Context: an optimization exercise on an open-source flow, tuned for small area. The choices shown serve that exercise and are no tape-out recipe.
At most, simulation tests tie the RTL to the original design; equivalence was not proved.
The series may have gaps, and a smaller design here may also do less where the tests do not look.
Function not checked in runs 2 to 9, 11 to 14, 16 and 17: the RTL went through the layout flow alone.
The clock cells of runs 16 and 17 come from the design's own scripts or RTL, not from TritonCTS.
The clock input has no modelled driver; a real chip could not lean on it and would need a root buffer or a full tree.
Power figures rest on the tool's default switching activity, not on a simulated workload.

Figure 1. Wiring heat map (run 1).
The die is cut into 24 by 24 equal tiles; white is low, dark blue is high, scaled to the fullest tile. Values are wire area over tile area, all layers added.
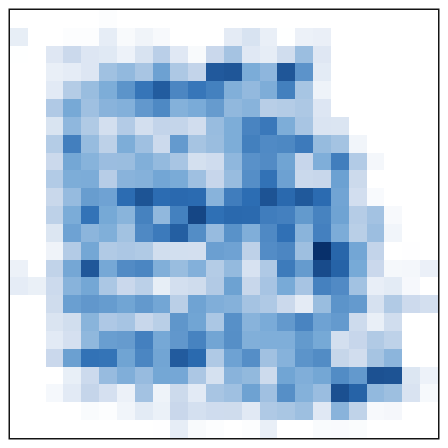
Figure 2. Selected gate families (run 1).
Bar = 20 um.
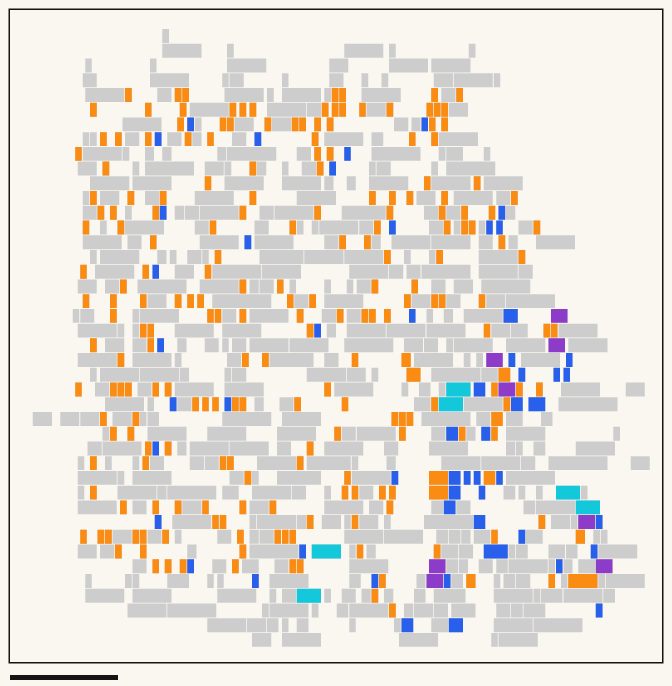
Figure 3. Local utilization (run 1).
The die is cut into 12 by 12 equal tiles; white is low, dark blue is high, 0 to 100% covered.
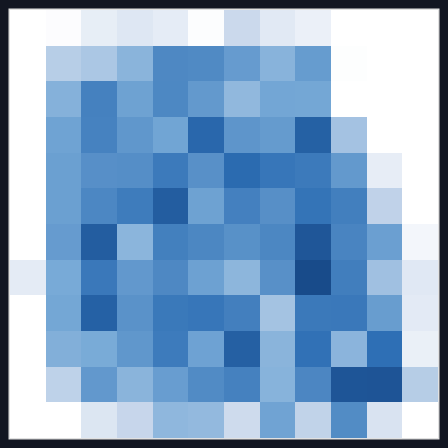
File: flow/config.mk
export PLATFORM = sky130hd
export DESIGN_NAME = i2s
export DESIGN_NICKNAME = i2s
export VERILOG_FILES = /design/flow/design.v
export SDC_FILE = /design/flow/constraint.sdc
export NUM_CORES = 4
export LEC_CHECK = 0
export CAP_MARGIN = 20
export CORE_MARGIN = 2
export CORE_UTILIZATION = 40
export SLEW_MARGIN = 20
File: flow/constraint.sdc
create_clock -name core_clock -period 10.0 [get_ports {bck_i}]
set_input_delay 2.0000 -clock core_clock [delete_from_list [all_inputs] [get_ports {bck_i}]]
set_output_delay 2.0000 -clock core_clock [all_outputs]
set_load 0.01 [all_outputs]
File: flow/design.v
module i2s(
    input               rst_i,
    input               mck_i,
    input               lrck_i,
    input               bck_i,
    input               data_i,
    output              mck_o,
    output              lrck_o,
    output              data_o,
    output reg          sdo,
    output reg          sync
);
localparam  BIT = 24;
localparam  B= 0;
localparam  E = B+BIT;
localparam  IDLE = 0;
localparam  R_START = 1;
localparam  R_TRANSFER = 2;
localparam  R_DONE = 3;
localparam  L_START = 4;
localparam  L_TRANSFER = 5;
localparam  L_DONE = 6;
localparam  FLASH = 7;
wire    rstn;
assign  rstn = rst_i;
assign  mck_o = mck_i;
assign  lrck_o = lrck_i;
assign  data_o = data_i;
reg     lrck_r;
reg     lrck_rr;
wire    left_start;
wire    right_start;
assign  left_start = lrck_r & ~lrck_rr;
assign  right_start = ~lrck_r & lrck_rr;
always @(negedge bck_i) begin
    if (!rstn) begin
        lrck_r <= 0;
        lrck_rr <= 0;
    end
    else begin
        lrck_r <= lrck_i;
        lrck_rr <= lrck_r;
    end
end
reg             data_r;
reg[3:0]        state_r;
reg[8:0]        count;
reg[BIT-1:0]    val;
reg[BIT-1:0]    val_r;
reg[BIT-1:0]    val_rr;
reg[BIT-1:0]    l_val;
reg[BIT-1:0]    r_val;
always @(negedge bck_i) begin
    if (!rstn) begin
        state_r <= IDLE;
        count <= 0;
        val <= 0;
        val_r <= 0;
        val_rr <= 0;
        l_val <= 0;
        r_val <= 0;
        data_r <= 0;
    end
    else begin
        data_r <= data_i;
        if (right_start)
            state_r <= R_TRANSFER;
        else if (left_start)
            state_r <= L_TRANSFER;
        else begin
            case(state_r)
                IDLE:
                    val <= 0;
                R_TRANSFER: begin
                    if (count == E) begin
                        count <= 0;
                        state_r <= R_DONE;
                    end
                    else if (count < E) begin
                        val <= {val, data_i};
                        count <= count + 1;
                    end
                end
                R_DONE: begin
                    val_r <= val;
                    val_rr <= val_r;
                    r_val <= {~val[BIT-1], val[BIT-2:0]};
                    state_r <= IDLE;
                end
                L_TRANSFER: begin
                    if (count == E) begin
                        count <= 0;
                        state_r <= L_DONE;
                    end
                    else if (count < E) begin
                        val <= {val, data_i};
                        count <= count + 1;
                    end
                end
                L_DONE: begin
                    l_val <= {~val[BIT-1], val[BIT-2:0]};
                    state_r <= IDLE;
                end
            endcase
        end
    end
end
localparam  WORD = 24;
reg [3:0]       state_w;
reg [5:0]       count_w;
reg [31:0]      key;
always @(posedge bck_i) begin
    if (!rstn)  begin
        count_w <= 0;
        key <= {8'h06, 24'hffffff};
        state_w <= FLASH;
    end
    else if (left_start) begin
        key <= {8'h08, l_val};
        state_w <= FLASH;
        sync <= 0;
    end
    else if (right_start) begin
        key <= {8'h09, r_val};
        state_w <= FLASH;
        sync <= 0;
    end
    else if (state_w == FLASH) begin
        if (count_w == WORD) begin
            state_w <= IDLE;
            count_w <= 0;
            sync <= 1;
            sdo <= 0;
        end
        else begin
            sync <= 0;
            sdo <= key[31 - count_w];
            count_w <= count_w + 1;
        end
    end
end
endmodule
File: flow/run.sh
#!/bin/bash
# synth_recipe.tcl (not shown) runs the flow's synth.tcl, then flattens the netlist and writes it again
# the make line also repeats each setting of config.mk as NAME=value (left out here)
make -C /OpenROAD-flow-scripts/flow DESIGN_CONFIG=/design/flow/config.mk WORK_HOME=/design/flow/orfs CLKGATE_MAP_FILE= SYNTH_SCRIPT=/design/flow/synth_recipe.tcl finish
==> out/results.txt, run 1 <==
met1 layer usage reported by global route: 0.210
TritonCTS clock tree: yes
hold endpoint: l_val[13]
sequential share of the synthesized area: 0.454
Clock Skew: 0.0395 ns
Required @ worst endpoint: 5.36 ns
min-delay src: l_val[13]
Main synth FF type: dfxtp_1
largest family of logic cells by synthesized area: simple AND/OR/NAND/NOR gates
vias post-DR: 4505
Synth Area in Adders: 0.0139
Ys Warns: 1
CP top delay family: simple AND/OR/NAND/NOR gates
Post-Syn Area per Cell: 8.36 um2
power share of the combinational group: 0.068
critical path's slowest cell: and2_1
Setup TNS Final: 0 ns
critical path cell sequence: buf_2 -> and2_1 -> nand2_1 -> mux2i_1
root buffer cell: clkbuf_16
Layout clock buffers: 19
most frequent cells in the layout: nand2_1, dfxtp_1, inv_1
clk slew on worst S/H paths: 0.03 ns
slowest cell delay on critical path: 0.90 ns
Yosys cell types: 51
Via density: 5.01
Multi-Input Combinational: 461
IO buf count: 7
Synth Area in Compound Gates: 0.156
layout cell share with drive strength beyond 1: 0.0788
critical path type: in -> reg
worst reg2reg path startpoint: lrck_r
worst reg2reg setup slack: 2.86 ns
GRT busiest layer: met2
P_comb: 91.6 uW
status: complete, no violations
Final Hold Viols: 0
top-count cell post-synth: nand2_1
Simple-Gate Fraction of Synth Area: 0.229
Synth top area share: 0.443
nets@finish: 721
drt total wl: 12.1 mm
setup ws final: 1.83 ns
FFs & Latches: 122
cts repair resizes: 0
Setup Slack @ Placement: 1.39 ns
Post-Synthesis Cells: 648
Sw Ratio: 0.288
Back to the opening pictures, Figure 1:
tiles over half the peak = 25%
fullest tile = 0.44
emptiest ninth of the die = upper right
mean over tiles = 0.13

Back to the opening pictures, Figure 2:
orange -> NAND gates  # cells 217
blue -> NOR gates  # cells 53, where all over the die
purple -> XOR/XNOR gates  # cells 8
cyan -> adder and majority cells  # cells 6

Back to the opening pictures, Figure 3:
densest ninth of the die = centre
mean over tiles = 43%
nearly empty tiles = 19%
emptiest ninth of the die = upper right
tiles over 75% full = 7.6%
fullest tile = 89%

-- run 1: routing by layer --
layer  wire length [um]  part of all wire  vias to the layer above
li1                   -                 -                     2284
met1               5570              0.46                     2136
met2               6030              0.50                       76
met3                463             0.038                        9
met4                 65            0.0054                        0
met5                  0                 0                        -
-- run 1: worst max path at each step --
stage | from | cells past startpoint | to | slack, ns
5_1_grt | rst_i | 4 | val[18] | 1.65
2_1_floorplan | rst_i | 5 | val[0] | 2.36
3_3_place_gp | rst_i | 4 | val[16] | 1.47
3_5_place_dp | rst_i | 4 | val[10] | 1.39
6_report | rst_i | 4 | val[18] | 1.83
4_1_cts | rst_i | 4 | val[13] | 1.85
-- run 1: per-stage QoR --
| stage | hold WS (ns) | std cells | total power, mW | instance area (um2) | util |
|---|---|---|---|---|---|
| after floorplan | 0.435 | 648 | 0.655 | 5420 | - |
| after global placement | 0.441 | 782 | 0.669 | 5460 | 0.412 |
| after detailed placement | 0.447 | 782 | 0.671 | 5470 | 0.413 |
| after CTS | 0.452 | 899 | 1.37 | 6380 | 0.482 |
| after global routing | 0.465 | 899 | 1.44 | 6390 | 0.482 |
| final | 0.448 | 899 | 1.35 | 6390 | 0.482 |
Figure 4. Register map, names as in the netlist (run 1).
Bar = 20 um. Other sequential cells in the stronger grey, the rest of the logic in the fainter grey.
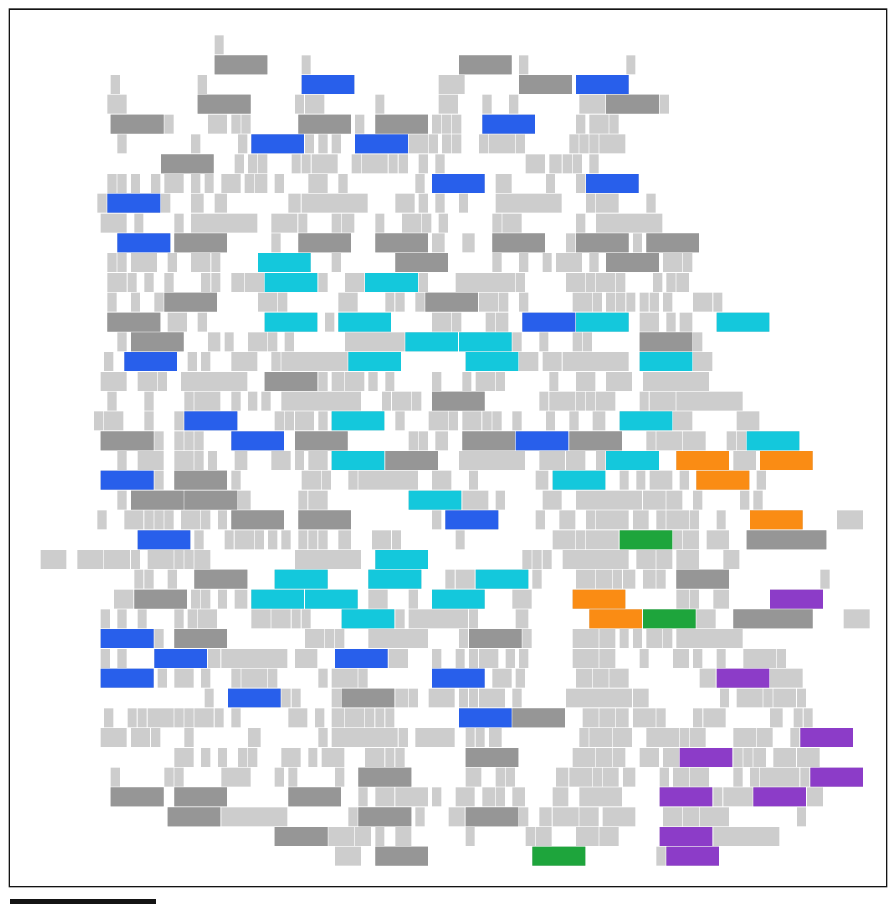

==> run 1 -> run 2 <==
==> flow/design.v (replaced) <==
module i2s(
    input               rst_i,
    input               mck_i,
    input               lrck_i,
    input               bck_i,
    input               data_i,
    output              mck_o,
    output              lrck_o,
    output              data_o,
    output reg          sdo,
    output reg          sync
);
assign  mck_o = mck_i;
assign  lrck_o = lrck_i;
assign  data_o = data_i;
reg     lr1;
reg     d0;
always @(negedge bck_i) begin
    lr1 <= rst_i & lrck_i;
    d0 <= data_i;
end
reg         lr2;
reg [6:0]   dl;
reg [31:0]  sh;
reg [4:0]   cnt;     
reg [1:0]   m;       
wire start = lr1 ^ lr2;
wire [3:0] cy = {cy[2:0] & cnt[2:0], 1'b1};
wire pu = &m;
wire dbit = pu | (~|m & sh[31]);
wire [2:0] k = cnt[2:0];
wire cbit = pu ? (k == 3'd5 || k == 3'd6) : (k == 3'd4 || (k == 3'd7 && !lr1));
always @(posedge bck_i) begin
    lr2 <= lr1;
    dl <= {dl[5:0], d0};
    if (cnt[4])
        sh <= {sh[30:0], dl[6] ^ ~|cnt[3:0]};
    if (!rst_i || start)
        cnt <= 5'd8;
    else
        cnt <= cnt ^ {cy[3:0] & cnt[3:0], 1'b1} & {5{cnt[4] | cnt[3]}};
    if (!rst_i)
        m <= 2'd3;
    else if (start && m != 2'd0)
        m <= {m[1] & m[0], ~m[0]};
    if (rst_i) begin
        if (start)
            sync <= 1'b0;
        else begin
            sync <= ~(cnt[4] | cnt[3]);
            sdo <= cnt[4] ? dbit : (cnt[3] & cbit);
        end
    end
end
endmodule
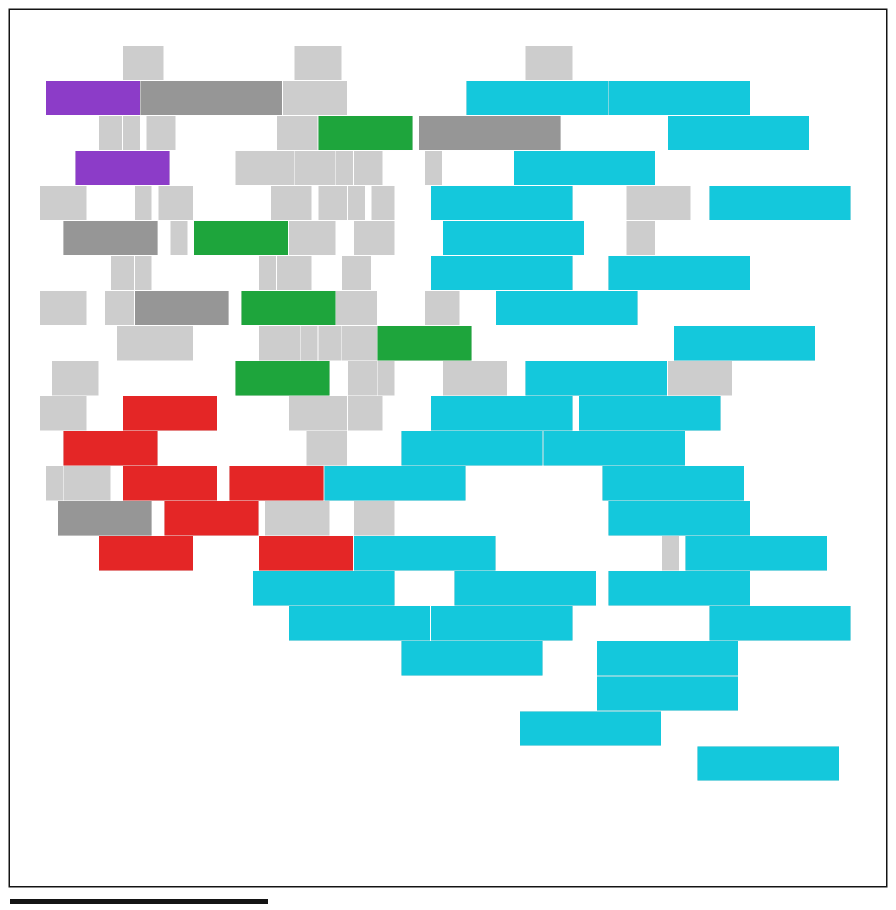
Figure 5: run 2, register map, names as in the netlist.
Bar = 20 um. Other sequential cells in the stronger grey, the rest of the logic in the fainter grey.
red -> dl  # sequential cells 7, where middle left
cyan -> sh  # sequential cells 32
purple -> m  # sequential cells 2
green -> cnt  # sequential cells 5
not coloured = 5

==> out/results.txt, run 2 <==
critical path cell sequence: clkdlybuf4s50_1 -> and2_1
Final Hold Viols: 0
DR top layer: met4
worst reg2reg setup slack: 3.81 ns
sequential cell area: 1360 um2
critical path endpoint: lr1
IO buf count: 7
TritonCTS clock tree: yes
Setup Slack @ Placement: 2.19 ns
met2 WL post-DR: 884 um
worst reg2reg path startpoint: lr1
drt total wl: 2.02 mm
critical path type: in -> reg
top-count cell post-synth: edfxtp_1
CP top delay family: buffers and inverters
nets@finish: 109
status: complete, no violations
Synth top area share: 0.622
sequential share of the synthesized area: 0.830
Async S/R FF share, synth: 0
clk slew on worst S/H paths: 0.08 ns
WHS Path Cells: 0
met3 WL post-DR: 92 um
Ys Warns: 1
most frequent cells in the layout: edfxtp_1, dfxtp_1, clkdlybuf4s50_1
GRT busiest layer: met1
filler instances: 348
Overall Power: 354 uW
vias post-DR: 717
Clock Skew: 0.0560 ns
stages on the worst setup path: 2
Post-Synthesis Cells: 91
layout cell share with drive strength beyond 1: 0.125
met1 layer usage reported by global route: 0.143
Via density: 4.66
root buffer cell: clkbuf_8
min-delay src: dl[4]
Post-Syn Area per Cell: 18.0 um2
M1 WL: 1.03 mm
Crit. Startpoint: rst_i
DIE AREA: 4630 um2
critical path's slowest cell: clkdlybuf4s50_1
worst hold slack: 0.332 ns
Setup TNS Final: 0 ns
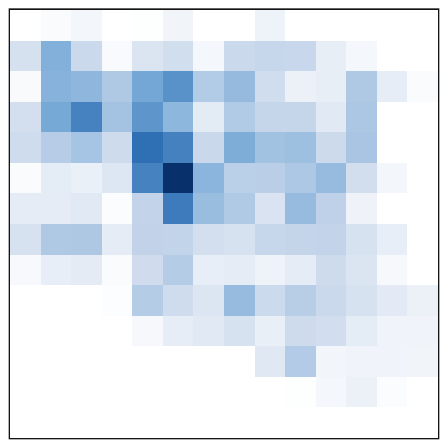
Figure 6: run 2, wiring heat map.
The die is cut into 14 by 14 equal tiles; white is low, dark blue is high, scaled to the fullest tile. Values are wire area over tile area, all layers added.
emptiest ninth of the die = lower left
tiles over half the peak = 5.1%
mean over tiles = 0.068
fullest tile = 0.42
nearly empty tiles = 33%
densest ninth of the die = centre

[run 2: cell families (layout without fill, tap and decap cells)]
kind of cell             count (synthesis)  after routing  share of synthesized area
flip-flops                              51             51                      0.830
AND/OR/NAND/NOR                         20             20                     0.0740
AO/OA/AOI/OAI                            7              7                     0.0305
XOR/XNOR                                 6              6                     0.0366
buffers and inverters                    6             19                     0.0214
adder cells (fa/ha/maj)                  1              1                    0.00763
[run 2: through the flow]
stage / area [um2] / cells / utilization
floorplan: 1640 / 91 / -
finish: 1840 / 154 / 0.463
global route: 1840 / 154 / 0.463
detailed placement: 1750 / 145 / 0.441
CTS: 1840 / 154 / 0.463
global placement: 1750 / 145 / 0.441
[run 2: report_power, final]
group,internal (mW),switching (mW)
Sequential,0.226,0.00369
Clock,0.0490,0.0644
Combinational,0.00620,0.00443
Total,0.281,0.0726
[run 2: cell type report]
type / count / share of cell area
multi-input combinational: 34 / 0.133
clock buffer: 5 / 0.0374
sequential: 51 / 0.740
timing repair buffer: 8 / 0.0422
inverter: 1 / 0.00204
clock inverter: 5 / 0.0116
tap: 50 / 0.0340
==> run 2 -> run 3 <==
--- a/flow/config.mk
+++ b/flow/config.mk
@@ -8,4 +8,7 @@
 export CAP_MARGIN = 20
 export CORE_MARGIN = 2
 export CORE_UTILIZATION = 40
+export CTS_BUF_LIST = sky130_fd_sc_hd__clkbuf_8
+export CTS_CLUSTER_DIAMETER = 500
+export CTS_CLUSTER_SIZE = 60
 export SLEW_MARGIN = 20
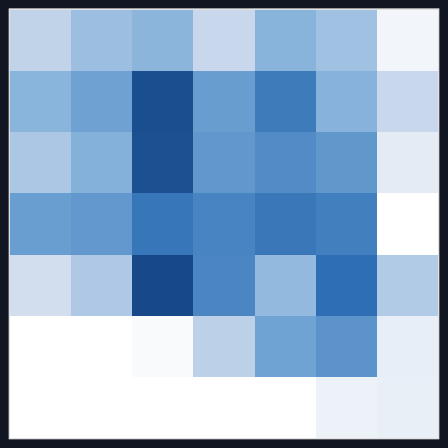
Figure 7: run 3, local utilization.
The die is cut into 7 by 7 equal tiles; white is low, dark blue is high, 0 to 100% covered.
mean over tiles = 38%
nearly empty tiles = 16%
densest ninth of the die = centre
emptiest ninth of the die = lower left

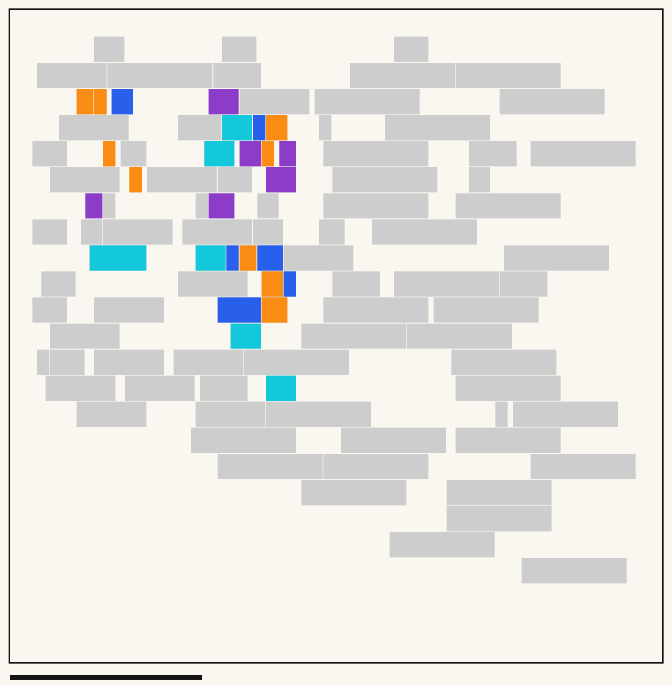
Figure 8: run 3, selected gate families.
Bar = 20 um.
blue -> NOR gates  # cells 6
purple -> inverting AOI/OAI gates  # cells 6
cyan -> XOR/XNOR gates  # cells 6
orange -> NAND gates  # cells 9

==> out/results.txt, run 3 <==
Design Area, Final: 1840 um2
cts repair resizes: 0
Cell Area, Placed: 1750 um2
Setup TNS Final: 0 ns
IO buf count: 7
critical path's slowest cell: clkdlybuf4s50_1
Post-Syn Area per Cell: 18.0 um2
top-count cell post-synth: edfxtp_1
most frequent cells in the layout: edfxtp_1, dfxtp_1, clkdlybuf4s50_1
GRT busiest layer: met1
Slew @ Worst Pin: 0.426 ns
Clock Skew: 0.0560 ns
worst reg2reg setup slack: 3.81 ns
Final Hold Viols: 0
Async S/R FF share, synth: 0
met1 layer usage reported by global route: 0.143
Via density: 4.66
final core occ: 0.463
Yosys reg bits: 51
DR top layer: met4
worst reg2reg path startpoint: lr1
Post-Synthesis Cells: 91
vias post-DR: 717
setup ws final: 2.56 ns
nets@finish: 109
sequential cell area: 1360 um2
met3 GRT Util: 0.0592
M1 WL: 1.03 mm
WHS Path Cells: 0
critical path type: in -> reg
filler instances: 348
sequential share of the synthesized area: 0.830
met3 WL post-DR: 92 um
DIE AREA: 4630 um2
Overall Power: 354 uW
critical path cell sequence: clkdlybuf4s50_1 -> and2_1
CP top delay family: buffers and inverters
Non-Filler Instances: 154
met2 WL post-DR: 884 um
hold endpoint: dl[5]
Required @ worst endpoint: 5.24 ns
root buffer cell: clkbuf_8
status: complete, no violations
Synth top area share: 0.622
## run 3: cell counts after synthesis
Identical to the previous run, type by type.
## run 3: kinds of logic after synthesis
group,share of synthesized area
AO/OA/AOI/OAI,0.0305
XOR/XNOR,0.0366
adder cells (fa/ha/maj),0.00763
buffers and inverters,0.0214
flip-flops,0.830
AND/OR/NAND/NOR,0.0740
## run 3: report_power, final
| part | internal (mW) | switching [mW] | total (mW) |
|---|---|---|---|
| combinational | 0.00620 | 0.00443 | 0.0106 |
| clock | 0.0490 | 0.0644 | 0.113 |
| sequential | 0.226 | 0.00369 | 0.230 |
| total | 0.281 | 0.0726 | 0.354 |
## run 3: final cells by class
class | count | share of cell area
clock inverter | 5 | 0.0116
inverter | 1 | 0.00204
tap | 50 | 0.0340
timing repair buffer | 8 | 0.0422
clock buffer | 5 | 0.0374
sequential | 51 | 0.740
multi-input combinational | 34 | 0.133
## run 3: how the worst max path moves through the flow
stage               cells after the start   from  end
detailed placement                      2  rst_i  lr1
finish                                  2  rst_i  lr1
global placement                        2  rst_i  lr1
global route                            2  rst_i  lr1
CTS                                     2  rst_i  lr1
floorplan                               1  rst_i  lr1
==> run 3 -> run 4 <==
--- a/flow/config.mk
+++ b/flow/config.mk
@@ -8,7 +8,7 @@
 export CAP_MARGIN = 20
 export CORE_MARGIN = 2
 export CORE_UTILIZATION = 40
-export CTS_BUF_LIST = sky130_fd_sc_hd__clkbuf_8
+export CTS_BUF_LIST = sky130_fd_sc_hd__clkbuf_16
 export CTS_CLUSTER_DIAMETER = 500
 export CTS_CLUSTER_SIZE = 60
 export SLEW_MARGIN = 20
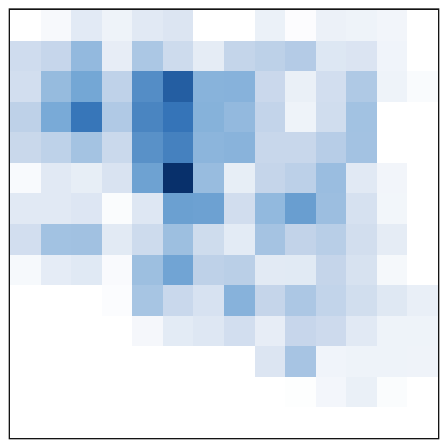
Figure 9: run 4, wiring heat map.
The die is cut into 14 by 14 equal tiles; white is low, dark blue is high, scaled to the fullest tile. Values are wire area over tile area, all layers added.
Routed WL per cell: 13.4 um
vias post-DR: 716
total track usage: 0.106
drt total wl: 2.07 mm

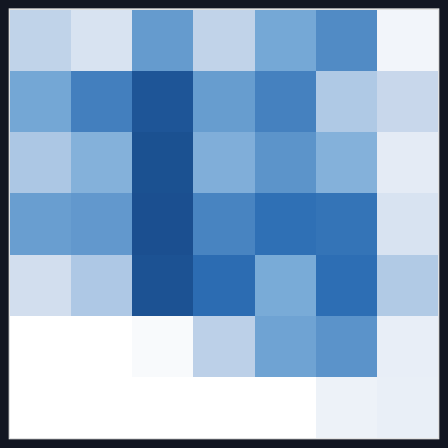
Figure 10: run 4, local utilization.
The die is cut into 7 by 7 equal tiles; white is low, dark blue is high, 0 to 100% covered.
densest ninth of the die = centre
nearly empty tiles = 14%
mean over tiles = 40%
emptiest ninth of the die = lower left
tiles over 75% full = 10%

==> out/results.txt, run 4 <==
clk tree area frac: 0.0772
critical path type: in -> reg
M1 WL: 1.04 mm
Slew @ Worst Pin: 0.423 ns
Layout clock buffers: 5
Post-Syn Area per Cell: 18.0 um2
most frequent cells in the layout: edfxtp_1, dfxtp_1, clkdlybuf4s50_1
DIE AREA: 4630 um2
Post-Synthesis Cells: 91
hold endpoint: dl[5]
worst hold slack: 0.326 ns
Logic inverters: 1
GRT busiest layer: met1
CP top delay family: buffers and inverters
Non-Filler Instances: 154
worst reg2reg setup slack: 3.79 ns
clk slew on worst S/H paths: 0.06 ns
sequential share of the synthesized area: 0.830
Required @ worst endpoint: 5.24 ns
filler instances: 340
Via density: 4.65
FFs & Latches: 51
DP Cell Count: 145
Clock Skew: 0.0698 ns
status: complete, no violations
DR top layer: met4
met2 WL post-DR: 935 um
Multi-Input Combinational: 34
multi-input gate share of total cell area: 0.129
WHS Path Cells: 0
worst reg2reg path startpoint: lr1
==> run 4: worst max path at each step <==
| stage | depth (start not counted) | end | startpoint |
|---|---|---|---|
| 6_report | 2 | lr1 | rst_i |
| 5_1_grt | 2 | lr1 | rst_i |
| 4_1_cts | 2 | lr1 | rst_i |
| 3_5_place_dp | 2 | lr1 | rst_i |
| 3_3_place_gp | 2 | lr1 | rst_i |
| 2_1_floorplan | 1 | lr1 | rst_i |
==> run 4: power breakdown <==
| group | total [mW] | internal [mW] | switching (mW) |
|---|---|---|---|
| Combinational | 0.0108 | 0.00624 | 0.00456 |
| Sequential | 0.230 | 0.226 | 0.00368 |
| Clock | 0.161 | 0.0922 | 0.0687 |
==> run 4: kinds of logic after synthesis <==
kind of cell	count (synthesis)	share of synthesized area
compound gates	7	0.0305
flops	51	0.830
fa+ha+maj	1	0.00763
xor+xnor	6	0.0366
simple gates	20	0.0740
buf+inv	6	0.0214
==> run 4: per-stage QoR <==
step	setup slack, ns	instance area, um2	power (mW)
after floorplan	2.76	1640	0.244
after global placement	2.22	1750	0.246
after detailed placement	2.19	1750	0.247
after CTS	2.56	1900	0.408
after global routing	2.55	1900	0.418
final	2.56	1900	0.402
Figure 11. Selected gate families (run 4).
Bar = 20 um.
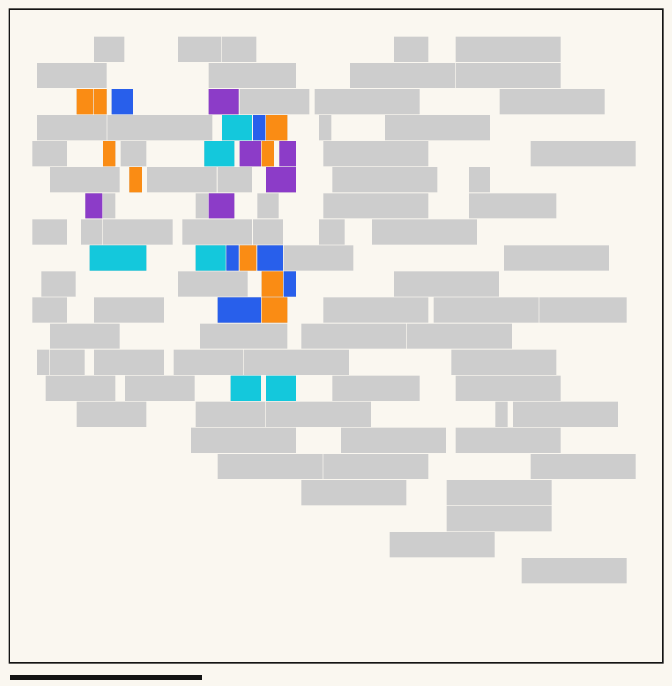

==> run 4 -> run 5 <==
==> flow/flow/run.sh (new file) <==
#!/bin/bash
# Standard layout, with small port buffers and a lighter clock tree.
set -euo pipefail
export BUFFER_PORTS_ARGS="-buffer_cell sky130_fd_sc_hd__buf_1"
export CTS_ARGS="-sink_clustering_enable -repair_clock_nets -dont_use_dummy_load -buf_list sky130_fd_sc_hd__clkbuf_16 -root_buf sky130_fd_sc_hd__clkbuf_16 -sink_clustering_size 60 -sink_clustering_max_diameter 500"
bash standard.sh > standard.log 2>&1
==> flow/standard.sh (new file) <==
#!/bin/bash
# synth_recipe.tcl (not shown) runs the flow's synth.tcl, then flattens the netlist and writes it again
# the make line also repeats each setting of config.mk as NAME=value (left out here)
make -C /OpenROAD-flow-scripts/flow DESIGN_CONFIG=/design/flow/config.mk WORK_HOME=/design/flow/orfs CLKGATE_MAP_FILE= SYNTH_SCRIPT=/design/flow/synth_recipe.tcl "${@:-finish}"
--- a/flow/config.mk
+++ b/flow/config.mk
@@ -8,7 +8,4 @@
 export CAP_MARGIN = 20
 export CORE_MARGIN = 2
 export CORE_UTILIZATION = 40
-export CTS_BUF_LIST = sky130_fd_sc_hd__clkbuf_16
-export CTS_CLUSTER_DIAMETER = 500
-export CTS_CLUSTER_SIZE = 60
 export SLEW_MARGIN = 20
removed: flow/run.sh
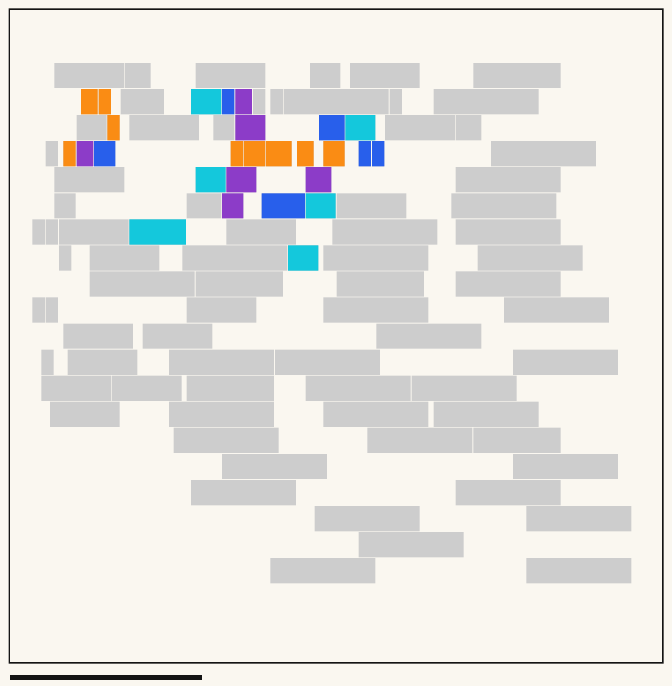
Figure 12: run 5, selected gate families.
Bar = 20 um.
orange -> NAND gates  # cells 9
blue -> NOR gates  # cells 6, where top centre
cyan -> XOR/XNOR gates  # cells 6
purple -> inverting AOI/OAI gates  # cells 6

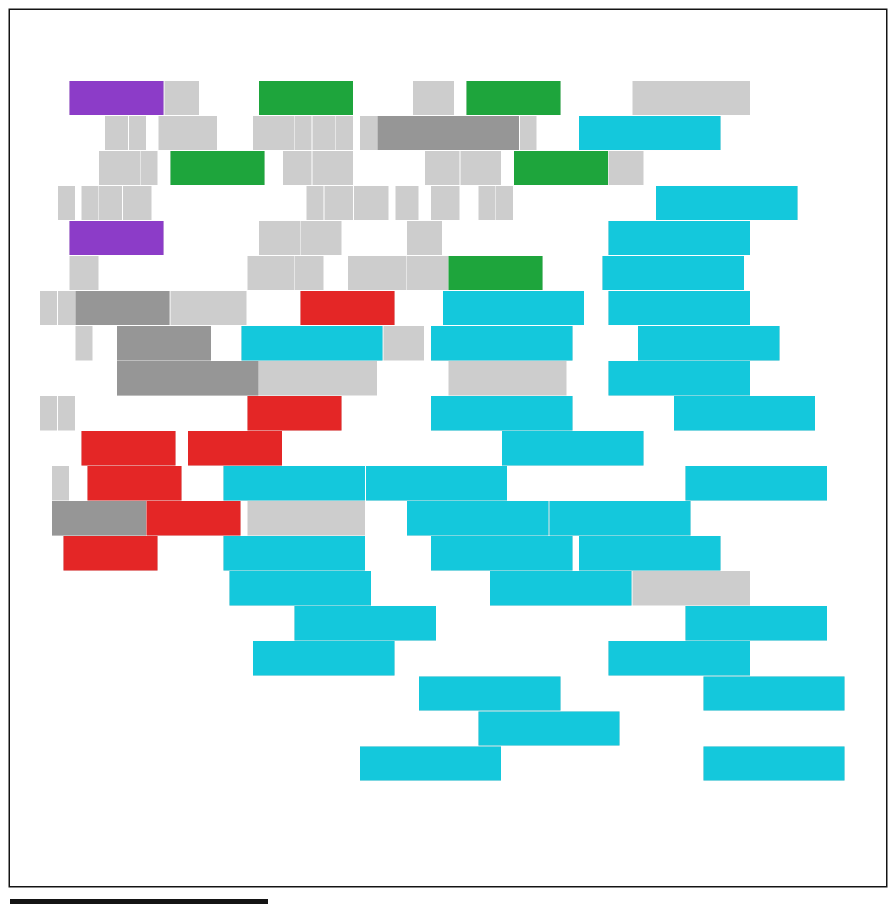
Figure 13: run 5, register map, names as in the netlist.
Bar = 20 um. Other sequential cells in the stronger grey, the rest of the logic in the fainter grey.
final core occ: 0.463
sequential power: 230 uW
Seq/total area: 0.741

==> out/results.txt, run 5 <==
total track usage: 0.0998
Clock Skew: 0.0703 ns
drt total wl: 1.97 mm
status: complete, no violations
CP top delay family: simple AND/OR/NAND/NOR gates
nets@finish: 109
Sw Ratio: 0.182
Synth top area share: 0.622
Overall Power: 391 uW
Design Area, Final: 1840 um2
met1 layer usage reported by global route: 0.141
met3 WL post-DR: 79 um
critical path's slowest cell: and2_1
DIE AREA: 4630 um2
register share of total power: 0.588
Setup Slack @ Placement: 2.57 ns
Post-Synth XOR/XNOR Area: 0.0366
critical path type: in -> reg
Required @ worst endpoint: 5.24 ns
M1 WL: 1.00 mm
DR top layer: met4
vias post-DR: 710
Post-Syn Area per Cell: 18.0 um2
met3 GRT Util: 0.0444
Skew-Pair Late Insertion Delay: 0.34 ns
most frequent cells in the layout: edfxtp_1, dfxtp_1, buf_1
Yosys reg bits: 51
Net Switching: 71.0 uW
DP Cell Count: 145
Simple-Gate Fraction of Synth Area: 0.0740
Non-Filler Instances: 151
Slew @ Worst Pin: 0.439 ns
GRT busiest layer: met1
die height: 68.0 um
Ys Warns: 1
Yosys cell types: 28
post-synthesis mux area share: 0
met2 WL post-DR: 845 um
Clk pwr share: 0.389
Routed WL per cell: 13.0 um
Async S/R FF share, synth: 0
largest family of logic cells by synthesized area: simple AND/OR/NAND/NOR gates
setup ws final: 2.93 ns
Main synth FF type: edfxtp_1
sequential share of the synthesized area: 0.830
cts repair resizes: 0
slowest cell delay on critical path: 0.17 ns
die width: 68.0 um
top-count cell post-synth: edfxtp_1
Synth Area in Adders: 0.00763
worst hold slack: 0.329 ns
root buffer cell: clkbuf_16
TritonCTS clock tree: yes
clk slew on worst S/H paths: 0.06 ns
Post-Synthesis Cells: 91
Via density: 4.70
[run 5: cell count changes in the layout (fill, tap and decap cells not counted), sizes merged]
cell | previous run | this run
inv | 5 | 3
clkdlybuf4s50 | 7 | 0
buf | 1 | 8
clkinv | 1 | 0
[run 5: worst paths after layout]
check | endpoint | cells past startpoint | start | slack, ns
max | lr1 | 2 | rst_i | 2.93
min | dl[5] | 0 | dl[4] | 0.33
max reg2reg | cnt[3] | 3 | lr1 | 3.80
min reg2reg | dl[5] | 0 | dl[4] | 0.33
[run 5: power by group through the flow]
stage	clock network (mW)	logic, mW	registers, mW
final	0.152	0.00898	0.230
after detailed placement	0.00188	0.00905	0.235
after floorplan	0.00188	0.00847	0.233
after global placement	0.00188	0.00875	0.234
after CTS	0.158	0.00913	0.230
after global routing	0.166	0.0100	0.230
[run 5: area by class of cell]
cell class | count | area, um2
clock buffers | 5 | 125
clock inverters | 2 | 7.51
fillers | 349 | 2130
inverters | 1 | 3.75
multi-input cells | 34 | 244
flip-flops and latches | 51 | 1360
well taps | 50 | 62.6
repair buffers | 8 | 33.8
Figure 14. Local utilization (run 5).
The die is cut into 7 by 7 equal tiles; white is low, dark blue is high, 0 to 100% covered.
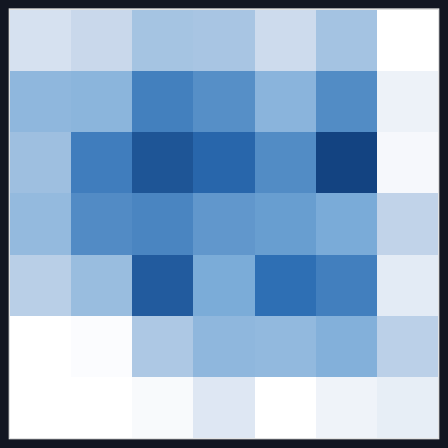

==> run 5 -> run 6 <==
==> flow/flow/run.sh (replaced) <==
#!/bin/bash
# Standard layout, with small port buffers and a lighter clock tree.
set -euo pipefail
export BUFFER_PORTS_ARGS="-buffer_cell sky130_fd_sc_hd__buf_1"
export CTS_ARGS="-sink_clustering_enable -repair_clock_nets -dont_use_dummy_load -buf_list sky130_fd_sc_hd__clkbuf_4 -root_buf sky130_fd_sc_hd__clkbuf_8"
bash standard.sh > standard.log 2>&1
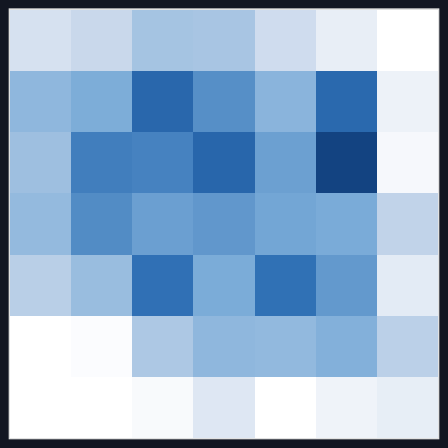
Figure 15: run 6, local utilization.
The die is cut into 7 by 7 equal tiles; white is low, dark blue is high, 0 to 100% covered.
emptiest ninth of the die = lower left
nearly empty tiles = 12%
mean over tiles = 37%
tiles over 75% full = 8.2%

==> out/results.txt, run 6 <==
met2 WL post-DR: 850 um
Crit. Startpoint: rst_i
Routed WL per cell: 13.1 um
min-delay src: dl[4]
critical path cell sequence: buf_1 -> and2_1
sequential share of the synthesized area: 0.830
GRT busiest layer: met1
Skew-Pair Late Insertion Delay: 0.35 ns
Synth Area in Compound Gates: 0.0305
layout cell share with drive strength beyond 1: 0.109
critical path type: in -> reg
Required @ worst endpoint: 5.24 ns
Post-Syn Area per Cell: 18.0 um2
Post-Synth XOR/XNOR Area: 0.0366
Slew @ Worst Pin: 0.435 ns
Synth Area in Adders: 0.00763
clk slew on worst S/H paths: 0.08 ns
met3 WL post-DR: 86 um
IO buf count: 7
critical path endpoint: lr1
status: complete, no violations
Setup TNS Final: 0 ns
slowest cell delay on critical path: 0.17 ns
Synth top area share: 0.622
met1 layer usage reported by global route: 0.139
worst reg2reg setup slack: 3.82 ns
CP top delay family: simple AND/OR/NAND/NOR gates
DP Cell Count: 145
total track usage: 0.102
Overall Power: 344 uW
worst-case reg-to-reg path depth: 3
hold endpoint: dl[5]
critical path's slowest cell: and2_1
Non-Filler Instances: 151
largest family of logic cells by synthesized area: simple AND/OR/NAND/NOR gates
die width: 68.0 um
stages on the worst setup path: 2
post-synthesis mux area share: 0
DR top layer: met4
root buffer cell: clkbuf_8
TritonCTS clock tree: yes
Final Hold Viols: 0
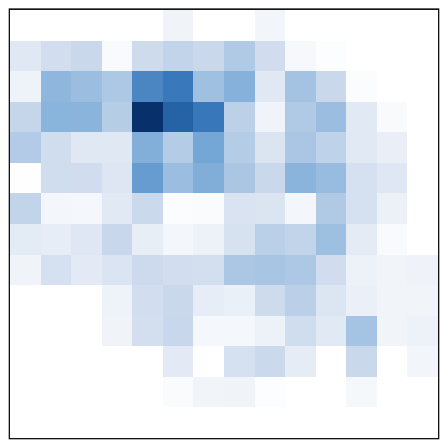
Figure 16: run 6, wiring heat map.
The die is cut into 14 by 14 equal tiles; white is low, dark blue is high, scaled to the fullest tile. Values are wire area over tile area, all layers added.
densest ninth of the die = top centre
nearly empty tiles = 33%
mean over tiles = 0.068
tiles over half the peak = 3.6%
fullest tile = 0.45
emptiest ninth of the die = lower left

run 6: cell types whose count changed in the layout (fill, tap and decap cells not counted):
cell	change
clkbuf_8	+5
clkbuf_16	-5
run 6: cell type report:
cell class | instances | area, um2
Clock buffer | 5 | 68.8
Clock inverter | 2 | 7.51
Fill cell | 357 | 2190
Inverter | 1 | 3.75
Multi-Input combinational cell | 34 | 244
Sequential cell | 51 | 1360
Tap cell | 50 | 62.6
Timing Repair Buffer | 8 | 33.8
run 6: metrics by stage:
step            util  area, um2  setup WS [ns]
2_1_floorplan      -       1640           2.76
3_3_place_gp   0.430       1710           2.60
3_5_place_dp   0.430       1710           2.57
4_1_cts        0.449       1780           2.94
5_1_grt        0.449       1780           2.93
6_report       0.449       1780           2.93
run 6: worst reg2reg max path, cell delays in order, from the launching register on:
cell and delay, ns:
dfxtp_1 0.32, xnor2_2 0.24, nand2_1 0.19, a211o_1 0.27
run 6: power by group:
| part | switching, mW | internal (mW) |
|---|---|---|
| Clock | 0.0588 | 0.0462 |
| Sequential | 0.00355 | 0.226 |
| Combinational | 0.00449 | 0.00450 |
==> run 6 -> run 7 <==
==> flow/flow/run.sh (replaced) <==
#!/bin/bash
# Standard layout, with small port buffers and a lighter clock tree.
set -euo pipefail
export BUFFER_PORTS_ARGS="-buffer_cell sky130_fd_sc_hd__buf_1"
export CTS_ARGS="-sink_clustering_enable -repair_clock_nets -dont_use_dummy_load"
bash standard.sh > standard.log 2>&1
==> out/results.txt, run 7 <==
most frequent cells in the layout: edfxtp_1, dfxtp_1, buf_1
Cell Area, Placed: 1710 um2
area of the multi-input gates: 244 um2
largest family of logic cells by synthesized area: simple AND/OR/NAND/NOR gates
leading power group: registers
Post-Synthesis Cells: 91
slowest cell delay on critical path: 0.17 ns
Net Switching: 66.8 uW
sequential cell area: 1360 um2
DIE AREA: 4630 um2
cts repair resizes: 0
TritonCTS clock tree: yes
worst reg2reg setup slack: 3.82 ns
sequential power: 230 uW
setup ws final: 2.93 ns
final core occ: 0.449
min-delay src: dl[4]
Synth top area share: 0.622
Post-Synth XOR/XNOR Area: 0.0366
Simple-Gate Fraction of Synth Area: 0.0740
die height: 68.0 um
nets@finish: 109
DP Cell Count: 145
sequential share of the synthesized area: 0.830
Slew @ Worst Pin: 0.435 ns
post-synthesis mux area share: 0
vias post-DR: 705
total track usage: 0.102
worst r2r dst: cnt[3]
drt total wl: 1.97 mm
P_int: 277 uW
P_comb: 8.98 uW
hold endpoint: dl[5]
Clk pwr share: 0.306
Synth Area in Compound Gates: 0.0305
power share of the combinational group: 0.026
Setup Slack @ Placement: 2.57 ns
Main synth FF type: edfxtp_1
Post-Syn Area per Cell: 18.0 um2
Yosys reg bits: 51
Routed WL per cell: 13.1 um
Yosys cell types: 28
register share of total power: 0.668
Final Hold Viols: 0
Via density: 4.67
layout cell share with drive strength beyond 1: 0.109
critical path's slowest cell: and2_1
filler instances: 357
root buffer cell: clkbuf_8
stages on the worst setup path: 2
critical path cell sequence: buf_1 -> and2_1
status: complete, no violations
[run 7: cell counts after synthesis]
Identical to the previous run, type by type.
[run 7: worst register-to-register path: cells and delay by family, from the launching register on]
kind / cells / cell delay (ns)
XOR/XNOR: 1 / 0.24
AND/OR/NAND/NOR: 1 / 0.19
AO/OA/AOI/OAI: 1 / 0.27
flip-flops: 1 / 0.32
[run 7: final cells by class]
cell class                      count  area share
Tap cell                           50      0.0351
Sequential cell                    51       0.764
Clock buffer                        5      0.0386
Timing Repair Buffer                8      0.0190
Multi-Input combinational cell     34       0.137
Clock inverter                      2     0.00421
Inverter                            1     0.00211
[run 7: cell families after synthesis]
kind of cell / Yosys count
AOI/OAI and AO/OA: 7
xor gates and xnor gates: 6
adders and majority gates: 1
buffers and inverters: 6
DFF: 51
and+or+nand+nor: 20
[run 7: layer usage]
metal | track usage | wire [um] | part of all wire | vias up
met3 | 0.0444 | 86 | 0.044 | 8
met5 | 0 | 0 | 0 | -
li1 | - | - | - | 347
met2 | 0.126 | 850 | 0.43 | 11
met4 | 0.0750 | 57 | 0.029 | 0
met1 | 0.139 | 980 | 0.50 | 339
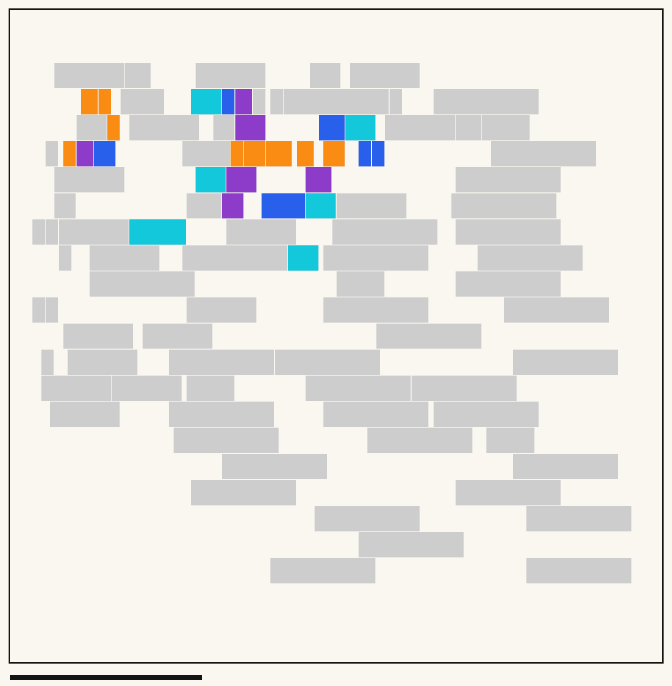
Figure 17: run 7, selected gate families.
Bar = 20 um.
blue -> NOR gates  # cells 6, where top centre
purple -> inverting AOI/OAI gates  # cells 6
cyan -> XOR/XNOR gates  # cells 6
orange -> NAND gates  # cells 9

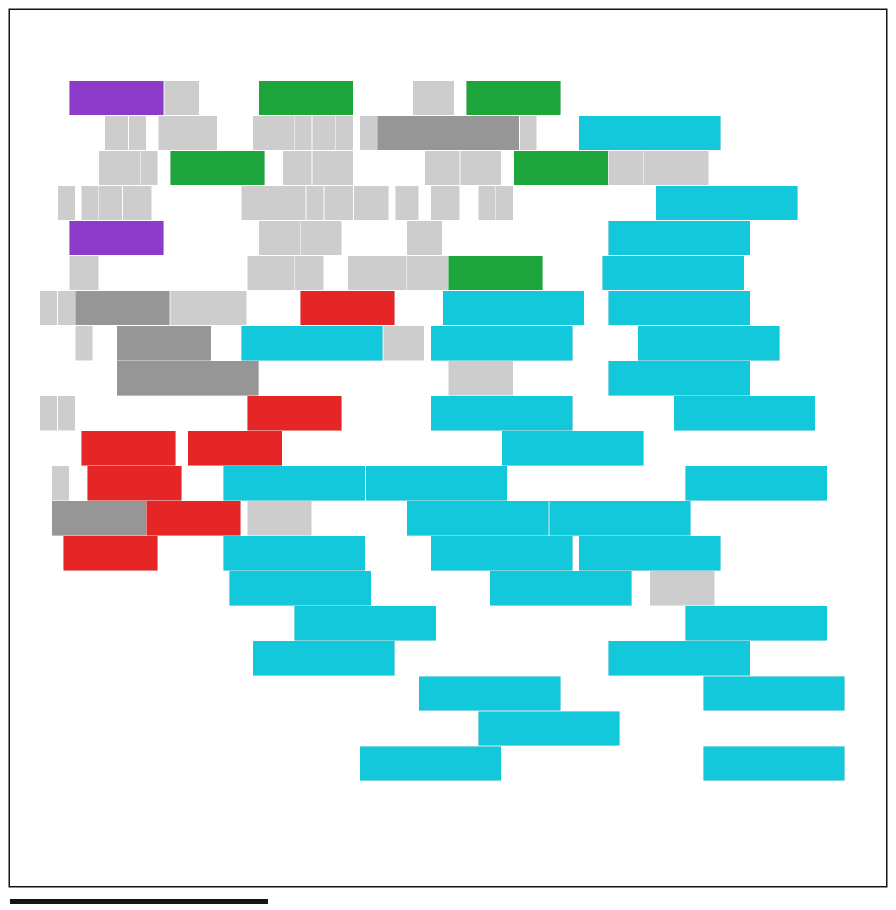
Figure 18: run 7, register map, names as in the netlist.
Bar = 20 um. Other sequential cells in the stronger grey, the rest of the logic in the fainter grey.
green -> cnt  # sequential cells 5, where top centre
cyan -> sh  # sequential cells 32
red -> dl  # sequential cells 7, where middle left
purple -> m  # sequential cells 2
not coloured = 5

==> run 7 -> run 8 <==
==> flow/flow/run.sh (replaced) <==
#!/bin/bash
# Standard layout, with small port buffers and a lighter clock tree.
set -euo pipefail
export BUFFER_PORTS_ARGS="-buffer_cell sky130_fd_sc_hd__buf_1"
export CTS_ARGS="-sink_clustering_enable -repair_clock_nets -dont_use_dummy_load -sink_clustering_levels 1 -sink_clustering_size 60 -sink_clustering_max_diameter 500"
bash standard.sh > standard.log 2>&1
==> out/results.txt, run 8 <==
status: complete, no violations
Yosys reg bits: 51
Cell Area, Placed: 1710 um2
top-count cell post-synth: edfxtp_1
vias post-DR: 705
critical path's slowest cell: and2_1
post-synthesis mux area share: 0
total track usage: 0.102
DIE AREA: 4630 um2
sequential share of the synthesized area: 0.830
critical path type: in -> reg
met3 WL post-DR: 86 um
P_int: 277 uW
Via density: 4.67
Net Switching: 66.8 uW
Clk pwr share: 0.306
Post-Synth XOR/XNOR Area: 0.0366
Yosys cell types: 28
met2 WL post-DR: 850 um
area of the multi-input gates: 244 um2
Skew-Pair Late Insertion Delay: 0.35 ns
Clock Skew: 0.0621 ns
Overall Power: 344 uW
power in the clock group: 105 uW
layout cell share with drive strength beyond 1: 0.109
P_comb: 8.98 uW
Post-Syn Area per Cell: 18.0 um2
most frequent cells in the layout: edfxtp_1, dfxtp_1, buf_1
TritonCTS clock tree: yes
filler instances: 357
power share of the combinational group: 0.026
Routed WL per cell: 13.1 um
Simple-Gate Fraction of Synth Area: 0.0740
worst hold slack: 0.331 ns
sequential power: 230 uW
drt total wl: 1.97 mm
register share of total power: 0.668
Sw Ratio: 0.194
die width: 68.0 um
cts repair resizes: 0
nets@finish: 109
Design Area, Final: 1780 um2
clk slew on worst S/H paths: 0.08 ns
M1 WL: 980 um
Slew @ Worst Pin: 0.435 ns
Required @ worst endpoint: 5.24 ns
Synth Area in Compound Gates: 0.0305
Synth top area share: 0.622
leading power group: registers
Setup TNS Final: 0 ns
root buffer cell: clkbuf_8
IO buf count: 7
Async S/R FF share, synth: 0
largest family of logic cells by synthesized area: simple AND/OR/NAND/NOR gates
sequential cell area: 1360 um2
Main synth FF type: edfxtp_1
run 8: cell counts after synthesis:
Identical to the previous run, type by type.
run 8: layout make-up:
cell class,count,share of cell area
timing repair buffer,8,0.0190
tap,50,0.0351
clock buffer,5,0.0386
clock inverter,2,0.00421
multi-input combinational,34,0.137
sequential,51,0.764
inverter,1,0.00211
run 8: metal layers:
layer / track usage / up-vias
met5: 0 / -
met4: 0.0750 / 0
met3: 0.0444 / 8
met2: 0.126 / 11
met1: 0.139 / 339
li1: - / 347
run 8: stage by stage:
stage	instances	util
after floorplan	91	-
after global placement	145	0.430
after detailed placement	145	0.430
after CTS	151	0.449
after global routing	151	0.449
final	151	0.449
run 8: path summary, 6_finish.rpt:
check                           startpoint      to  slack (ns)  cells past startpoint
worst min register to register       dl[4]   dl[5]        0.33                      0
worst max register to register         lr1  cnt[3]        3.82                      3
worst max-delay path                 rst_i     lr1        2.93                      2
worst min-delay path                 dl[4]   dl[5]        0.33                      0
run 8: cells by family after synthesis:
group           after synthesis
flops                        51
simple gates                 20
compound gates                7
xor+xnor                      6
buf+inv                       6
fa+ha+maj                     1
==> run 8 -> run 9 <==
==> flow/flow/run.sh (replaced) <==
#!/bin/bash
# Standard layout, with small port buffers and a lighter clock tree.
set -euo pipefail
export BUFFER_PORTS_ARGS="-buffer_cell sky130_fd_sc_hd__buf_1"
export CTS_ARGS="-sink_clustering_enable -repair_clock_nets -dont_use_dummy_load -buf_list sky130_fd_sc_hd__clkbuf_16 -root_buf sky130_fd_sc_hd__clkbuf_16 -sink_buffer_max_cap_derate 1.0 -sink_clustering_size 60 -sink_clustering_max_diameter 500"
bash standard.sh > standard.log 2>&1
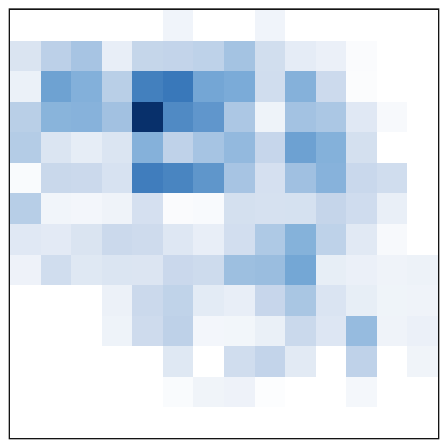
Figure 19: run 9, wiring heat map.
The die is cut into 14 by 14 equal tiles; white is low, dark blue is high, scaled to the fullest tile. Values are wire area over tile area, all layers added.
fullest tile = 0.40
nearly empty tiles = 31%
densest ninth of the die = top centre
emptiest ninth of the die = lower left

==> out/results.txt, run 9 <==
Design Area, Final: 1840 um2
Post-Synth XOR/XNOR Area: 0.0366
min-delay src: dl[4]
layout cell share with drive strength beyond 1: 0.109
Clk pwr share: 0.389
Ys Warns: 1
Slew @ Worst Pin: 0.439 ns
cts repair resizes: 0
Synth Area in Compound Gates: 0.0305
clk slew on worst S/H paths: 0.06 ns
Synth top area share: 0.622
Crit. Startpoint: rst_i
vias post-DR: 710
worst-case reg-to-reg path depth: 3
most frequent cells in the layout: edfxtp_1, dfxtp_1, buf_1
IO buf count: 7
status: complete, no violations
Post-Syn Area per Cell: 18.0 um2
post-synthesis mux area share: 0
total track usage: 0.0998
die width: 68.0 um
Non-Filler Instances: 151
setup ws final: 2.93 ns
Async S/R FF share, synth: 0
worst hold slack: 0.329 ns
P_int: 320 uW
stages on the worst setup path: 2
final core occ: 0.463
die height: 68.0 um
worst reg2reg path startpoint: lr1
register share of total power: 0.588
Net Switching: 71.0 uW
root buffer cell: clkbuf_16
critical path type: in -> reg
Simple-Gate Fraction of Synth Area: 0.0740
Cell Area, Placed: 1710 um2
drt total wl: 1.97 mm
Skew-Pair Late Insertion Delay: 0.34 ns
Required @ worst endpoint: 5.24 ns
TritonCTS clock tree: yes
WHS Path Cells: 0
Clock Skew: 0.0703 ns
Synth Area in Adders: 0.00763
Routed WL per cell: 13.0 um
top-count cell post-synth: edfxtp_1
slowest cell delay on critical path: 0.17 ns
critical path cell sequence: buf_1 -> and2_1
DIE AREA: 4630 um2
sequential share of the synthesized area: 0.830
worst reg2reg setup slack: 3.80 ns
Yosys reg bits: 51
largest family of logic cells by synthesized area: simple AND/OR/NAND/NOR gates
Yosys cell types: 28
Overall Power: 391 uW
critical path endpoint: lr1
[run 9: cell types whose count changed in the layout (fill, tap and decap cells not counted)]
cell       delta
clkbuf_16     +5
clkbuf_8      -5
[run 9: layout make-up]
type | instances | area [um2] | area share
Clock inverter | 2 | 7.51 | 0.00408
Tap cell | 50 | 62.6 | 0.0340
Inverter | 1 | 3.75 | 0.00204
Multi-Input combinational cell | 34 | 244 | 0.133
Clock buffer | 5 | 125 | 0.0681
Sequential cell | 51 | 1360 | 0.741
Timing Repair Buffer | 8 | 33.8 | 0.0184
[run 9: power groups by stage]
stage / combinational [mW] / sequential (mW) / clock [mW]
after floorplan: 0.00847 / 0.233 / 0.00188
after global placement: 0.00875 / 0.234 / 0.00188
after detailed placement: 0.00905 / 0.235 / 0.00188
after CTS: 0.00913 / 0.230 / 0.158
after global routing: 0.0100 / 0.230 / 0.166
final: 0.00898 / 0.230 / 0.152
[run 9: per-layer routing]
layer	wire length [um]	track usage
met1	1000	0.141
met2	845	0.124
met3	79	0.0444
met4	40	0.0600
met5	0	0
==> run 9 -> run 10 <==
--- a/flow/design.v
+++ b/flow/design.v
@@ -25,7 +25,6 @@
 reg [4:0]   cnt;     
 reg [1:0]   m;       
 wire start = lr1 ^ lr2;
-wire [3:0] cy = {cy[2:0] & cnt[2:0], 1'b1};
 wire pu = &m;
 wire dbit = pu | (~|m & sh[31]);
 wire [2:0] k = cnt[2:0];
@@ -37,12 +36,12 @@
         sh <= {sh[30:0], dl[6] ^ ~|cnt[3:0]};
     if (!rst_i || start)
         cnt <= 5'd8;
-    else
-        cnt <= cnt ^ {cy[3:0] & cnt[3:0], 1'b1} & {5{cnt[4] | cnt[3]}};
+    else if (cnt[4] || cnt[3])
+        cnt <= cnt + 5'd1;
     if (!rst_i)
         m <= 2'd3;
     else if (start && m != 2'd0)
-        m <= {m[1] & m[0], ~m[0]};
+        m <= m - 2'd1;
     if (rst_i) begin
         if (start)
             sync <= 1'b0;
==> flow/run.sh (new file) <==
#!/bin/bash
# synth_recipe.tcl (not shown) runs the flow's synth.tcl, then flattens the netlist and writes it again
# the make line also repeats each setting of config.mk as NAME=value (left out here)
make -C /OpenROAD-flow-scripts/flow DESIGN_CONFIG=/design/flow/config.mk WORK_HOME=/design/flow/orfs CLKGATE_MAP_FILE= SYNTH_SCRIPT=/design/flow/synth_recipe.tcl finish
removed: flow/flow/run.sh
removed: flow/standard.sh
==> out/results.txt, run 10 <==
status: complete, no violations
Post-Syn Area per Cell: 16.6 um2
Async S/R FF share, synth: 0
Post-Synthesis Cells: 103
Overall Power: 356 uW
Yosys cell types: 24
Yosys reg bits: 51
critical path endpoint: lr1
TritonCTS clock tree: yes
hold endpoint: dl[6]
sequential share of the synthesized area: 0.795
DIE AREA: 4820 um2
layout cell share with drive strength beyond 1: 0.103
worst reg2reg path startpoint: lr1
Slew @ Worst Pin: 0.425 ns
Via density: 4.66
IO buf count: 7
most frequent cells in the layout: edfxtp_1, dfxtp_1, inv_1
stages on the worst setup path: 2
vias post-DR: 779
worst reg2reg setup slack: 3.84 ns
setup ws final: 2.51 ns
Routed WL per cell: 13.3 um
Post-Synth XOR/XNOR Area: 0.0248
post-synthesis mux area share: 0
critical path type: in -> reg
Net Switching: 73.9 uW
top-count cell post-synth: edfxtp_1
critical path cell sequence: clkdlybuf4s50_1 -> and2_1
Sw Ratio: 0.207
clk slew on worst S/H paths: 0.09 ns
register share of total power: 0.641
die height: 69.4 um
Ys Warns: 1
Final Hold Viols: 0
[run 10: cell types whose count changed after synthesis, sizes merged, moves of 2 or more]
cell	previous run	this run
ha	1	7
inv	2	7
nand3	2	5
a21oi	0	4
o2bb2ai	2	0
xor2	4	1
o21ai	2	5
[run 10: power groups by stage]
stage	logic (mW)	clock network [mW]	registers, mW
floorplan	0.00904	0.00188	0.233
global placement	0.0126	0.00188	0.233
detailed placement	0.0131	0.00188	0.233
CTS	0.0133	0.120	0.229
global route	0.0154	0.127	0.229
finish	0.0132	0.115	0.229
[run 10: layout make-up]
cell class	count	area (um2)	area share
Tap cell	50	62.6	0.0326
Inverter	6	22.5	0.0117
Clock buffer	5	68.8	0.0359
Multi-Input combinational cell	42	303	0.158
Clock inverter	5	23.8	0.0124
Sequential cell	51	1360	0.709
Timing Repair Buffer	8	77.6	0.0404
[run 10: logic make-up after synthesis]
group / Yosys count
buffers and inverters: 10
xor gates and xnor gates: 4
and+or+nand+nor: 19
adders and majority gates: 7
AOI/OAI and AO/OA: 12
DFF: 51
[run 10: per-layer routing]
layer,global-route usage,part of all wire
met4,0.0458,0.016
met2,0.138,0.45
met5,0,0
met1,0.134,0.48
met3,0.0494,0.053
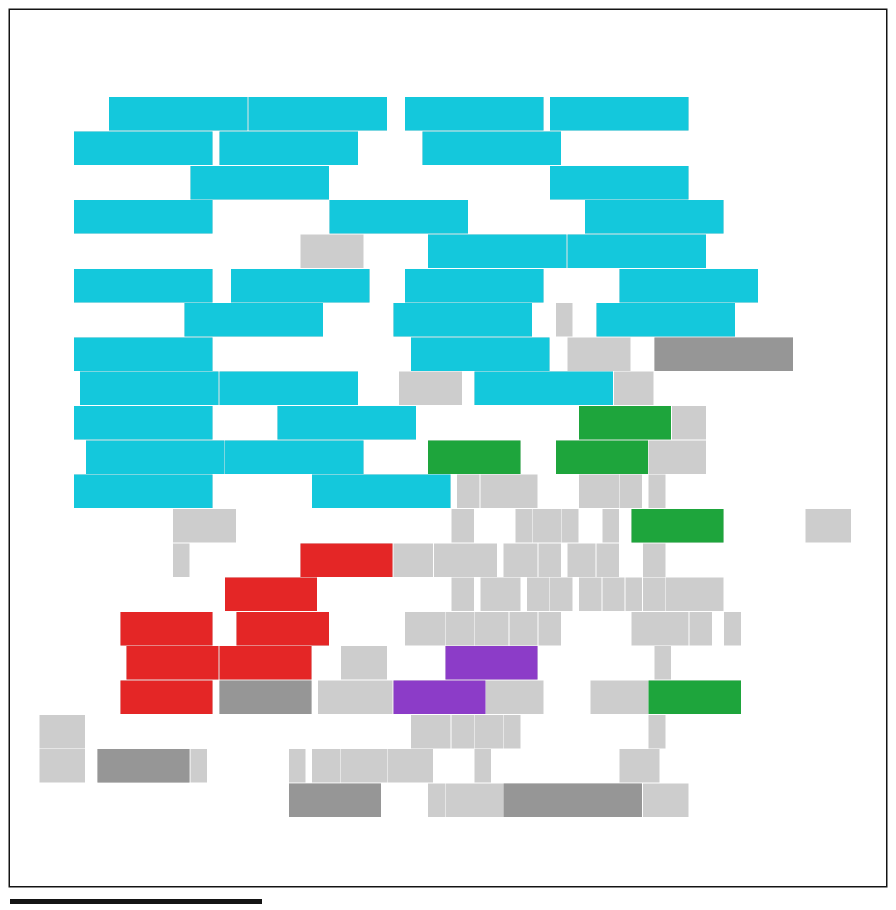
Figure 20: run 10, register map, names as in the netlist.
Bar = 20 um. Other sequential cells in the stronger grey, the rest of the logic in the fainter grey.
sequential cell area: 1360 um2
Seq/total area: 0.709

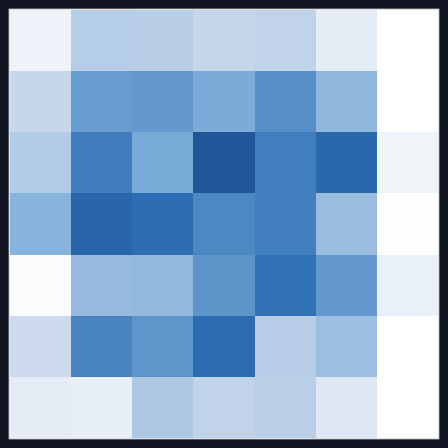
Figure 21: run 10, local utilization.
The die is cut into 7 by 7 equal tiles; white is low, dark blue is high, 0 to 100% covered.
fullest tile = 84%
emptiest ninth of the die = lower right
tiles over 75% full = 10%
densest ninth of the die = centre
mean over tiles = 39%

==> run 10 -> run 11 <==
==> flow/design.v (replaced) <==
module i2s(
    input               rst_i,
    input               mck_i,
    input               lrck_i,
    input               bck_i,
    input               data_i,
    output              mck_o,
    output              lrck_o,
    output              data_o,
    output reg          sdo,
    output reg          sync
);
assign  mck_o = mck_i;
assign  lrck_o = lrck_i;
assign  data_o = data_i;
reg     lr1;
reg     d0;
always @(negedge bck_i) begin
    lr1 <= rst_i & lrck_i;
    d0 <= data_i;
end
reg         lr2;
reg [6:0]   dl;
reg [31:0]  sh;
reg [1:0]   ph;      
reg [2:0]   k;       
reg [1:0]   m;       
wire start = lr1 ^ lr2;
wire load = !rst_i || start;
wire k7 = &k;
wire dbit = m[0] & (m[1] | sh[31]);
wire pu = m[1] & m[0];
wire cbit = k[2] & (pu ? (k[1] ^ k[0]) : (~k[1] & ~k[0]) | (k[1] & k[0] & ~lr1));
always @(posedge bck_i) begin
    lr2 <= lr1;
    dl <= {dl[5:0], d0};
    if (ph[1])
        sh <= {sh[30:0], dl[6] ^ (~ph[0] & ~|k)};
    if (load) begin
        k <= 3'd0;
        ph <= 2'b01;
    end
    else begin
        k <= {k[2] ^ (k[1] & k[0]), k[1] ^ k[0], ~k[0]};
        ph <= {ph[1] ^ (k7 & ph[0]), ph[0] ^ (k7 & (ph[1] | ph[0]))};
    end
    if (!rst_i)
        m <= 2'b11;
    else if (start)
        m <= {m[1] & m[0], ~m[1]};
    if (rst_i) begin
        sync <= ~(start | ph[1] | ph[0]);
        sdo <= ph[1] ? dbit : (ph[0] & cbit);
    end
end
endmodule
==> flow/flow/run.sh (new file) <==
#!/bin/bash
# Standard layout, with small port buffers and a lighter clock tree.
set -euo pipefail
export BUFFER_PORTS_ARGS="-buffer_cell sky130_fd_sc_hd__buf_1"
export CTS_ARGS="-repair_clock_nets -dont_use_dummy_load -buf_list sky130_fd_sc_hd__clkbuf_8 -root_buf sky130_fd_sc_hd__clkbuf_8 -wire_unit 200 -sink_clustering_enable -sink_clustering_size 30 -sink_clustering_max_diameter 200"
bash standard.sh > standard.log 2>&1
==> flow/standard.sh (new file) <==
#!/bin/bash
# synth_recipe.tcl (not shown) runs the flow's synth.tcl, then flattens the netlist and writes it again
# the make line also repeats each setting of config.mk as NAME=value (left out here)
make -C /OpenROAD-flow-scripts/flow DESIGN_CONFIG=/design/flow/config.mk WORK_HOME=/design/flow/orfs CLKGATE_MAP_FILE= SYNTH_SCRIPT=/design/flow/synth_recipe.tcl "${@:-finish}"
removed: flow/run.sh
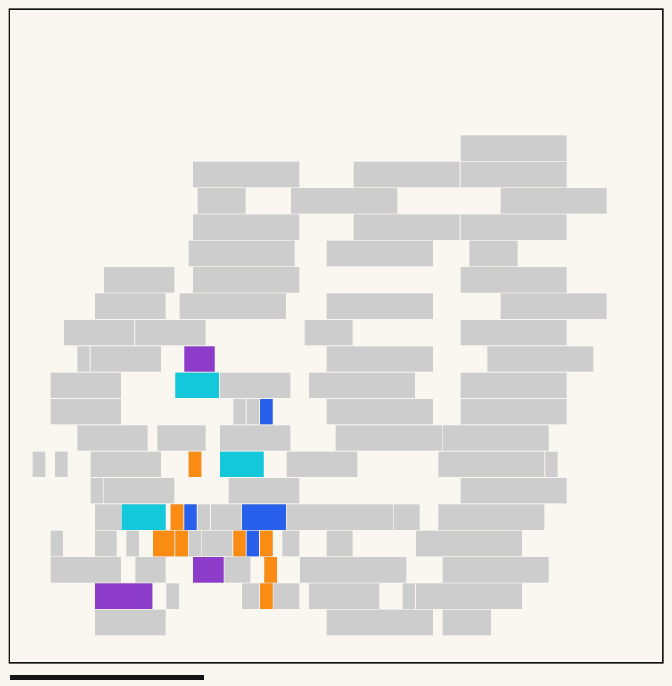
Figure 22: run 11, selected gate families.
Bar = 20 um.
blue -> NOR gates  # cells 4
cyan -> adder and majority cells  # cells 3
purple -> XOR/XNOR gates  # cells 3
orange -> NAND gates  # cells 8

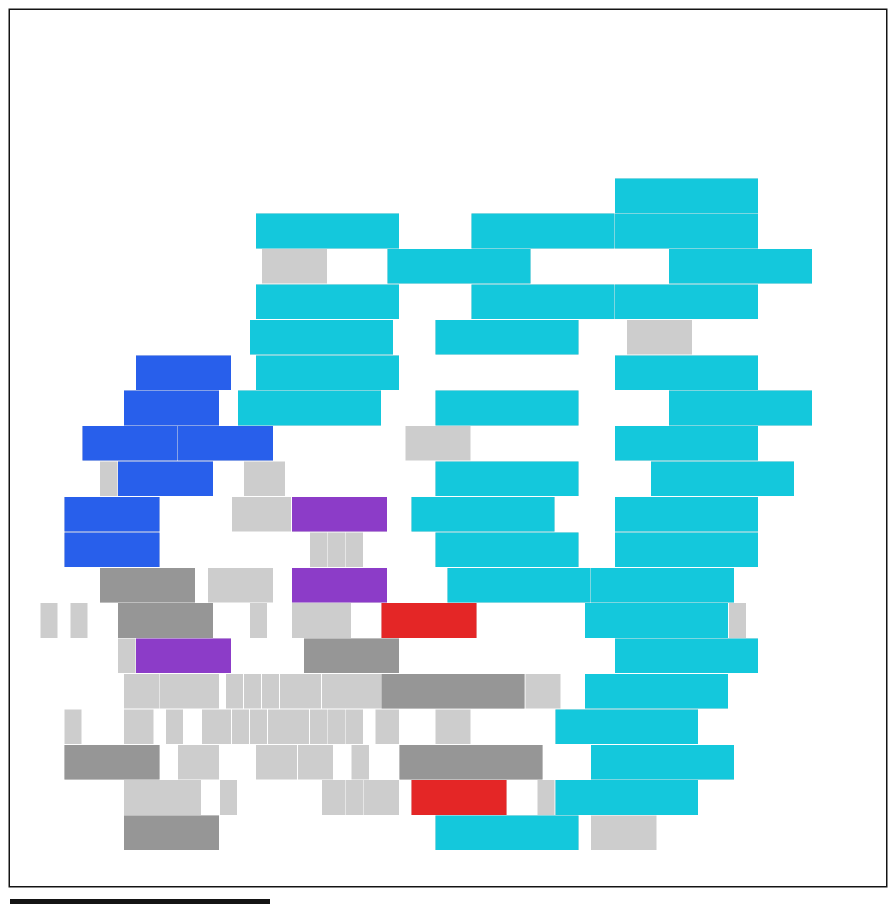
Figure 23: run 11, register map, names as in the netlist.
Bar = 20 um. Other sequential cells in the stronger grey, the rest of the logic in the fainter grey.
cyan -> sh  # sequential cells 32
blue -> dl  # sequential cells 7, where middle left
purple -> k  # sequential cells 3
red -> m  # sequential cells 2
not coloured = 7

==> out/results.txt, run 11 <==
status: complete, no violations
NonClk Buf Share: 0.0193
nets@finish: 108
clk slew on worst S/H paths: 0.07 ns
Slew @ Worst Pin: 0.364 ns
CP top delay family: buffers and inverters
Area-dominant class: sequential cells
Clock Skew: 0.0579 ns
TritonCTS clock tree: yes
register share of total power: 0.675
Layout clock buffers: 5
Simple-Gate Fraction of Synth Area: 0.0484
Net Switching: 62.8 uW
power share of the combinational group: 0.022
Skew-Pair Late Insertion Delay: 0.35 ns
Post-Synthesis Cells: 87
Multi-Input Combinational: 28
Main synth FF type: edfxtp_1
IO buf count: 7
Post-Syn Area per Cell: 18.4 um2
Final Hold Viols: 0
sequential cell area: 1360 um2
Post-Synth XOR/XNOR Area: 0.0211
critical path's slowest cell: buf_1
root buffer cell: clkbuf_8
slowest cell delay on critical path: 0.27 ns
met2 WL post-DR: 745 um
die width: 67.3 um
Required @ worst endpoint: 5.29 ns
most frequent cells in the layout: edfxtp_1, dfxtp_1, nand2_1, buf_1, inv_1
Yosys cell types: 17
multi-input gate share of total cell area: 0.114
total track usage: 0.106
worst hold slack: 0.330 ns
sequential share of the synthesized area: 0.849
post-synthesis mux area share: 0
Synth top area share: 0.637
critical path cell sequence: buf_1 -> and2_1
area of the multi-input gates: 200 um2
n_taps: 50
grt met2 use: 0.135
clk tree area frac: 0.0436
Seq/total area: 0.778
Via density: 4.55
met3 GRT Util: 0.0400
Ys Warns: 1
Async S/R FF share, synth: 0
Setup TNS Final: 0 ns
P_int: 276 uW
cts repair resizes: 0
Yosys reg bits: 51
drt total wl: 1.83 mm
Synth Area in Compound Gates: 0.0320
layout cell share with drive strength beyond 1: 0.102
critical path type: in -> reg
==> run 11: power by group through the flow <==
stage               clock network [mW]  registers (mW)  logic, mW
global placement               0.00188           0.233    0.00733
global route                     0.116           0.229    0.00885
finish                           0.102           0.229    0.00738
floorplan                      0.00188           0.233    0.00589
detailed placement             0.00188           0.233    0.00748
CTS                              0.107           0.228    0.00751
==> run 11: stage by stage <==
| stage | cell area, um2 | setup WS [ns] | cells | util | power, mW |
|---|---|---|---|---|---|
| 2_1_floorplan | 1600 | 2.76 | 87 | - | 0.240 |
| 3_3_place_gp | 1680 | 2.52 | 142 | 0.428 | 0.242 |
| 3_5_place_dp | 1680 | 2.49 | 142 | 0.428 | 0.243 |
| 4_1_cts | 1750 | 2.85 | 148 | 0.447 | 0.343 |
| 5_1_grt | 1750 | 2.80 | 148 | 0.447 | 0.353 |
| 6_report | 1750 | 2.84 | 148 | 0.447 | 0.338 |
==> run 11: final timing paths <==
kind | start | end | slack (ns) | cells past startpoint
worst max-delay path | rst_i | lr1 | 2.84 | 2
worst min-delay path | dl[5] | dl[6] | 0.33 | 0
worst max register to register | lr1 | sdo | 3.87 | 3
worst min register to register | dl[5] | dl[6] | 0.33 | 0
==> run 11 -> run 12 <==
==> flow/flow/run.sh (replaced) <==
#!/bin/bash
# Standard layout, with small port buffers and a lighter clock tree.
set -euo pipefail
export BUFFER_PORTS_ARGS="-buffer_cell sky130_fd_sc_hd__buf_1"
export CTS_ARGS="-sink_clustering_enable -repair_clock_nets -dont_use_dummy_load"
bash standard.sh > standard.log 2>&1
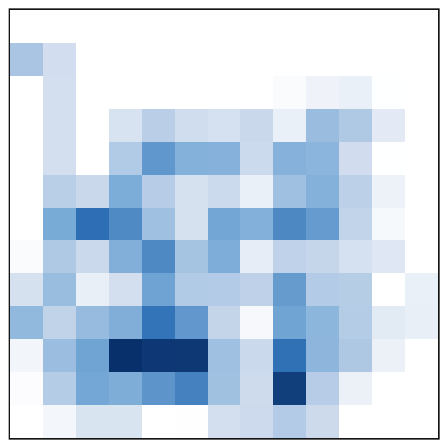
Figure 24: run 12, wiring heat map.
The die is cut into 13 by 13 equal tiles; white is low, dark blue is high, scaled to the fullest tile. Values are wire area over tile area, all layers added.
Routed WL per cell: 12.4 um
drt total wl: 1.83 mm
vias post-DR: 674

==> out/results.txt, run 12 <==
DIE AREA: 4530 um2
Async S/R FF share, synth: 0
Post-Syn Area per Cell: 18.4 um2
Non-Filler Instances: 148
Sw Ratio: 0.186
Final Hold Viols: 0
Required @ worst endpoint: 5.29 ns
CP top delay family: buffers and inverters
TritonCTS clock tree: yes
setup ws final: 2.84 ns
met1 layer usage reported by global route: 0.136
final core occ: 0.447
Skew-Pair Late Insertion Delay: 0.35 ns
critical path cell sequence: buf_1 -> and2_1
status: complete, no violations
critical path's slowest cell: buf_1
register share of total power: 0.675
sequential share of the synthesized area: 0.849
sequential power: 229 uW
total track usage: 0.106
Via density: 4.55
Net Switching: 62.8 uW
die width: 67.3 um
power share of the combinational group: 0.022
grt met2 use: 0.135
Clock Skew: 0.0579 ns
Synth top area share: 0.637
min-delay worst type: reg -> reg
P_comb: 7.38 uW
power in the clock group: 102 uW
top-count cell post-synth: edfxtp_1
core area: 3910 um2
nets@finish: 108
Yosys cell types: 17
Setup Slack @ Placement: 2.49 ns
die height: 67.3 um
Main synth FF type: edfxtp_1
Ys Warns: 1
Clk pwr share: 0.303
GRT busiest layer: met1
root buffer cell: clkbuf_8
worst hold slack: 0.330 ns
Post-Synthesis Cells: 87
Yosys reg bits: 51
clk slew on worst S/H paths: 0.07 ns
cts repair resizes: 0
IO buf count: 7
layout cell share with drive strength beyond 1: 0.102
most frequent cells in the layout: edfxtp_1, dfxtp_1, nand2_1, buf_1, inv_1
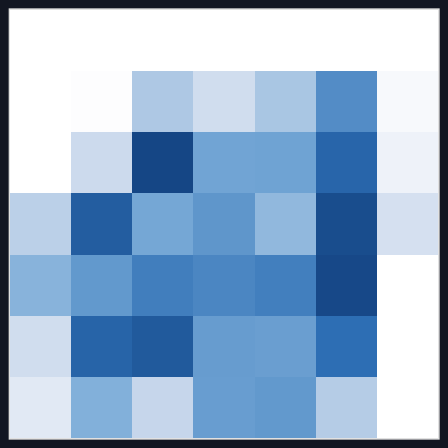
Figure 25: run 12, local utilization.
The die is cut into 7 by 7 equal tiles; white is low, dark blue is high, 0 to 100% covered.
tiles over 75% full = 16%
fullest tile = 91%
nearly empty tiles = 27%
mean over tiles = 37%
emptiest ninth of the die = upper left

-- run 12: metrics by stage --
step | power [mW] | cell area (um2)
3_3_place_gp | 0.242 | 1680
2_1_floorplan | 0.240 | 1600
6_report | 0.338 | 1750
5_1_grt | 0.353 | 1750
3_5_place_dp | 0.243 | 1680
4_1_cts | 0.343 | 1750
-- run 12: layer usage --
layer	vias to the layer above	wire length [um]
met4	0	79
met5	-	0
met1	323	914
li1	331	-
met3	7	89
met2	13	745
-- run 12: final cells by class --
cell class                      count  area (um2)
Clock buffer                        5        68.8
Clock inverter                      2        7.51
Fill cell                         359        2160
Inverter                            4        15.0
Multi-Input combinational cell     28         200
Sequential cell                    51        1360
Tap cell                           50        62.6
Timing Repair Buffer                8        33.8
-- run 12: cells by family after synthesis --
group,count (synthesis),share of synthesized area
flip-flops,51,0.849
AND/OR/NAND/NOR,15,0.0484
buffers and inverters,8,0.0258
AO/OA/AOI/OAI,7,0.0320
XOR/XNOR,3,0.0211
adder cells (fa/ha/maj),3,0.0234
-- run 12: path summary, 6_finish.rpt --
check,cells past startpoint,endpoint,from
worst max-delay path,2,lr1,rst_i
worst max register to register,3,sdo,lr1
worst min register to register,0,dl[6],dl[5]
worst min-delay path,0,dl[6],dl[5]
==> run 12 -> run 13 <==
==> flow/flow/run.sh (replaced) <==
#!/bin/bash
# Standard layout, with small port buffers and a lighter clock tree.
set -euo pipefail
export BUFFER_PORTS_ARGS="-buffer_cell sky130_fd_sc_hd__buf_1"
export CTS_ARGS="-repair_clock_nets -dont_use_dummy_load -buf_list sky130_fd_sc_hd__clkbuf_8 -root_buf sky130_fd_sc_hd__clkbuf_8 -wire_unit 100 -sink_clustering_enable -sink_clustering_size 20"
bash standard.sh > standard.log 2>&1
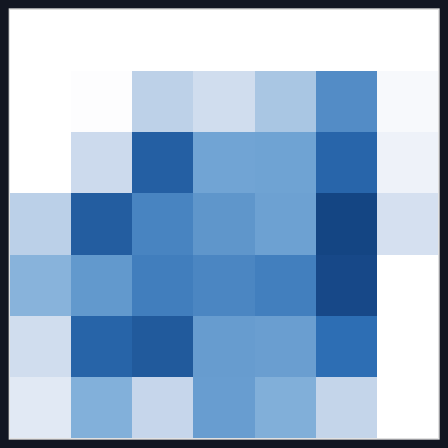
Figure 26: run 13, local utilization.
The die is cut into 7 by 7 equal tiles; white is low, dark blue is high, 0 to 100% covered.
core area: 3910 um2
Starting Density: 0.410
final core occ: 0.447

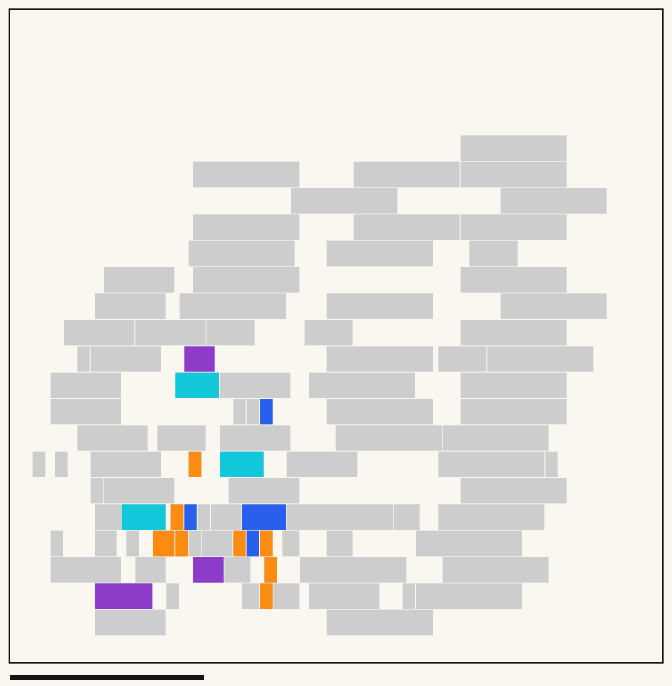
Figure 27: run 13, selected gate families.
Bar = 20 um.
multi-input gate share of total cell area: 0.114
most common cell after layout, fill and taps aside: edfxtp_1

==> out/results.txt, run 13 <==
status: complete, no violations
worst-case reg-to-reg path depth: 3
sequential share of the synthesized area: 0.849
Synth Area in Adders: 0.0234
Post-Synth XOR/XNOR Area: 0.0211
die width: 67.3 um
Setup TNS Final: 0 ns
sequential cell area: 1360 um2
nets@finish: 108
Final Hold Viols: 0
Async S/R FF share, synth: 0
CP top delay family: buffers and inverters
filler instances: 356
Clock Skew: 0.0618 ns
Post-Synthesis Cells: 87
Main synth FF type: edfxtp_1
setup ws final: 2.83 ns
root buffer cell: clkbuf_8
met1 layer usage reported by global route: 0.135
Skew-Pair Late Insertion Delay: 0.34 ns
worst r2r dst: sdo
layout cell share with drive strength beyond 1: 0.102
Post-Syn Area per Cell: 18.4 um2
grt met2 use: 0.136
hold endpoint: dl[6]
vias post-DR: 666
GRT busiest layer: met2
met3 GRT Util: 0.0400
cts repair resizes: 0
Ys Warns: 1
critical path cell sequence: buf_1 -> and2_1
Synth Area in Compound Gates: 0.0320
Simple-Gate Fraction of Synth Area: 0.0484
Overall Power: 336 uW
Non-Filler Instances: 148
critical path type: in -> reg
slowest cell delay on critical path: 0.27 ns
largest family of logic cells by synthesized area: simple AND/OR/NAND/NOR gates
area of the multi-input gates: 200 um2
## run 13: cell counts in the layout (fill, tap and decap cells not counted)
Identical to the previous run, type by type.
## run 13: stage by stage
stage	area, um2	hold slack [ns]
detailed placement	1680	0.316
finish	1750	0.331
CTS	1750	0.332
global route	1750	0.338
global placement	1680	0.312
floorplan	1600	0.310
## run 13: power breakdown
group	total, mW	switching (mW)	internal [mW]
logic	0.00738	0.00406	0.00332
clock network	0.100	0.0541	0.0461
registers	0.229	0.00242	0.226
## run 13: how the worst max path moves through the flow
stage	end	slack, ns	startpoint	cells after the start
after floorplan	lr1	2.76	rst_i	1
after global placement	lr1	2.52	rst_i	2
after detailed placement	lr1	2.49	rst_i	2
after CTS	lr1	2.84	rst_i	2
after global routing	lr1	2.79	rst_i	2
final	lr1	2.83	rst_i	2
## run 13: metal layers
metal	vias up	share of wire	routed length, um
met3	2	0.046	82
met2	12	0.42	756
met4	0	0.012	21
met1	321	0.52	918
li1	331	-	-
met5	-	0	0
## run 13: layout make-up
class	count	share of cell area
multi-input combinational	28	0.114
sequential	51	0.778
timing repair buffer	8	0.0193
inverter	4	0.00858
clock buffer	5	0.0393
clock inverter	2	0.00429
tap	50	0.0358
==> run 13 -> run 14 <==
==> flow/flow/run.sh (replaced) <==
#!/bin/bash
# Standard layout, with small port buffers and a lighter clock tree.
set -euo pipefail
export BUFFER_PORTS_ARGS="-buffer_cell sky130_fd_sc_hd__buf_1"
export CTS_ARGS="-repair_clock_nets -dont_use_dummy_load -buf_list sky130_fd_sc_hd__clkbuf_16 -root_buf sky130_fd_sc_hd__clkbuf_16 -wire_unit 200 -sink_clustering_enable -sink_clustering_size 60 -sink_clustering_max_diameter 500"
bash standard.sh > standard.log 2>&1
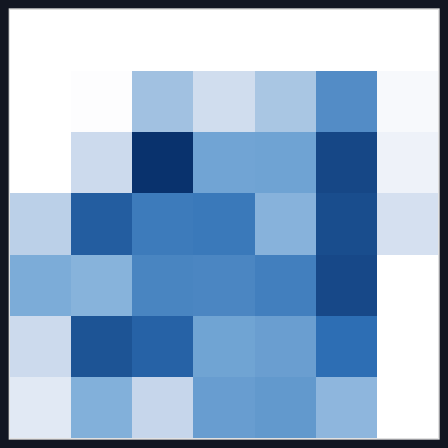
Figure 28: run 14, local utilization.
The die is cut into 7 by 7 equal tiles; white is low, dark blue is high, 0 to 100% covered.
final core occ: 0.461

==> out/results.txt, run 14 <==
Simple-Gate Fraction of Synth Area: 0.0484
sequential cell area: 1360 um2
P_comb: 7.40 uW
Main synth FF type: edfxtp_1
DIE AREA: 4530 um2
filler instances: 352
top-count cell post-synth: edfxtp_1
Net Switching: 68.2 uW
critical path cell sequence: buf_1 -> and2_1
Ys Warns: 1
Crit. Startpoint: rst_i
layout cell share with drive strength beyond 1: 0.102
Skew-Pair Late Insertion Delay: 0.35 ns
hold endpoint: dl[6]
min-delay worst type: reg -> reg
status: complete, no violations
Post-Synth XOR/XNOR Area: 0.0211
WHS Path Cells: 0
Yosys reg bits: 51
power in the clock group: 151 uW
P_int: 319 uW
clk slew on worst S/H paths: 0.05 ns
Async S/R FF share, synth: 0
critical path's slowest cell: buf_1
Post-Syn Area per Cell: 18.4 um2
Setup Slack @ Placement: 2.49 ns
most frequent cells in the layout: edfxtp_1, dfxtp_1, nand2_1, buf_1, inv_1
leading power group: registers
setup ws final: 2.84 ns
Clock Skew: 0.0712 ns
Synth top area share: 0.637
die width: 67.3 um
worst r2r dst: sdo
sequential share of the synthesized area: 0.849
die height: 67.3 um
Synth Area in Compound Gates: 0.0320
worst-case reg-to-reg path depth: 3
critical path type: in -> reg
vias post-DR: 674
TritonCTS clock tree: yes
Starting Density: 0.410
Required @ worst endpoint: 5.29 ns
Synth Area in Adders: 0.0234
register share of total power: 0.591
root buffer cell: clkbuf_16
worst reg2reg setup slack: 3.86 ns
largest family of logic cells by synthesized area: simple AND/OR/NAND/NOR gates
nets@finish: 108
CP top delay family: buffers and inverters
sequential power: 229 uW
slowest cell delay on critical path: 0.28 ns
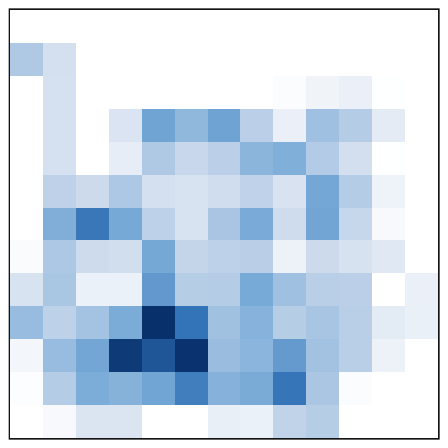
Figure 29: run 14, wiring heat map.
The die is cut into 13 by 13 equal tiles; white is low, dark blue is high, scaled to the fullest tile. Values are wire area over tile area, all layers added.
total track usage: 0.108
Routed WL per cell: 12.4 um
drt total wl: 1.84 mm

run 14: area by class of cell:
type	count	share of cell area
clock inverter	2	0.00416
multi-input combinational	28	0.111
inverter	4	0.00832
timing repair buffer	8	0.0187
clock buffer	5	0.0693
sequential	51	0.754
tap	50	0.0347
run 14: through the flow:
stage	instance area [um2]	instances	hold WS [ns]	util	total power, mW
final	1810	148	0.327	0.461	0.387
after global routing	1810	148	0.333	0.461	0.403
after CTS	1810	148	0.328	0.461	0.392
after detailed placement	1680	142	0.316	0.428	0.243
after global placement	1680	142	0.312	0.428	0.242
after floorplan	1600	87	0.310	-	0.240
run 14: per-layer routing:
metal	GRT usage	vias up	part of all wire
li1	-	333	-
met1	0.133	324	0.49
met2	0.144	10	0.42
met3	0.0600	7	0.053
met4	0.0765	0	0.036
met5	0	-	0
run 14: cell families after synthesis:
| group | count (synthesis) |
|---|---|
| AO/OA/AOI/OAI | 7 |
| XOR/XNOR | 3 |
| adder cells (fa/ha/maj) | 3 |
| buffers and inverters | 8 |
| flip-flops | 51 |
| AND/OR/NAND/NOR | 15 |
Figure 30. Register map, names as in the netlist (run 14).
Bar = 20 um. Other sequential cells in the stronger grey, the rest of the logic in the fainter grey.
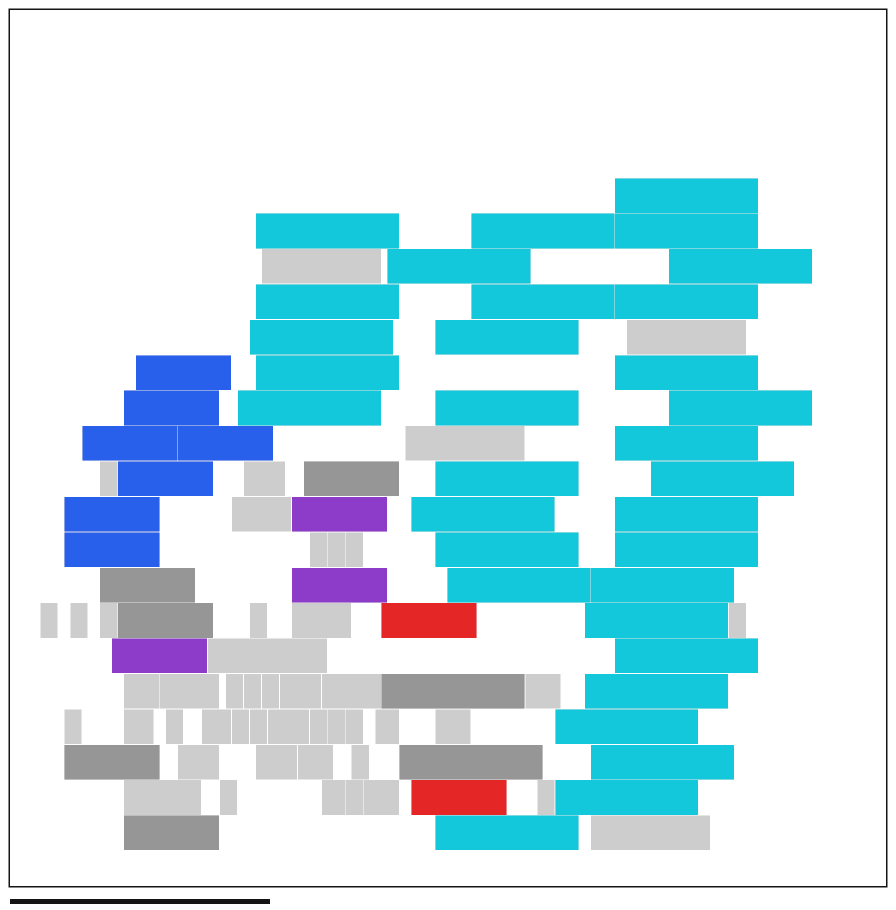

==> run 14 -> run 15 <==
==> flow/design.v (replaced) <==
module i2s(
    input               rst_i,
    input               mck_i,
    input               lrck_i,
    input               bck_i,
    input               data_i,
    output              mck_o,
    output              lrck_o,
    output              data_o,
    output reg          sdo,
    output reg          sync
);
assign  mck_o = mck_i;
assign  lrck_o = lrck_i;
assign  data_o = data_i;
reg     lr1;
reg     d0;
always @(negedge bck_i) begin
    lr1 <= rst_i & lrck_i;
    d0 <= data_i;
end
localparam [1:0] CMD = 2'd0, D1 = 2'd2, D2 = 2'd3, IDLE = 2'd1;
localparam [7:0] FB = 8'b01001011;
reg         lr2;
reg [6:0]   dl;
reg [31:0]  sh;
reg [1:0]   ph;
reg [2:0]   k;       
reg         f;
wire start = lr1 ^ lr2;
wire load = !rst_i || start;
wire trans = k == 3'd7;     
wire data = ph == D1 || ph == D2;
wire pu = f & ~lr1;
wire dbit = f ? ~lr1 : sh[31];
wire cbit = pu ? (k == 3'd1 || k == 3'd3)
               : (k == 3'd0 || (trans && !lr1));
always @(posedge bck_i) begin
    lr2 <= lr1;
    dl <= {dl[5:0], d0};
    if (data)
        sh <= {sh[30:16], sh[15] & ~f, sh[14:0], dl[6] ^ (ph == D1 && k == 3'd6)};
    if (load) begin
        k <= 3'd6;
        ph <= CMD;
    end
    else begin
        k <= {k[1:0], FB[k]};
        if (trans)
            case (ph)
                CMD: ph <= D1;
                D1: ph <= D2;
                D2: ph <= IDLE;
                default: ph <= IDLE;
            endcase
    end
    if (!rst_i)
        f <= 1'b1;
    else if (start && !lr1)
        f <= 1'b0;
    if (rst_i) begin
        sync <= !start && ph == IDLE;
        sdo <= data ? dbit : (ph == CMD && cbit);
    end
end
endmodule
==> flow/run.sh (new file) <==
#!/bin/bash
# synth_recipe.tcl (not shown) runs the flow's synth.tcl, then flattens the netlist and writes it again
# the make line also repeats each setting of config.mk as NAME=value (left out here)
make -C /OpenROAD-flow-scripts/flow DESIGN_CONFIG=/design/flow/config.mk WORK_HOME=/design/flow/orfs CLKGATE_MAP_FILE= SYNTH_SCRIPT=/design/flow/synth_recipe.tcl finish
removed: flow/flow/run.sh
removed: flow/standard.sh
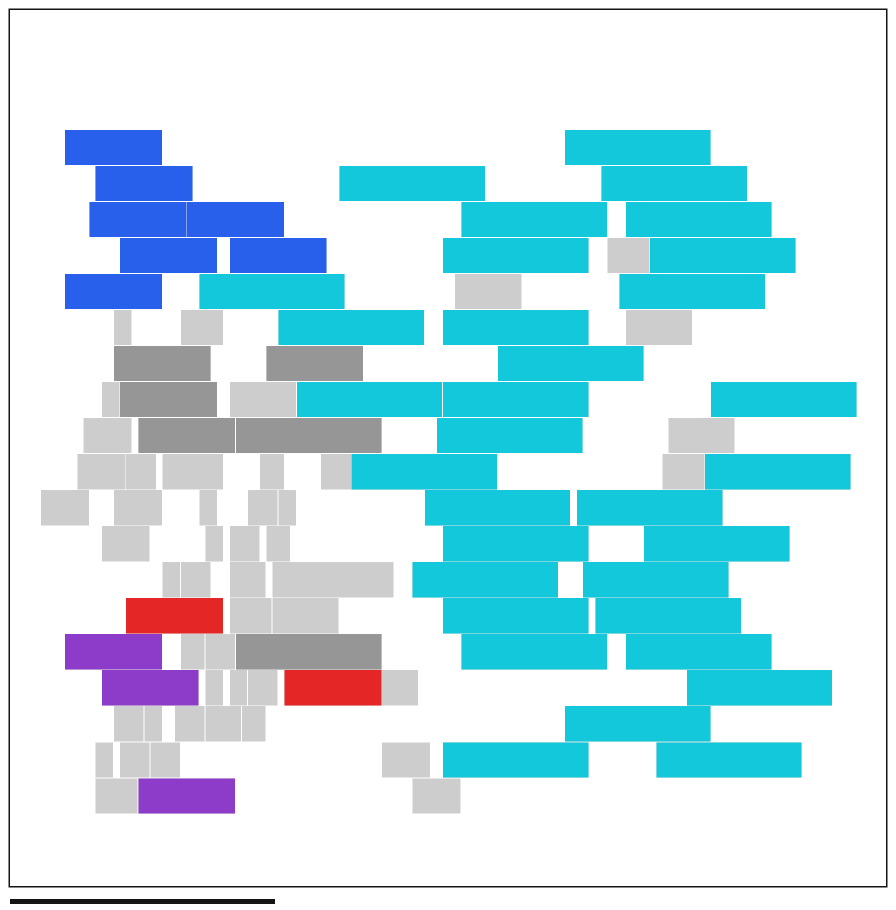
Figure 31: run 15, register map, names as in the netlist.
Bar = 20 um. Other sequential cells in the stronger grey, the rest of the logic in the fainter grey.
Seq/total area: 0.758
final core occ: 0.480
sequential power: 235 uW
sequential cell area: 1340 um2

==> out/results.txt, run 15 <==
die width: 66.1 um
Ys Warns: 1
Post-Synthesis Cells: 84
P_comb: 15.0 uW
most common cell after layout, fill and taps aside: edfxtp_1
Yosys cell types: 21
DR top layer: met4
top-count cell post-synth: edfxtp_1
met3 GRT Util: 0.0528
M1 WL: 932 um
status: complete, no violations
DIE AREA: 4370 um2
Simple-Gate Fraction of Synth Area: 0.0559
worst-case reg-to-reg path depth: 3
worst r2r dst: sync
Main synth FF type: edfxtp_1
Yosys reg bits: 50
hold endpoint: dl[4]
vias post-DR: 662
met3 WL post-DR: 88 um
slowest cell delay on critical path: 0.50 ns
met2 WL post-DR: 749 um
layout cell share with drive strength beyond 1: 0.0928
clk slew on worst S/H paths: 0.09 ns
Net Switching: 76.8 uW
Required @ worst endpoint: 5.24 ns
critical path cell sequence: clkdlybuf4s50_1 -> and2_1
power in the clock group: 131 uW
Async S/R FF share, synth: 0
CP top delay family: buffers and inverters
worst reg2reg path startpoint: lr1
core area: 3690 um2
Sw Ratio: 0.202
Skew-Pair Late Insertion Delay: 0.35 ns
IO buf count: 7
Via density: 4.57
Synth Area in Adders: 0.00810
Post-Synth XOR/XNOR Area: 0.0113
WHS Path Cells: 0
power share of the combinational group: 0.039
root buffer cell: clkbuf_8
cts repair resizes: 0
Setup Slack @ Placement: 2.19 ns
critical path type: in -> reg
drt total wl: 1.79 mm
post-synthesis mux area share: 0
TritonCTS clock tree: yes
Clock Skew: 0.0544 ns
Post-Syn Area per Cell: 18.4 um2
min-delay worst type: reg -> reg
Final Hold Viols: 0
die height: 66.1 um
Synth top area share: 0.661
met1 layer usage reported by global route: 0.127
GRT busiest layer: met2
grt met2 use: 0.130
register share of total power: 0.616
critical path's slowest cell: clkdlybuf4s50_1
nets@finish: 102
Starting Density: 0.419
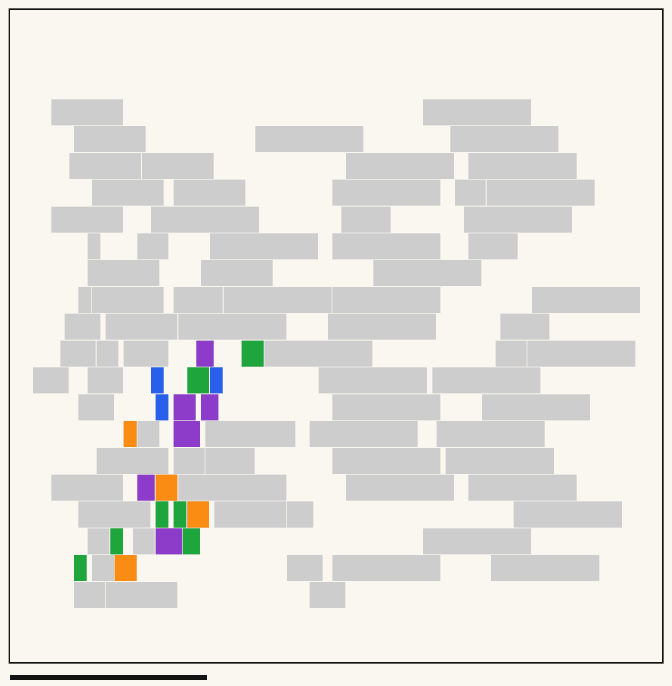
Figure 32: run 15, selected gate families.
Bar = 20 um.
Non-Filler Instances: 145
multi-input gate share of total cell area: 0.0912

## run 15: through the flow
step                 util  cells  total power [mW]  hold slack [ns]  area (um2)
CTS                 0.480    145             0.387            0.337        1770
finish              0.480    145             0.381            0.335        1770
floorplan               -     84             0.251            0.310        1540
detailed placement  0.449    136             0.256            0.315        1660
global route        0.480    145             0.398            0.349        1770
global placement    0.449    136             0.256            0.314        1660
## run 15: cells by family after synthesis
logic type,after synthesis
flip-flops,50
AND/OR/NAND/NOR,16
buffers and inverters,8
AO/OA/AOI/OAI,7
XOR/XNOR,2
adder cells (fa/ha/maj),1
## run 15: layout make-up
cell class                 count  area, um2
tap                           48       60.1
timing repair buffer           8       77.6
fill                         320       1920
clock buffer                   6       93.8
sequential                    50       1340
multi-input combinational     26        161
inverter                       3       11.3
clock inverter                 4       25.0
## run 15: worst max path at each step
stage | depth (start not counted) | endpoint | start
global placement | 2 | lr1 | rst_i
CTS | 2 | lr1 | rst_i
global route | 2 | lr1 | rst_i
finish | 2 | lr1 | rst_i
detailed placement | 2 | lr1 | rst_i
floorplan | 1 | lr1 | rst_i
--- run 16 (changed files replaced; the others as in run 15) ---
removed: flow/run.sh
==> flow/design.v <==
module i2s(
    input               rst_i,
    input               mck_i,
    input               lrck_i,
    input               bck_i,
    input               data_i,
    output              mck_o,
    output              lrck_o,
    output              data_o,
    output reg          sdo,
    output reg          sync
);
assign  mck_o = mck_i;
assign  lrck_o = lrck_i;
assign  data_o = data_i;
reg     lr1;
reg     d0;
always @(negedge bck_i) begin
    lr1 <= rst_i & lrck_i;
    d0 <= data_i;
end
reg         lr2;
reg [6:0]   dl;
reg [31:0]  sh;
reg [1:0]   ph;      
reg [2:0]   k;       
reg [1:0]   m;       
wire start = lr1 ^ lr2;
wire load = !rst_i || start;
wire k7 = &k;
wire dbit = m[0] & (m[1] | sh[31]);
wire pu = m[1] & m[0];
wire cbit = k[2] & (pu ? (k[1] ^ k[0]) : (~k[1] & ~k[0]) | (k[1] & k[0] & ~lr1));
always @(posedge bck_i) begin
    lr2 <= lr1;
    dl <= {dl[5:0], d0};
    if (ph[1])
        sh <= {sh[30:0], dl[6] ^ (~ph[0] & ~|k)};
    if (load) begin
        k <= 3'd0;
        ph <= 2'b01;
    end
    else begin
        k <= {k[2] ^ (k[1] & k[0]), k[1] ^ k[0], ~k[0]};
        ph <= {ph[1] ^ (k7 & ph[0]), ph[0] ^ (k7 & (ph[1] | ph[0]))};
    end
    if (!rst_i)
        m <= 2'b11;
    else if (start)
        m <= {m[1] & m[0], ~m[1]};
    if (rst_i) begin
        sync <= ~(start | ph[1] | ph[0]);
        sdo <= ph[1] ? dbit : (ph[0] & cbit);
    end
end
endmodule
==> flow/flow/run.sh <==
#!/bin/bash
# The standard layout (standard.sh), with three changes:
#  - ports are buffered with buf_1 instead of the default clkdlybuf4s50_1;
#  - the clock tree is a flat one (flow/flat_cts.tcl): the clock port drives
#    3 sky130_fd_sc_hd__clkbuf_8 cells, each driving a cluster of nearby clock sinks;
#  - power recovery (downsizing off the critical paths) after global routing.
# make's output goes to standard.log, each step's log to orfs/logs/.
set -euo pipefail
export BUFFER_PORTS_ARGS="-buffer_cell sky130_fd_sc_hd__buf_1"
export PRE_CTS_TCL="$PWD/flow/flat_cts.tcl"
export FLAT_CTS_N=3
export FLAT_CTS_CELL=sky130_fd_sc_hd__clkbuf_8
export FLAT_CTS_NET=bck_i
export RECOVER_POWER=0
bash standard.sh > standard.log 2>&1
==> flow/flow/flat_cts.tcl <==
# Flat clock tree used in place of TritonCTS (sourced as PRE_CTS_TCL).
# The clock port drives FLAT_CTS_N buffers of type FLAT_CTS_CELL directly; the
# clock sinks are split into FLAT_CTS_N groups by k-means on their placed
# locations, and each buffer, placed at its group's centre, drives one group.
proc clock_tree_synthesis { args } {
  set block [ord::get_db_block]
  set db [ord::get_db]
  set n $::env(FLAT_CTS_N)
  set master [$db findMaster $::env(FLAT_CTS_CELL)]
  set clk [$block findNet $::env(FLAT_CTS_NET)]
  set sinks {}
  foreach it [$clk getITerms] {
    set inst [$it getInst]
    set bb [$inst getBBox]
    set x [expr {([$bb xMin] + [$bb xMax]) / 2.0}]
    set y [expr {([$bb yMin] + [$bb yMax]) / 2.0}]
    lappend sinks [list $it $x $y]
  }
  set m [llength $sinks]
  puts "flat_cts: $m sinks on [$clk getName], $n buffers of [$master getName]"
  # initial centres: sinks spread along x
  set sorted [lsort -real -index 1 $sinks]
  set cx {}; set cy {}
  for {set i 0} {$i < $n} {incr i} {
    set s [lindex $sorted [expr {int(($i + 0.5) * $m / $n)}]]
    lappend cx [lindex $s 1]; lappend cy [lindex $s 2]
  }
  set cap [expr {int(ceil(double($m) / $n))}]
  for {set iter 0} {$iter < 30} {incr iter} {
    # balanced assignment: sinks take their nearest centre with room left,
    # most constrained (largest gap between best and worst) first
    set order {}
    foreach s $sinks {
      set ds {}
      for {set i 0} {$i < $n} {incr i} {
        lappend ds [expr {abs([lindex $s 1] - [lindex $cx $i]) + abs([lindex $s 2] - [lindex $cy $i])}]
      }
      set mn [tcl::mathfunc::min {*}$ds]; set mx [tcl::mathfunc::max {*}$ds]
      lappend order [list [expr {$mx - $mn}] $s $ds]
    }
    set order [lsort -real -decreasing -index 0 $order]
    set cnt [lrepeat $n 0]
    set groups [lrepeat $n {}]
    foreach o $order {
      set s [lindex $o 1]; set ds [lindex $o 2]
      set best -1
      set idx {}
      for {set i 0} {$i < $n} {incr i} { lappend idx [list $i [lindex $ds $i]] }
      foreach p [lsort -real -index 1 $idx] {
        set i [lindex $p 0]
        if {[lindex $cnt $i] < $cap} { set best $i; break }
      }
      lset cnt $best [expr {[lindex $cnt $best] + 1}]
      lset groups $best [concat [lindex $groups $best] [list $s]]
    }
    set ncx {}; set ncy {}
    for {set i 0} {$i < $n} {incr i} {
      set sx 0.0; set sy 0.0; set g [lindex $groups $i]
      foreach s $g { set sx [expr {$sx + [lindex $s 1]}]; set sy [expr {$sy + [lindex $s 2]}] }
      lappend ncx [expr {$sx / [llength $g]}]; lappend ncy [expr {$sy / [llength $g]}]
    }
    set cx $ncx; set cy $ncy
  }
  for {set i 0} {$i < $n} {incr i} {
    set buf [odb::dbInst_create $block $master "flatcts_buf_$i"]
    set w [[$buf getMaster] getWidth]; set h [[$buf getMaster] getHeight]
    $buf setLocation [expr {int([lindex $cx $i] - $w / 2)}] [expr {int([lindex $cy $i] - $h / 2)}]
    $buf setPlacementStatus PLACED
    set net [odb::dbNet_create $block "flatcts_net_$i"]
    $net setSigType CLOCK
    foreach s [lindex $groups $i] {
      set it [lindex $s 0]
      $it disconnect
      $it connect $net
    }
    [$buf findITerm A] connect $clk
    [$buf findITerm X] connect $net
    puts "flat_cts: buffer $i at ([lindex $cx $i], [lindex $cy $i]) drives [llength [lindex $groups $i]] sinks"
  }
  set_propagated_clock [all_clocks]
}
==> flow/standard.sh <==
#!/bin/bash
# synth_recipe.tcl (not shown) runs the flow's synth.tcl, then flattens the netlist and writes it again
# the make line also repeats each setting of config.mk as NAME=value (left out here)
make -C /OpenROAD-flow-scripts/flow DESIGN_CONFIG=/design/flow/config.mk WORK_HOME=/design/flow/orfs CLKGATE_MAP_FILE= SYNTH_SCRIPT=/design/flow/synth_recipe.tcl "${@:-finish}"
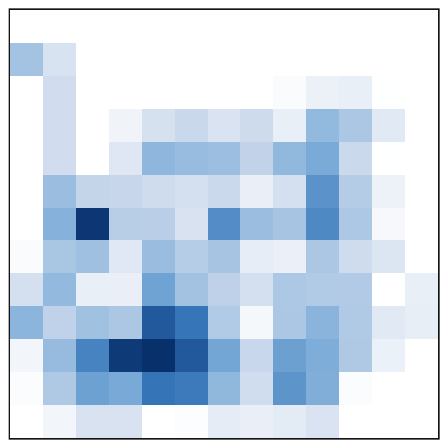
Figure 33: run 16, wiring heat map.
The die is cut into 13 by 13 equal tiles; white is low, dark blue is high, scaled to the fullest tile. Values are wire area over tile area, all layers added.
total track usage: 0.0855
drt total wl: 1.70 mm
Routed WL per cell: 11.7 um
vias post-DR: 655

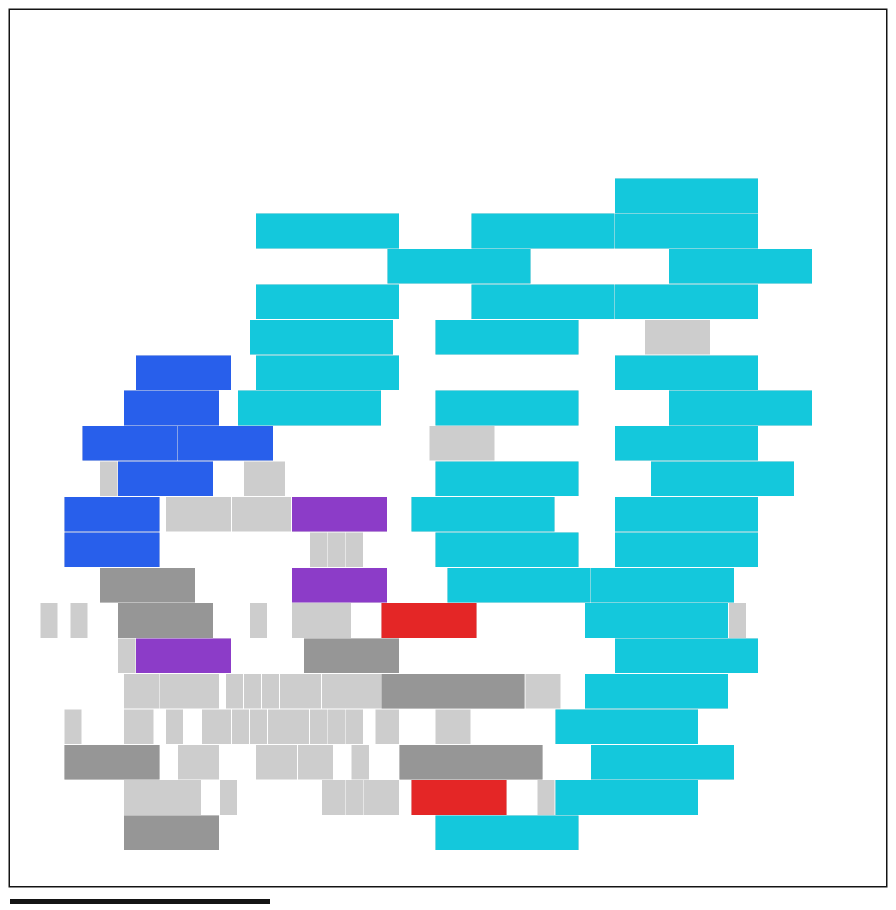
Figure 34: run 16, register map, names as in the netlist.
Bar = 20 um. Other sequential cells in the stronger grey, the rest of the logic in the fainter grey.
red -> m  # sequential cells 2
blue -> dl  # sequential cells 7, where middle left
purple -> k  # sequential cells 3
cyan -> sh  # sequential cells 32
not coloured = 7

==> out/results.txt, run 16 <==
Overall Power: 308 uW
clk slew on worst S/H paths: 0.09 ns
most common cell after layout, fill and taps aside: edfxtp_1
cts repair resizes: 0
largest family of logic cells by synthesized area: simple AND/OR/NAND/NOR gates
Main synth FF type: edfxtp_1
Setup TNS Final: 0 ns
GRT busiest layer: met2
CP top delay family: buffers and inverters
Yosys cell types: 17
min-delay src: dl[5]
Net Switching: 49.9 uW
hold endpoint: dl[6]
Synth top area share: 0.637
critical path's slowest cell: buf_1
Clk pwr share: 0.234
Simple-Gate Fraction of Synth Area: 0.0484
Setup Slack @ Placement: 2.49 ns
DIE AREA: 4530 um2
Via density: 4.49
critical path endpoint: lr1
Async S/R FF share, synth: 0
layout cell share with drive strength beyond 1: 0.0833
worst reg2reg path startpoint: lr1
Yosys reg bits: 51
post-synthesis mux area share: 0
WHS Path Cells: 0
filler instances: 357
most frequent cells in the layout: edfxtp_1, dfxtp_1, nand2_1, buf_1, inv_1
slowest cell delay on critical path: 0.27 ns
core area: 3910 um2
Ys Warns: 1
status: complete, no violations
## run 16: power groups by stage
stage          registers (mW)  clock network (mW)  logic, mW
2_1_floorplan           0.233             0.00188    0.00589
3_3_place_gp            0.233             0.00188    0.00733
3_5_place_dp            0.233             0.00188    0.00748
4_1_cts                 0.228              0.0760    0.00751
5_1_grt                 0.229              0.0836    0.00885
6_report                0.228              0.0721    0.00739
## run 16: stage by stage
stage | hold WS, ns | std cells | instance area (um2)
after floorplan | 0.310 | 87 | 1600
after detailed placement | 0.316 | 142 | 1680
after global routing | 0.344 | 146 | 1720
after global placement | 0.312 | 142 | 1680
final | 0.336 | 146 | 1720
after CTS | 0.338 | 146 | 1720
## run 16: area by class of cell
class / count / area share
tap: 50 / 0.0363
timing repair buffer: 8 / 0.0196
multi-input combinational: 28 / 0.116
inverter: 4 / 0.00872
sequential: 51 / 0.791
buffer: 3 / 0.0240
clock inverter: 2 / 0.00436
## run 16: routing by layer
layer | vias up | share of wire
li1 | 327 | -
met1 | 316 | 0.51
met2 | 8 | 0.43
met3 | 4 | 0.034
met4 | 0 | 0.018
met5 | - | 0
==> run 16 -> run 17 <==
--- a/flow/flow/run.sh
+++ b/flow/flow/run.sh
@@ -11,5 +11,5 @@
 export FLAT_CTS_N=3
 export FLAT_CTS_CELL=sky130_fd_sc_hd__clkbuf_8
 export FLAT_CTS_NET=bck_i
-export RECOVER_POWER=0
+export RECOVER_POWER=100
 bash standard.sh > standard.log 2>&1
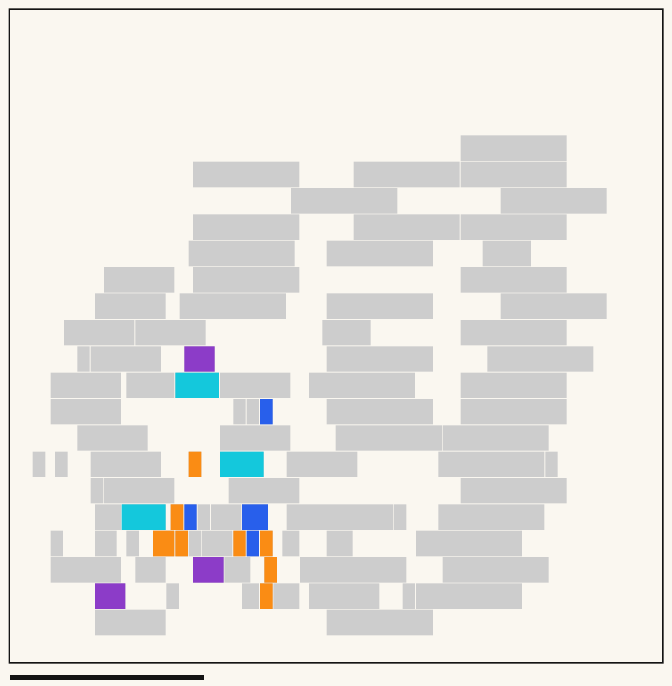
Figure 35: run 17, selected gate families.
Bar = 20 um.
cyan -> adder and majority cells  # cells 3
orange -> NAND gates  # cells 8
purple -> XOR/XNOR gates  # cells 3
blue -> NOR gates  # cells 4

==> out/results.txt, run 17 <==
status: complete, no violations
Post-Synthesis Cells: 87
Setup Slack @ Placement: 2.49 ns
Yosys cell types: 17
Synth top area share: 0.637
Overall Power: 307 uW
critical path type: in -> reg
Post-Syn Area per Cell: 18.4 um2
min-delay worst type: reg -> reg
Skew-Pair Late Insertion Delay: 0.20 ns
most common cell after layout, fill and taps aside: edfxtp_1
Final Hold Viols: 0
Clock Skew: 0.0559 ns
die width: 67.3 um
clk slew on worst S/H paths: 0.09 ns
vias post-DR: 660
DP Cell Count: 142
critical path's slowest cell: clkbuf_1
final core occ: 0.436
IO buf count: 7
Clk pwr share: 0.234
Non-Filler Instances: 146
Setup TNS Final: 0 ns
leading power group: registers
setup ws final: 2.69 ns
Net Switching: 49.7 uW
critical path cell sequence: clkbuf_1 -> and2_1
filler instances: 358
nets@finish: 106
core area: 3910 um2
total track usage: 0.0855
Routed WL per cell: 11.7 um
drt total wl: 1.71 mm
cts repair resizes: 0
Ys Warns: 1
Cell Area, Placed: 1680 um2
slowest cell delay on critical path: 0.27 ns
CP top delay family: buffers and inverters
Yosys reg bits: 51
die height: 67.3 um
layout cell share with drive strength beyond 1: 0.0521
DIE AREA: 4530 um2
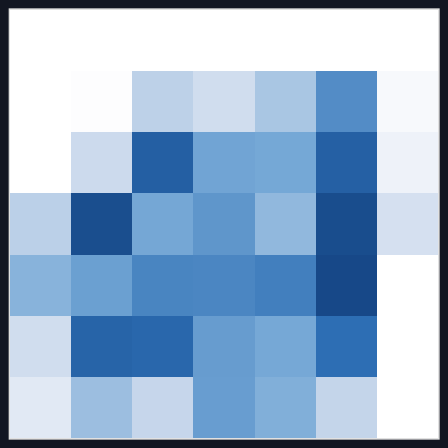
Figure 36: run 17, local utilization.
The die is cut into 7 by 7 equal tiles; white is low, dark blue is high, 0 to 100% covered.
tiles over 75% full = 16%
emptiest ninth of the die = upper left
fullest tile = 90%

run 17: cell counts after synthesis:
No cell type changed its count.
run 17: worst paths after layout:
check             startpoint     to  slack (ns)  depth (start not counted)
setup / recovery       rst_i    lr1        2.69                          2
hold / removal         dl[5]  dl[6]        0.34                          0
hold reg to reg        dl[5]  dl[6]        0.34                          0
setup reg to reg         lr1   sync        3.79                          2
run 17: layer usage:
metal,share of wire,GRT usage,vias to the layer above,wire length (um)
met5,0,0,-,0
met2,0.44,0.140,8,749
met3,0.034,0.0117,4,58
met4,0.018,0.0153,0,31
li1,-,-,326,-
met1,0.51,0.124,322,869
run 17: area by class of cell:
type                       count  area [um2]  area share
tap                           50        62.6      0.0367
timing repair buffer           8        30.0      0.0176
multi-input combinational     28         188       0.110
inverter                       4        15.0     0.00880
clock inverter                 2        7.51     0.00440
sequential                    51        1360       0.798
buffer                         3        41.3      0.0242
run 17: cell families (layout without fill, tap and decap cells):
family | after synthesis | in the layout | synth area share
flops | 51 | 51 | 0.849
fa+ha+maj | 3 | 3 | 0.0234
buf+inv | 8 | 17 | 0.0258
xor+xnor | 3 | 3 | 0.0211
compound gates | 7 | 7 | 0.0320
simple gates | 15 | 15 | 0.0484

==> notes/layouts.md <==
Pictures saved along the way, in no particular order.

Register map, names as in the netlist.
Bar = 20 um. Other sequential cells in the stronger grey, the rest of the logic in the fainter grey.
panel A
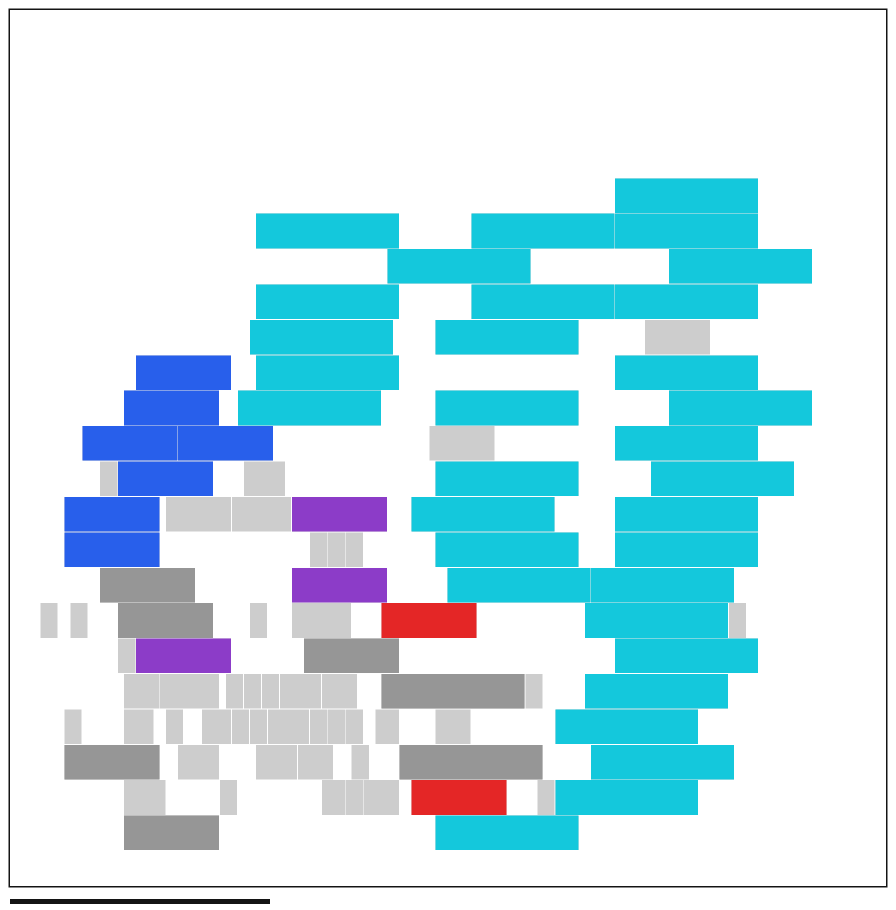
panel B
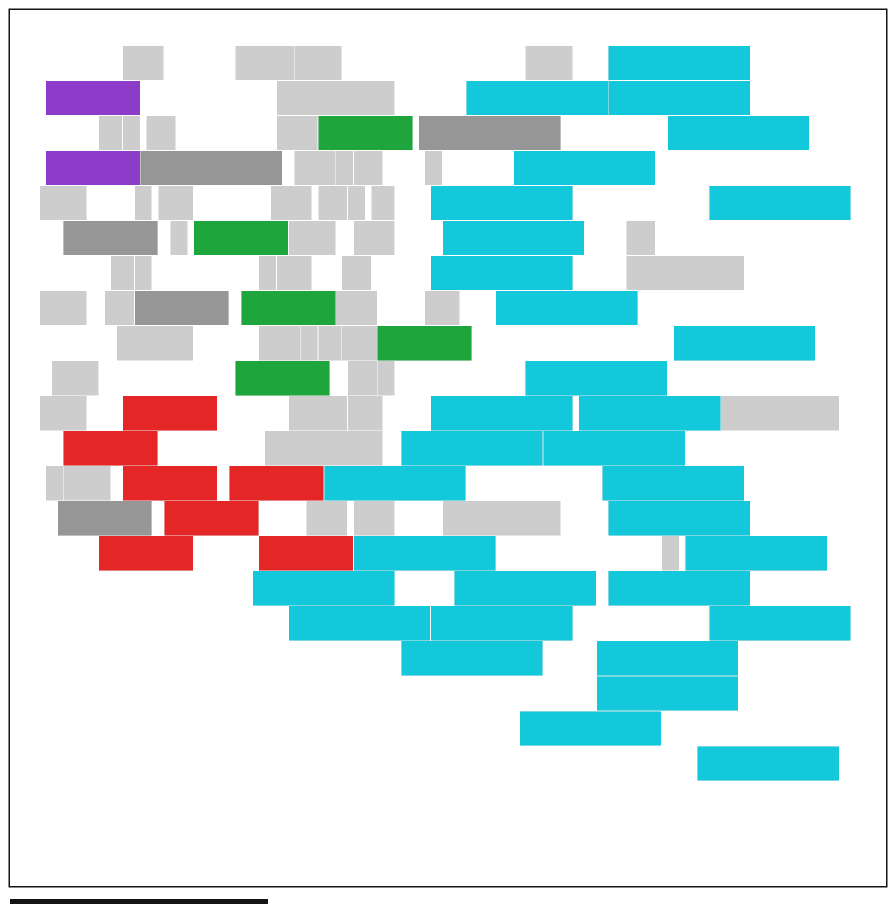
panel B -> run 4
panel A -> run 17


==> layout pictures side by side <==
Wiring heat map.
(a)
The die is cut into 13 by 13 equal tiles; white is low, dark blue is high, scaled to the fullest tile. Values are wire area over tile area, all layers added.
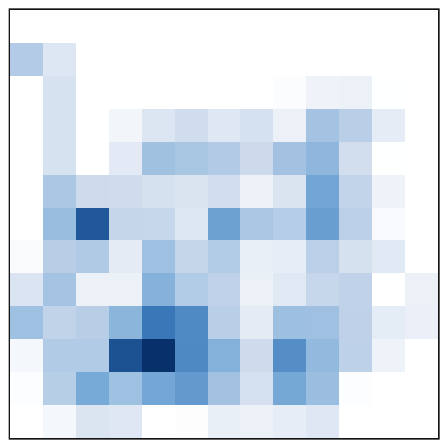
(b)
The die is cut into 14 by 14 equal tiles; white is low, dark blue is high, scaled to the fullest tile. Values are wire area over tile area, all layers added.
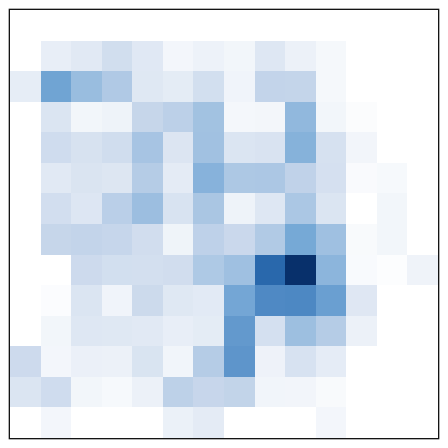
(c)
The die is cut into 13 by 13 equal tiles; white is low, dark blue is high, scaled to the fullest tile. Values are wire area over tile area, all layers added.
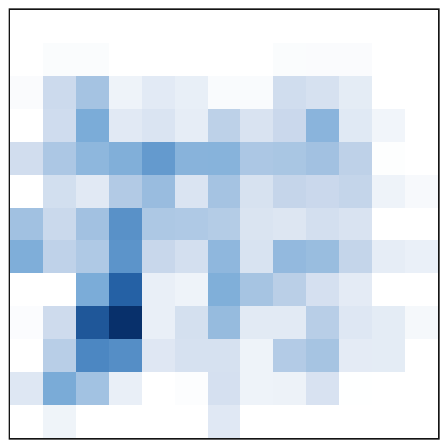
For run 10, see (b).
For run 15, see (c).
For run 17, see (a).

Key to (a):
mean over tiles = 0.059
densest ninth of the die = bottom centre
nearly empty tiles = 34%

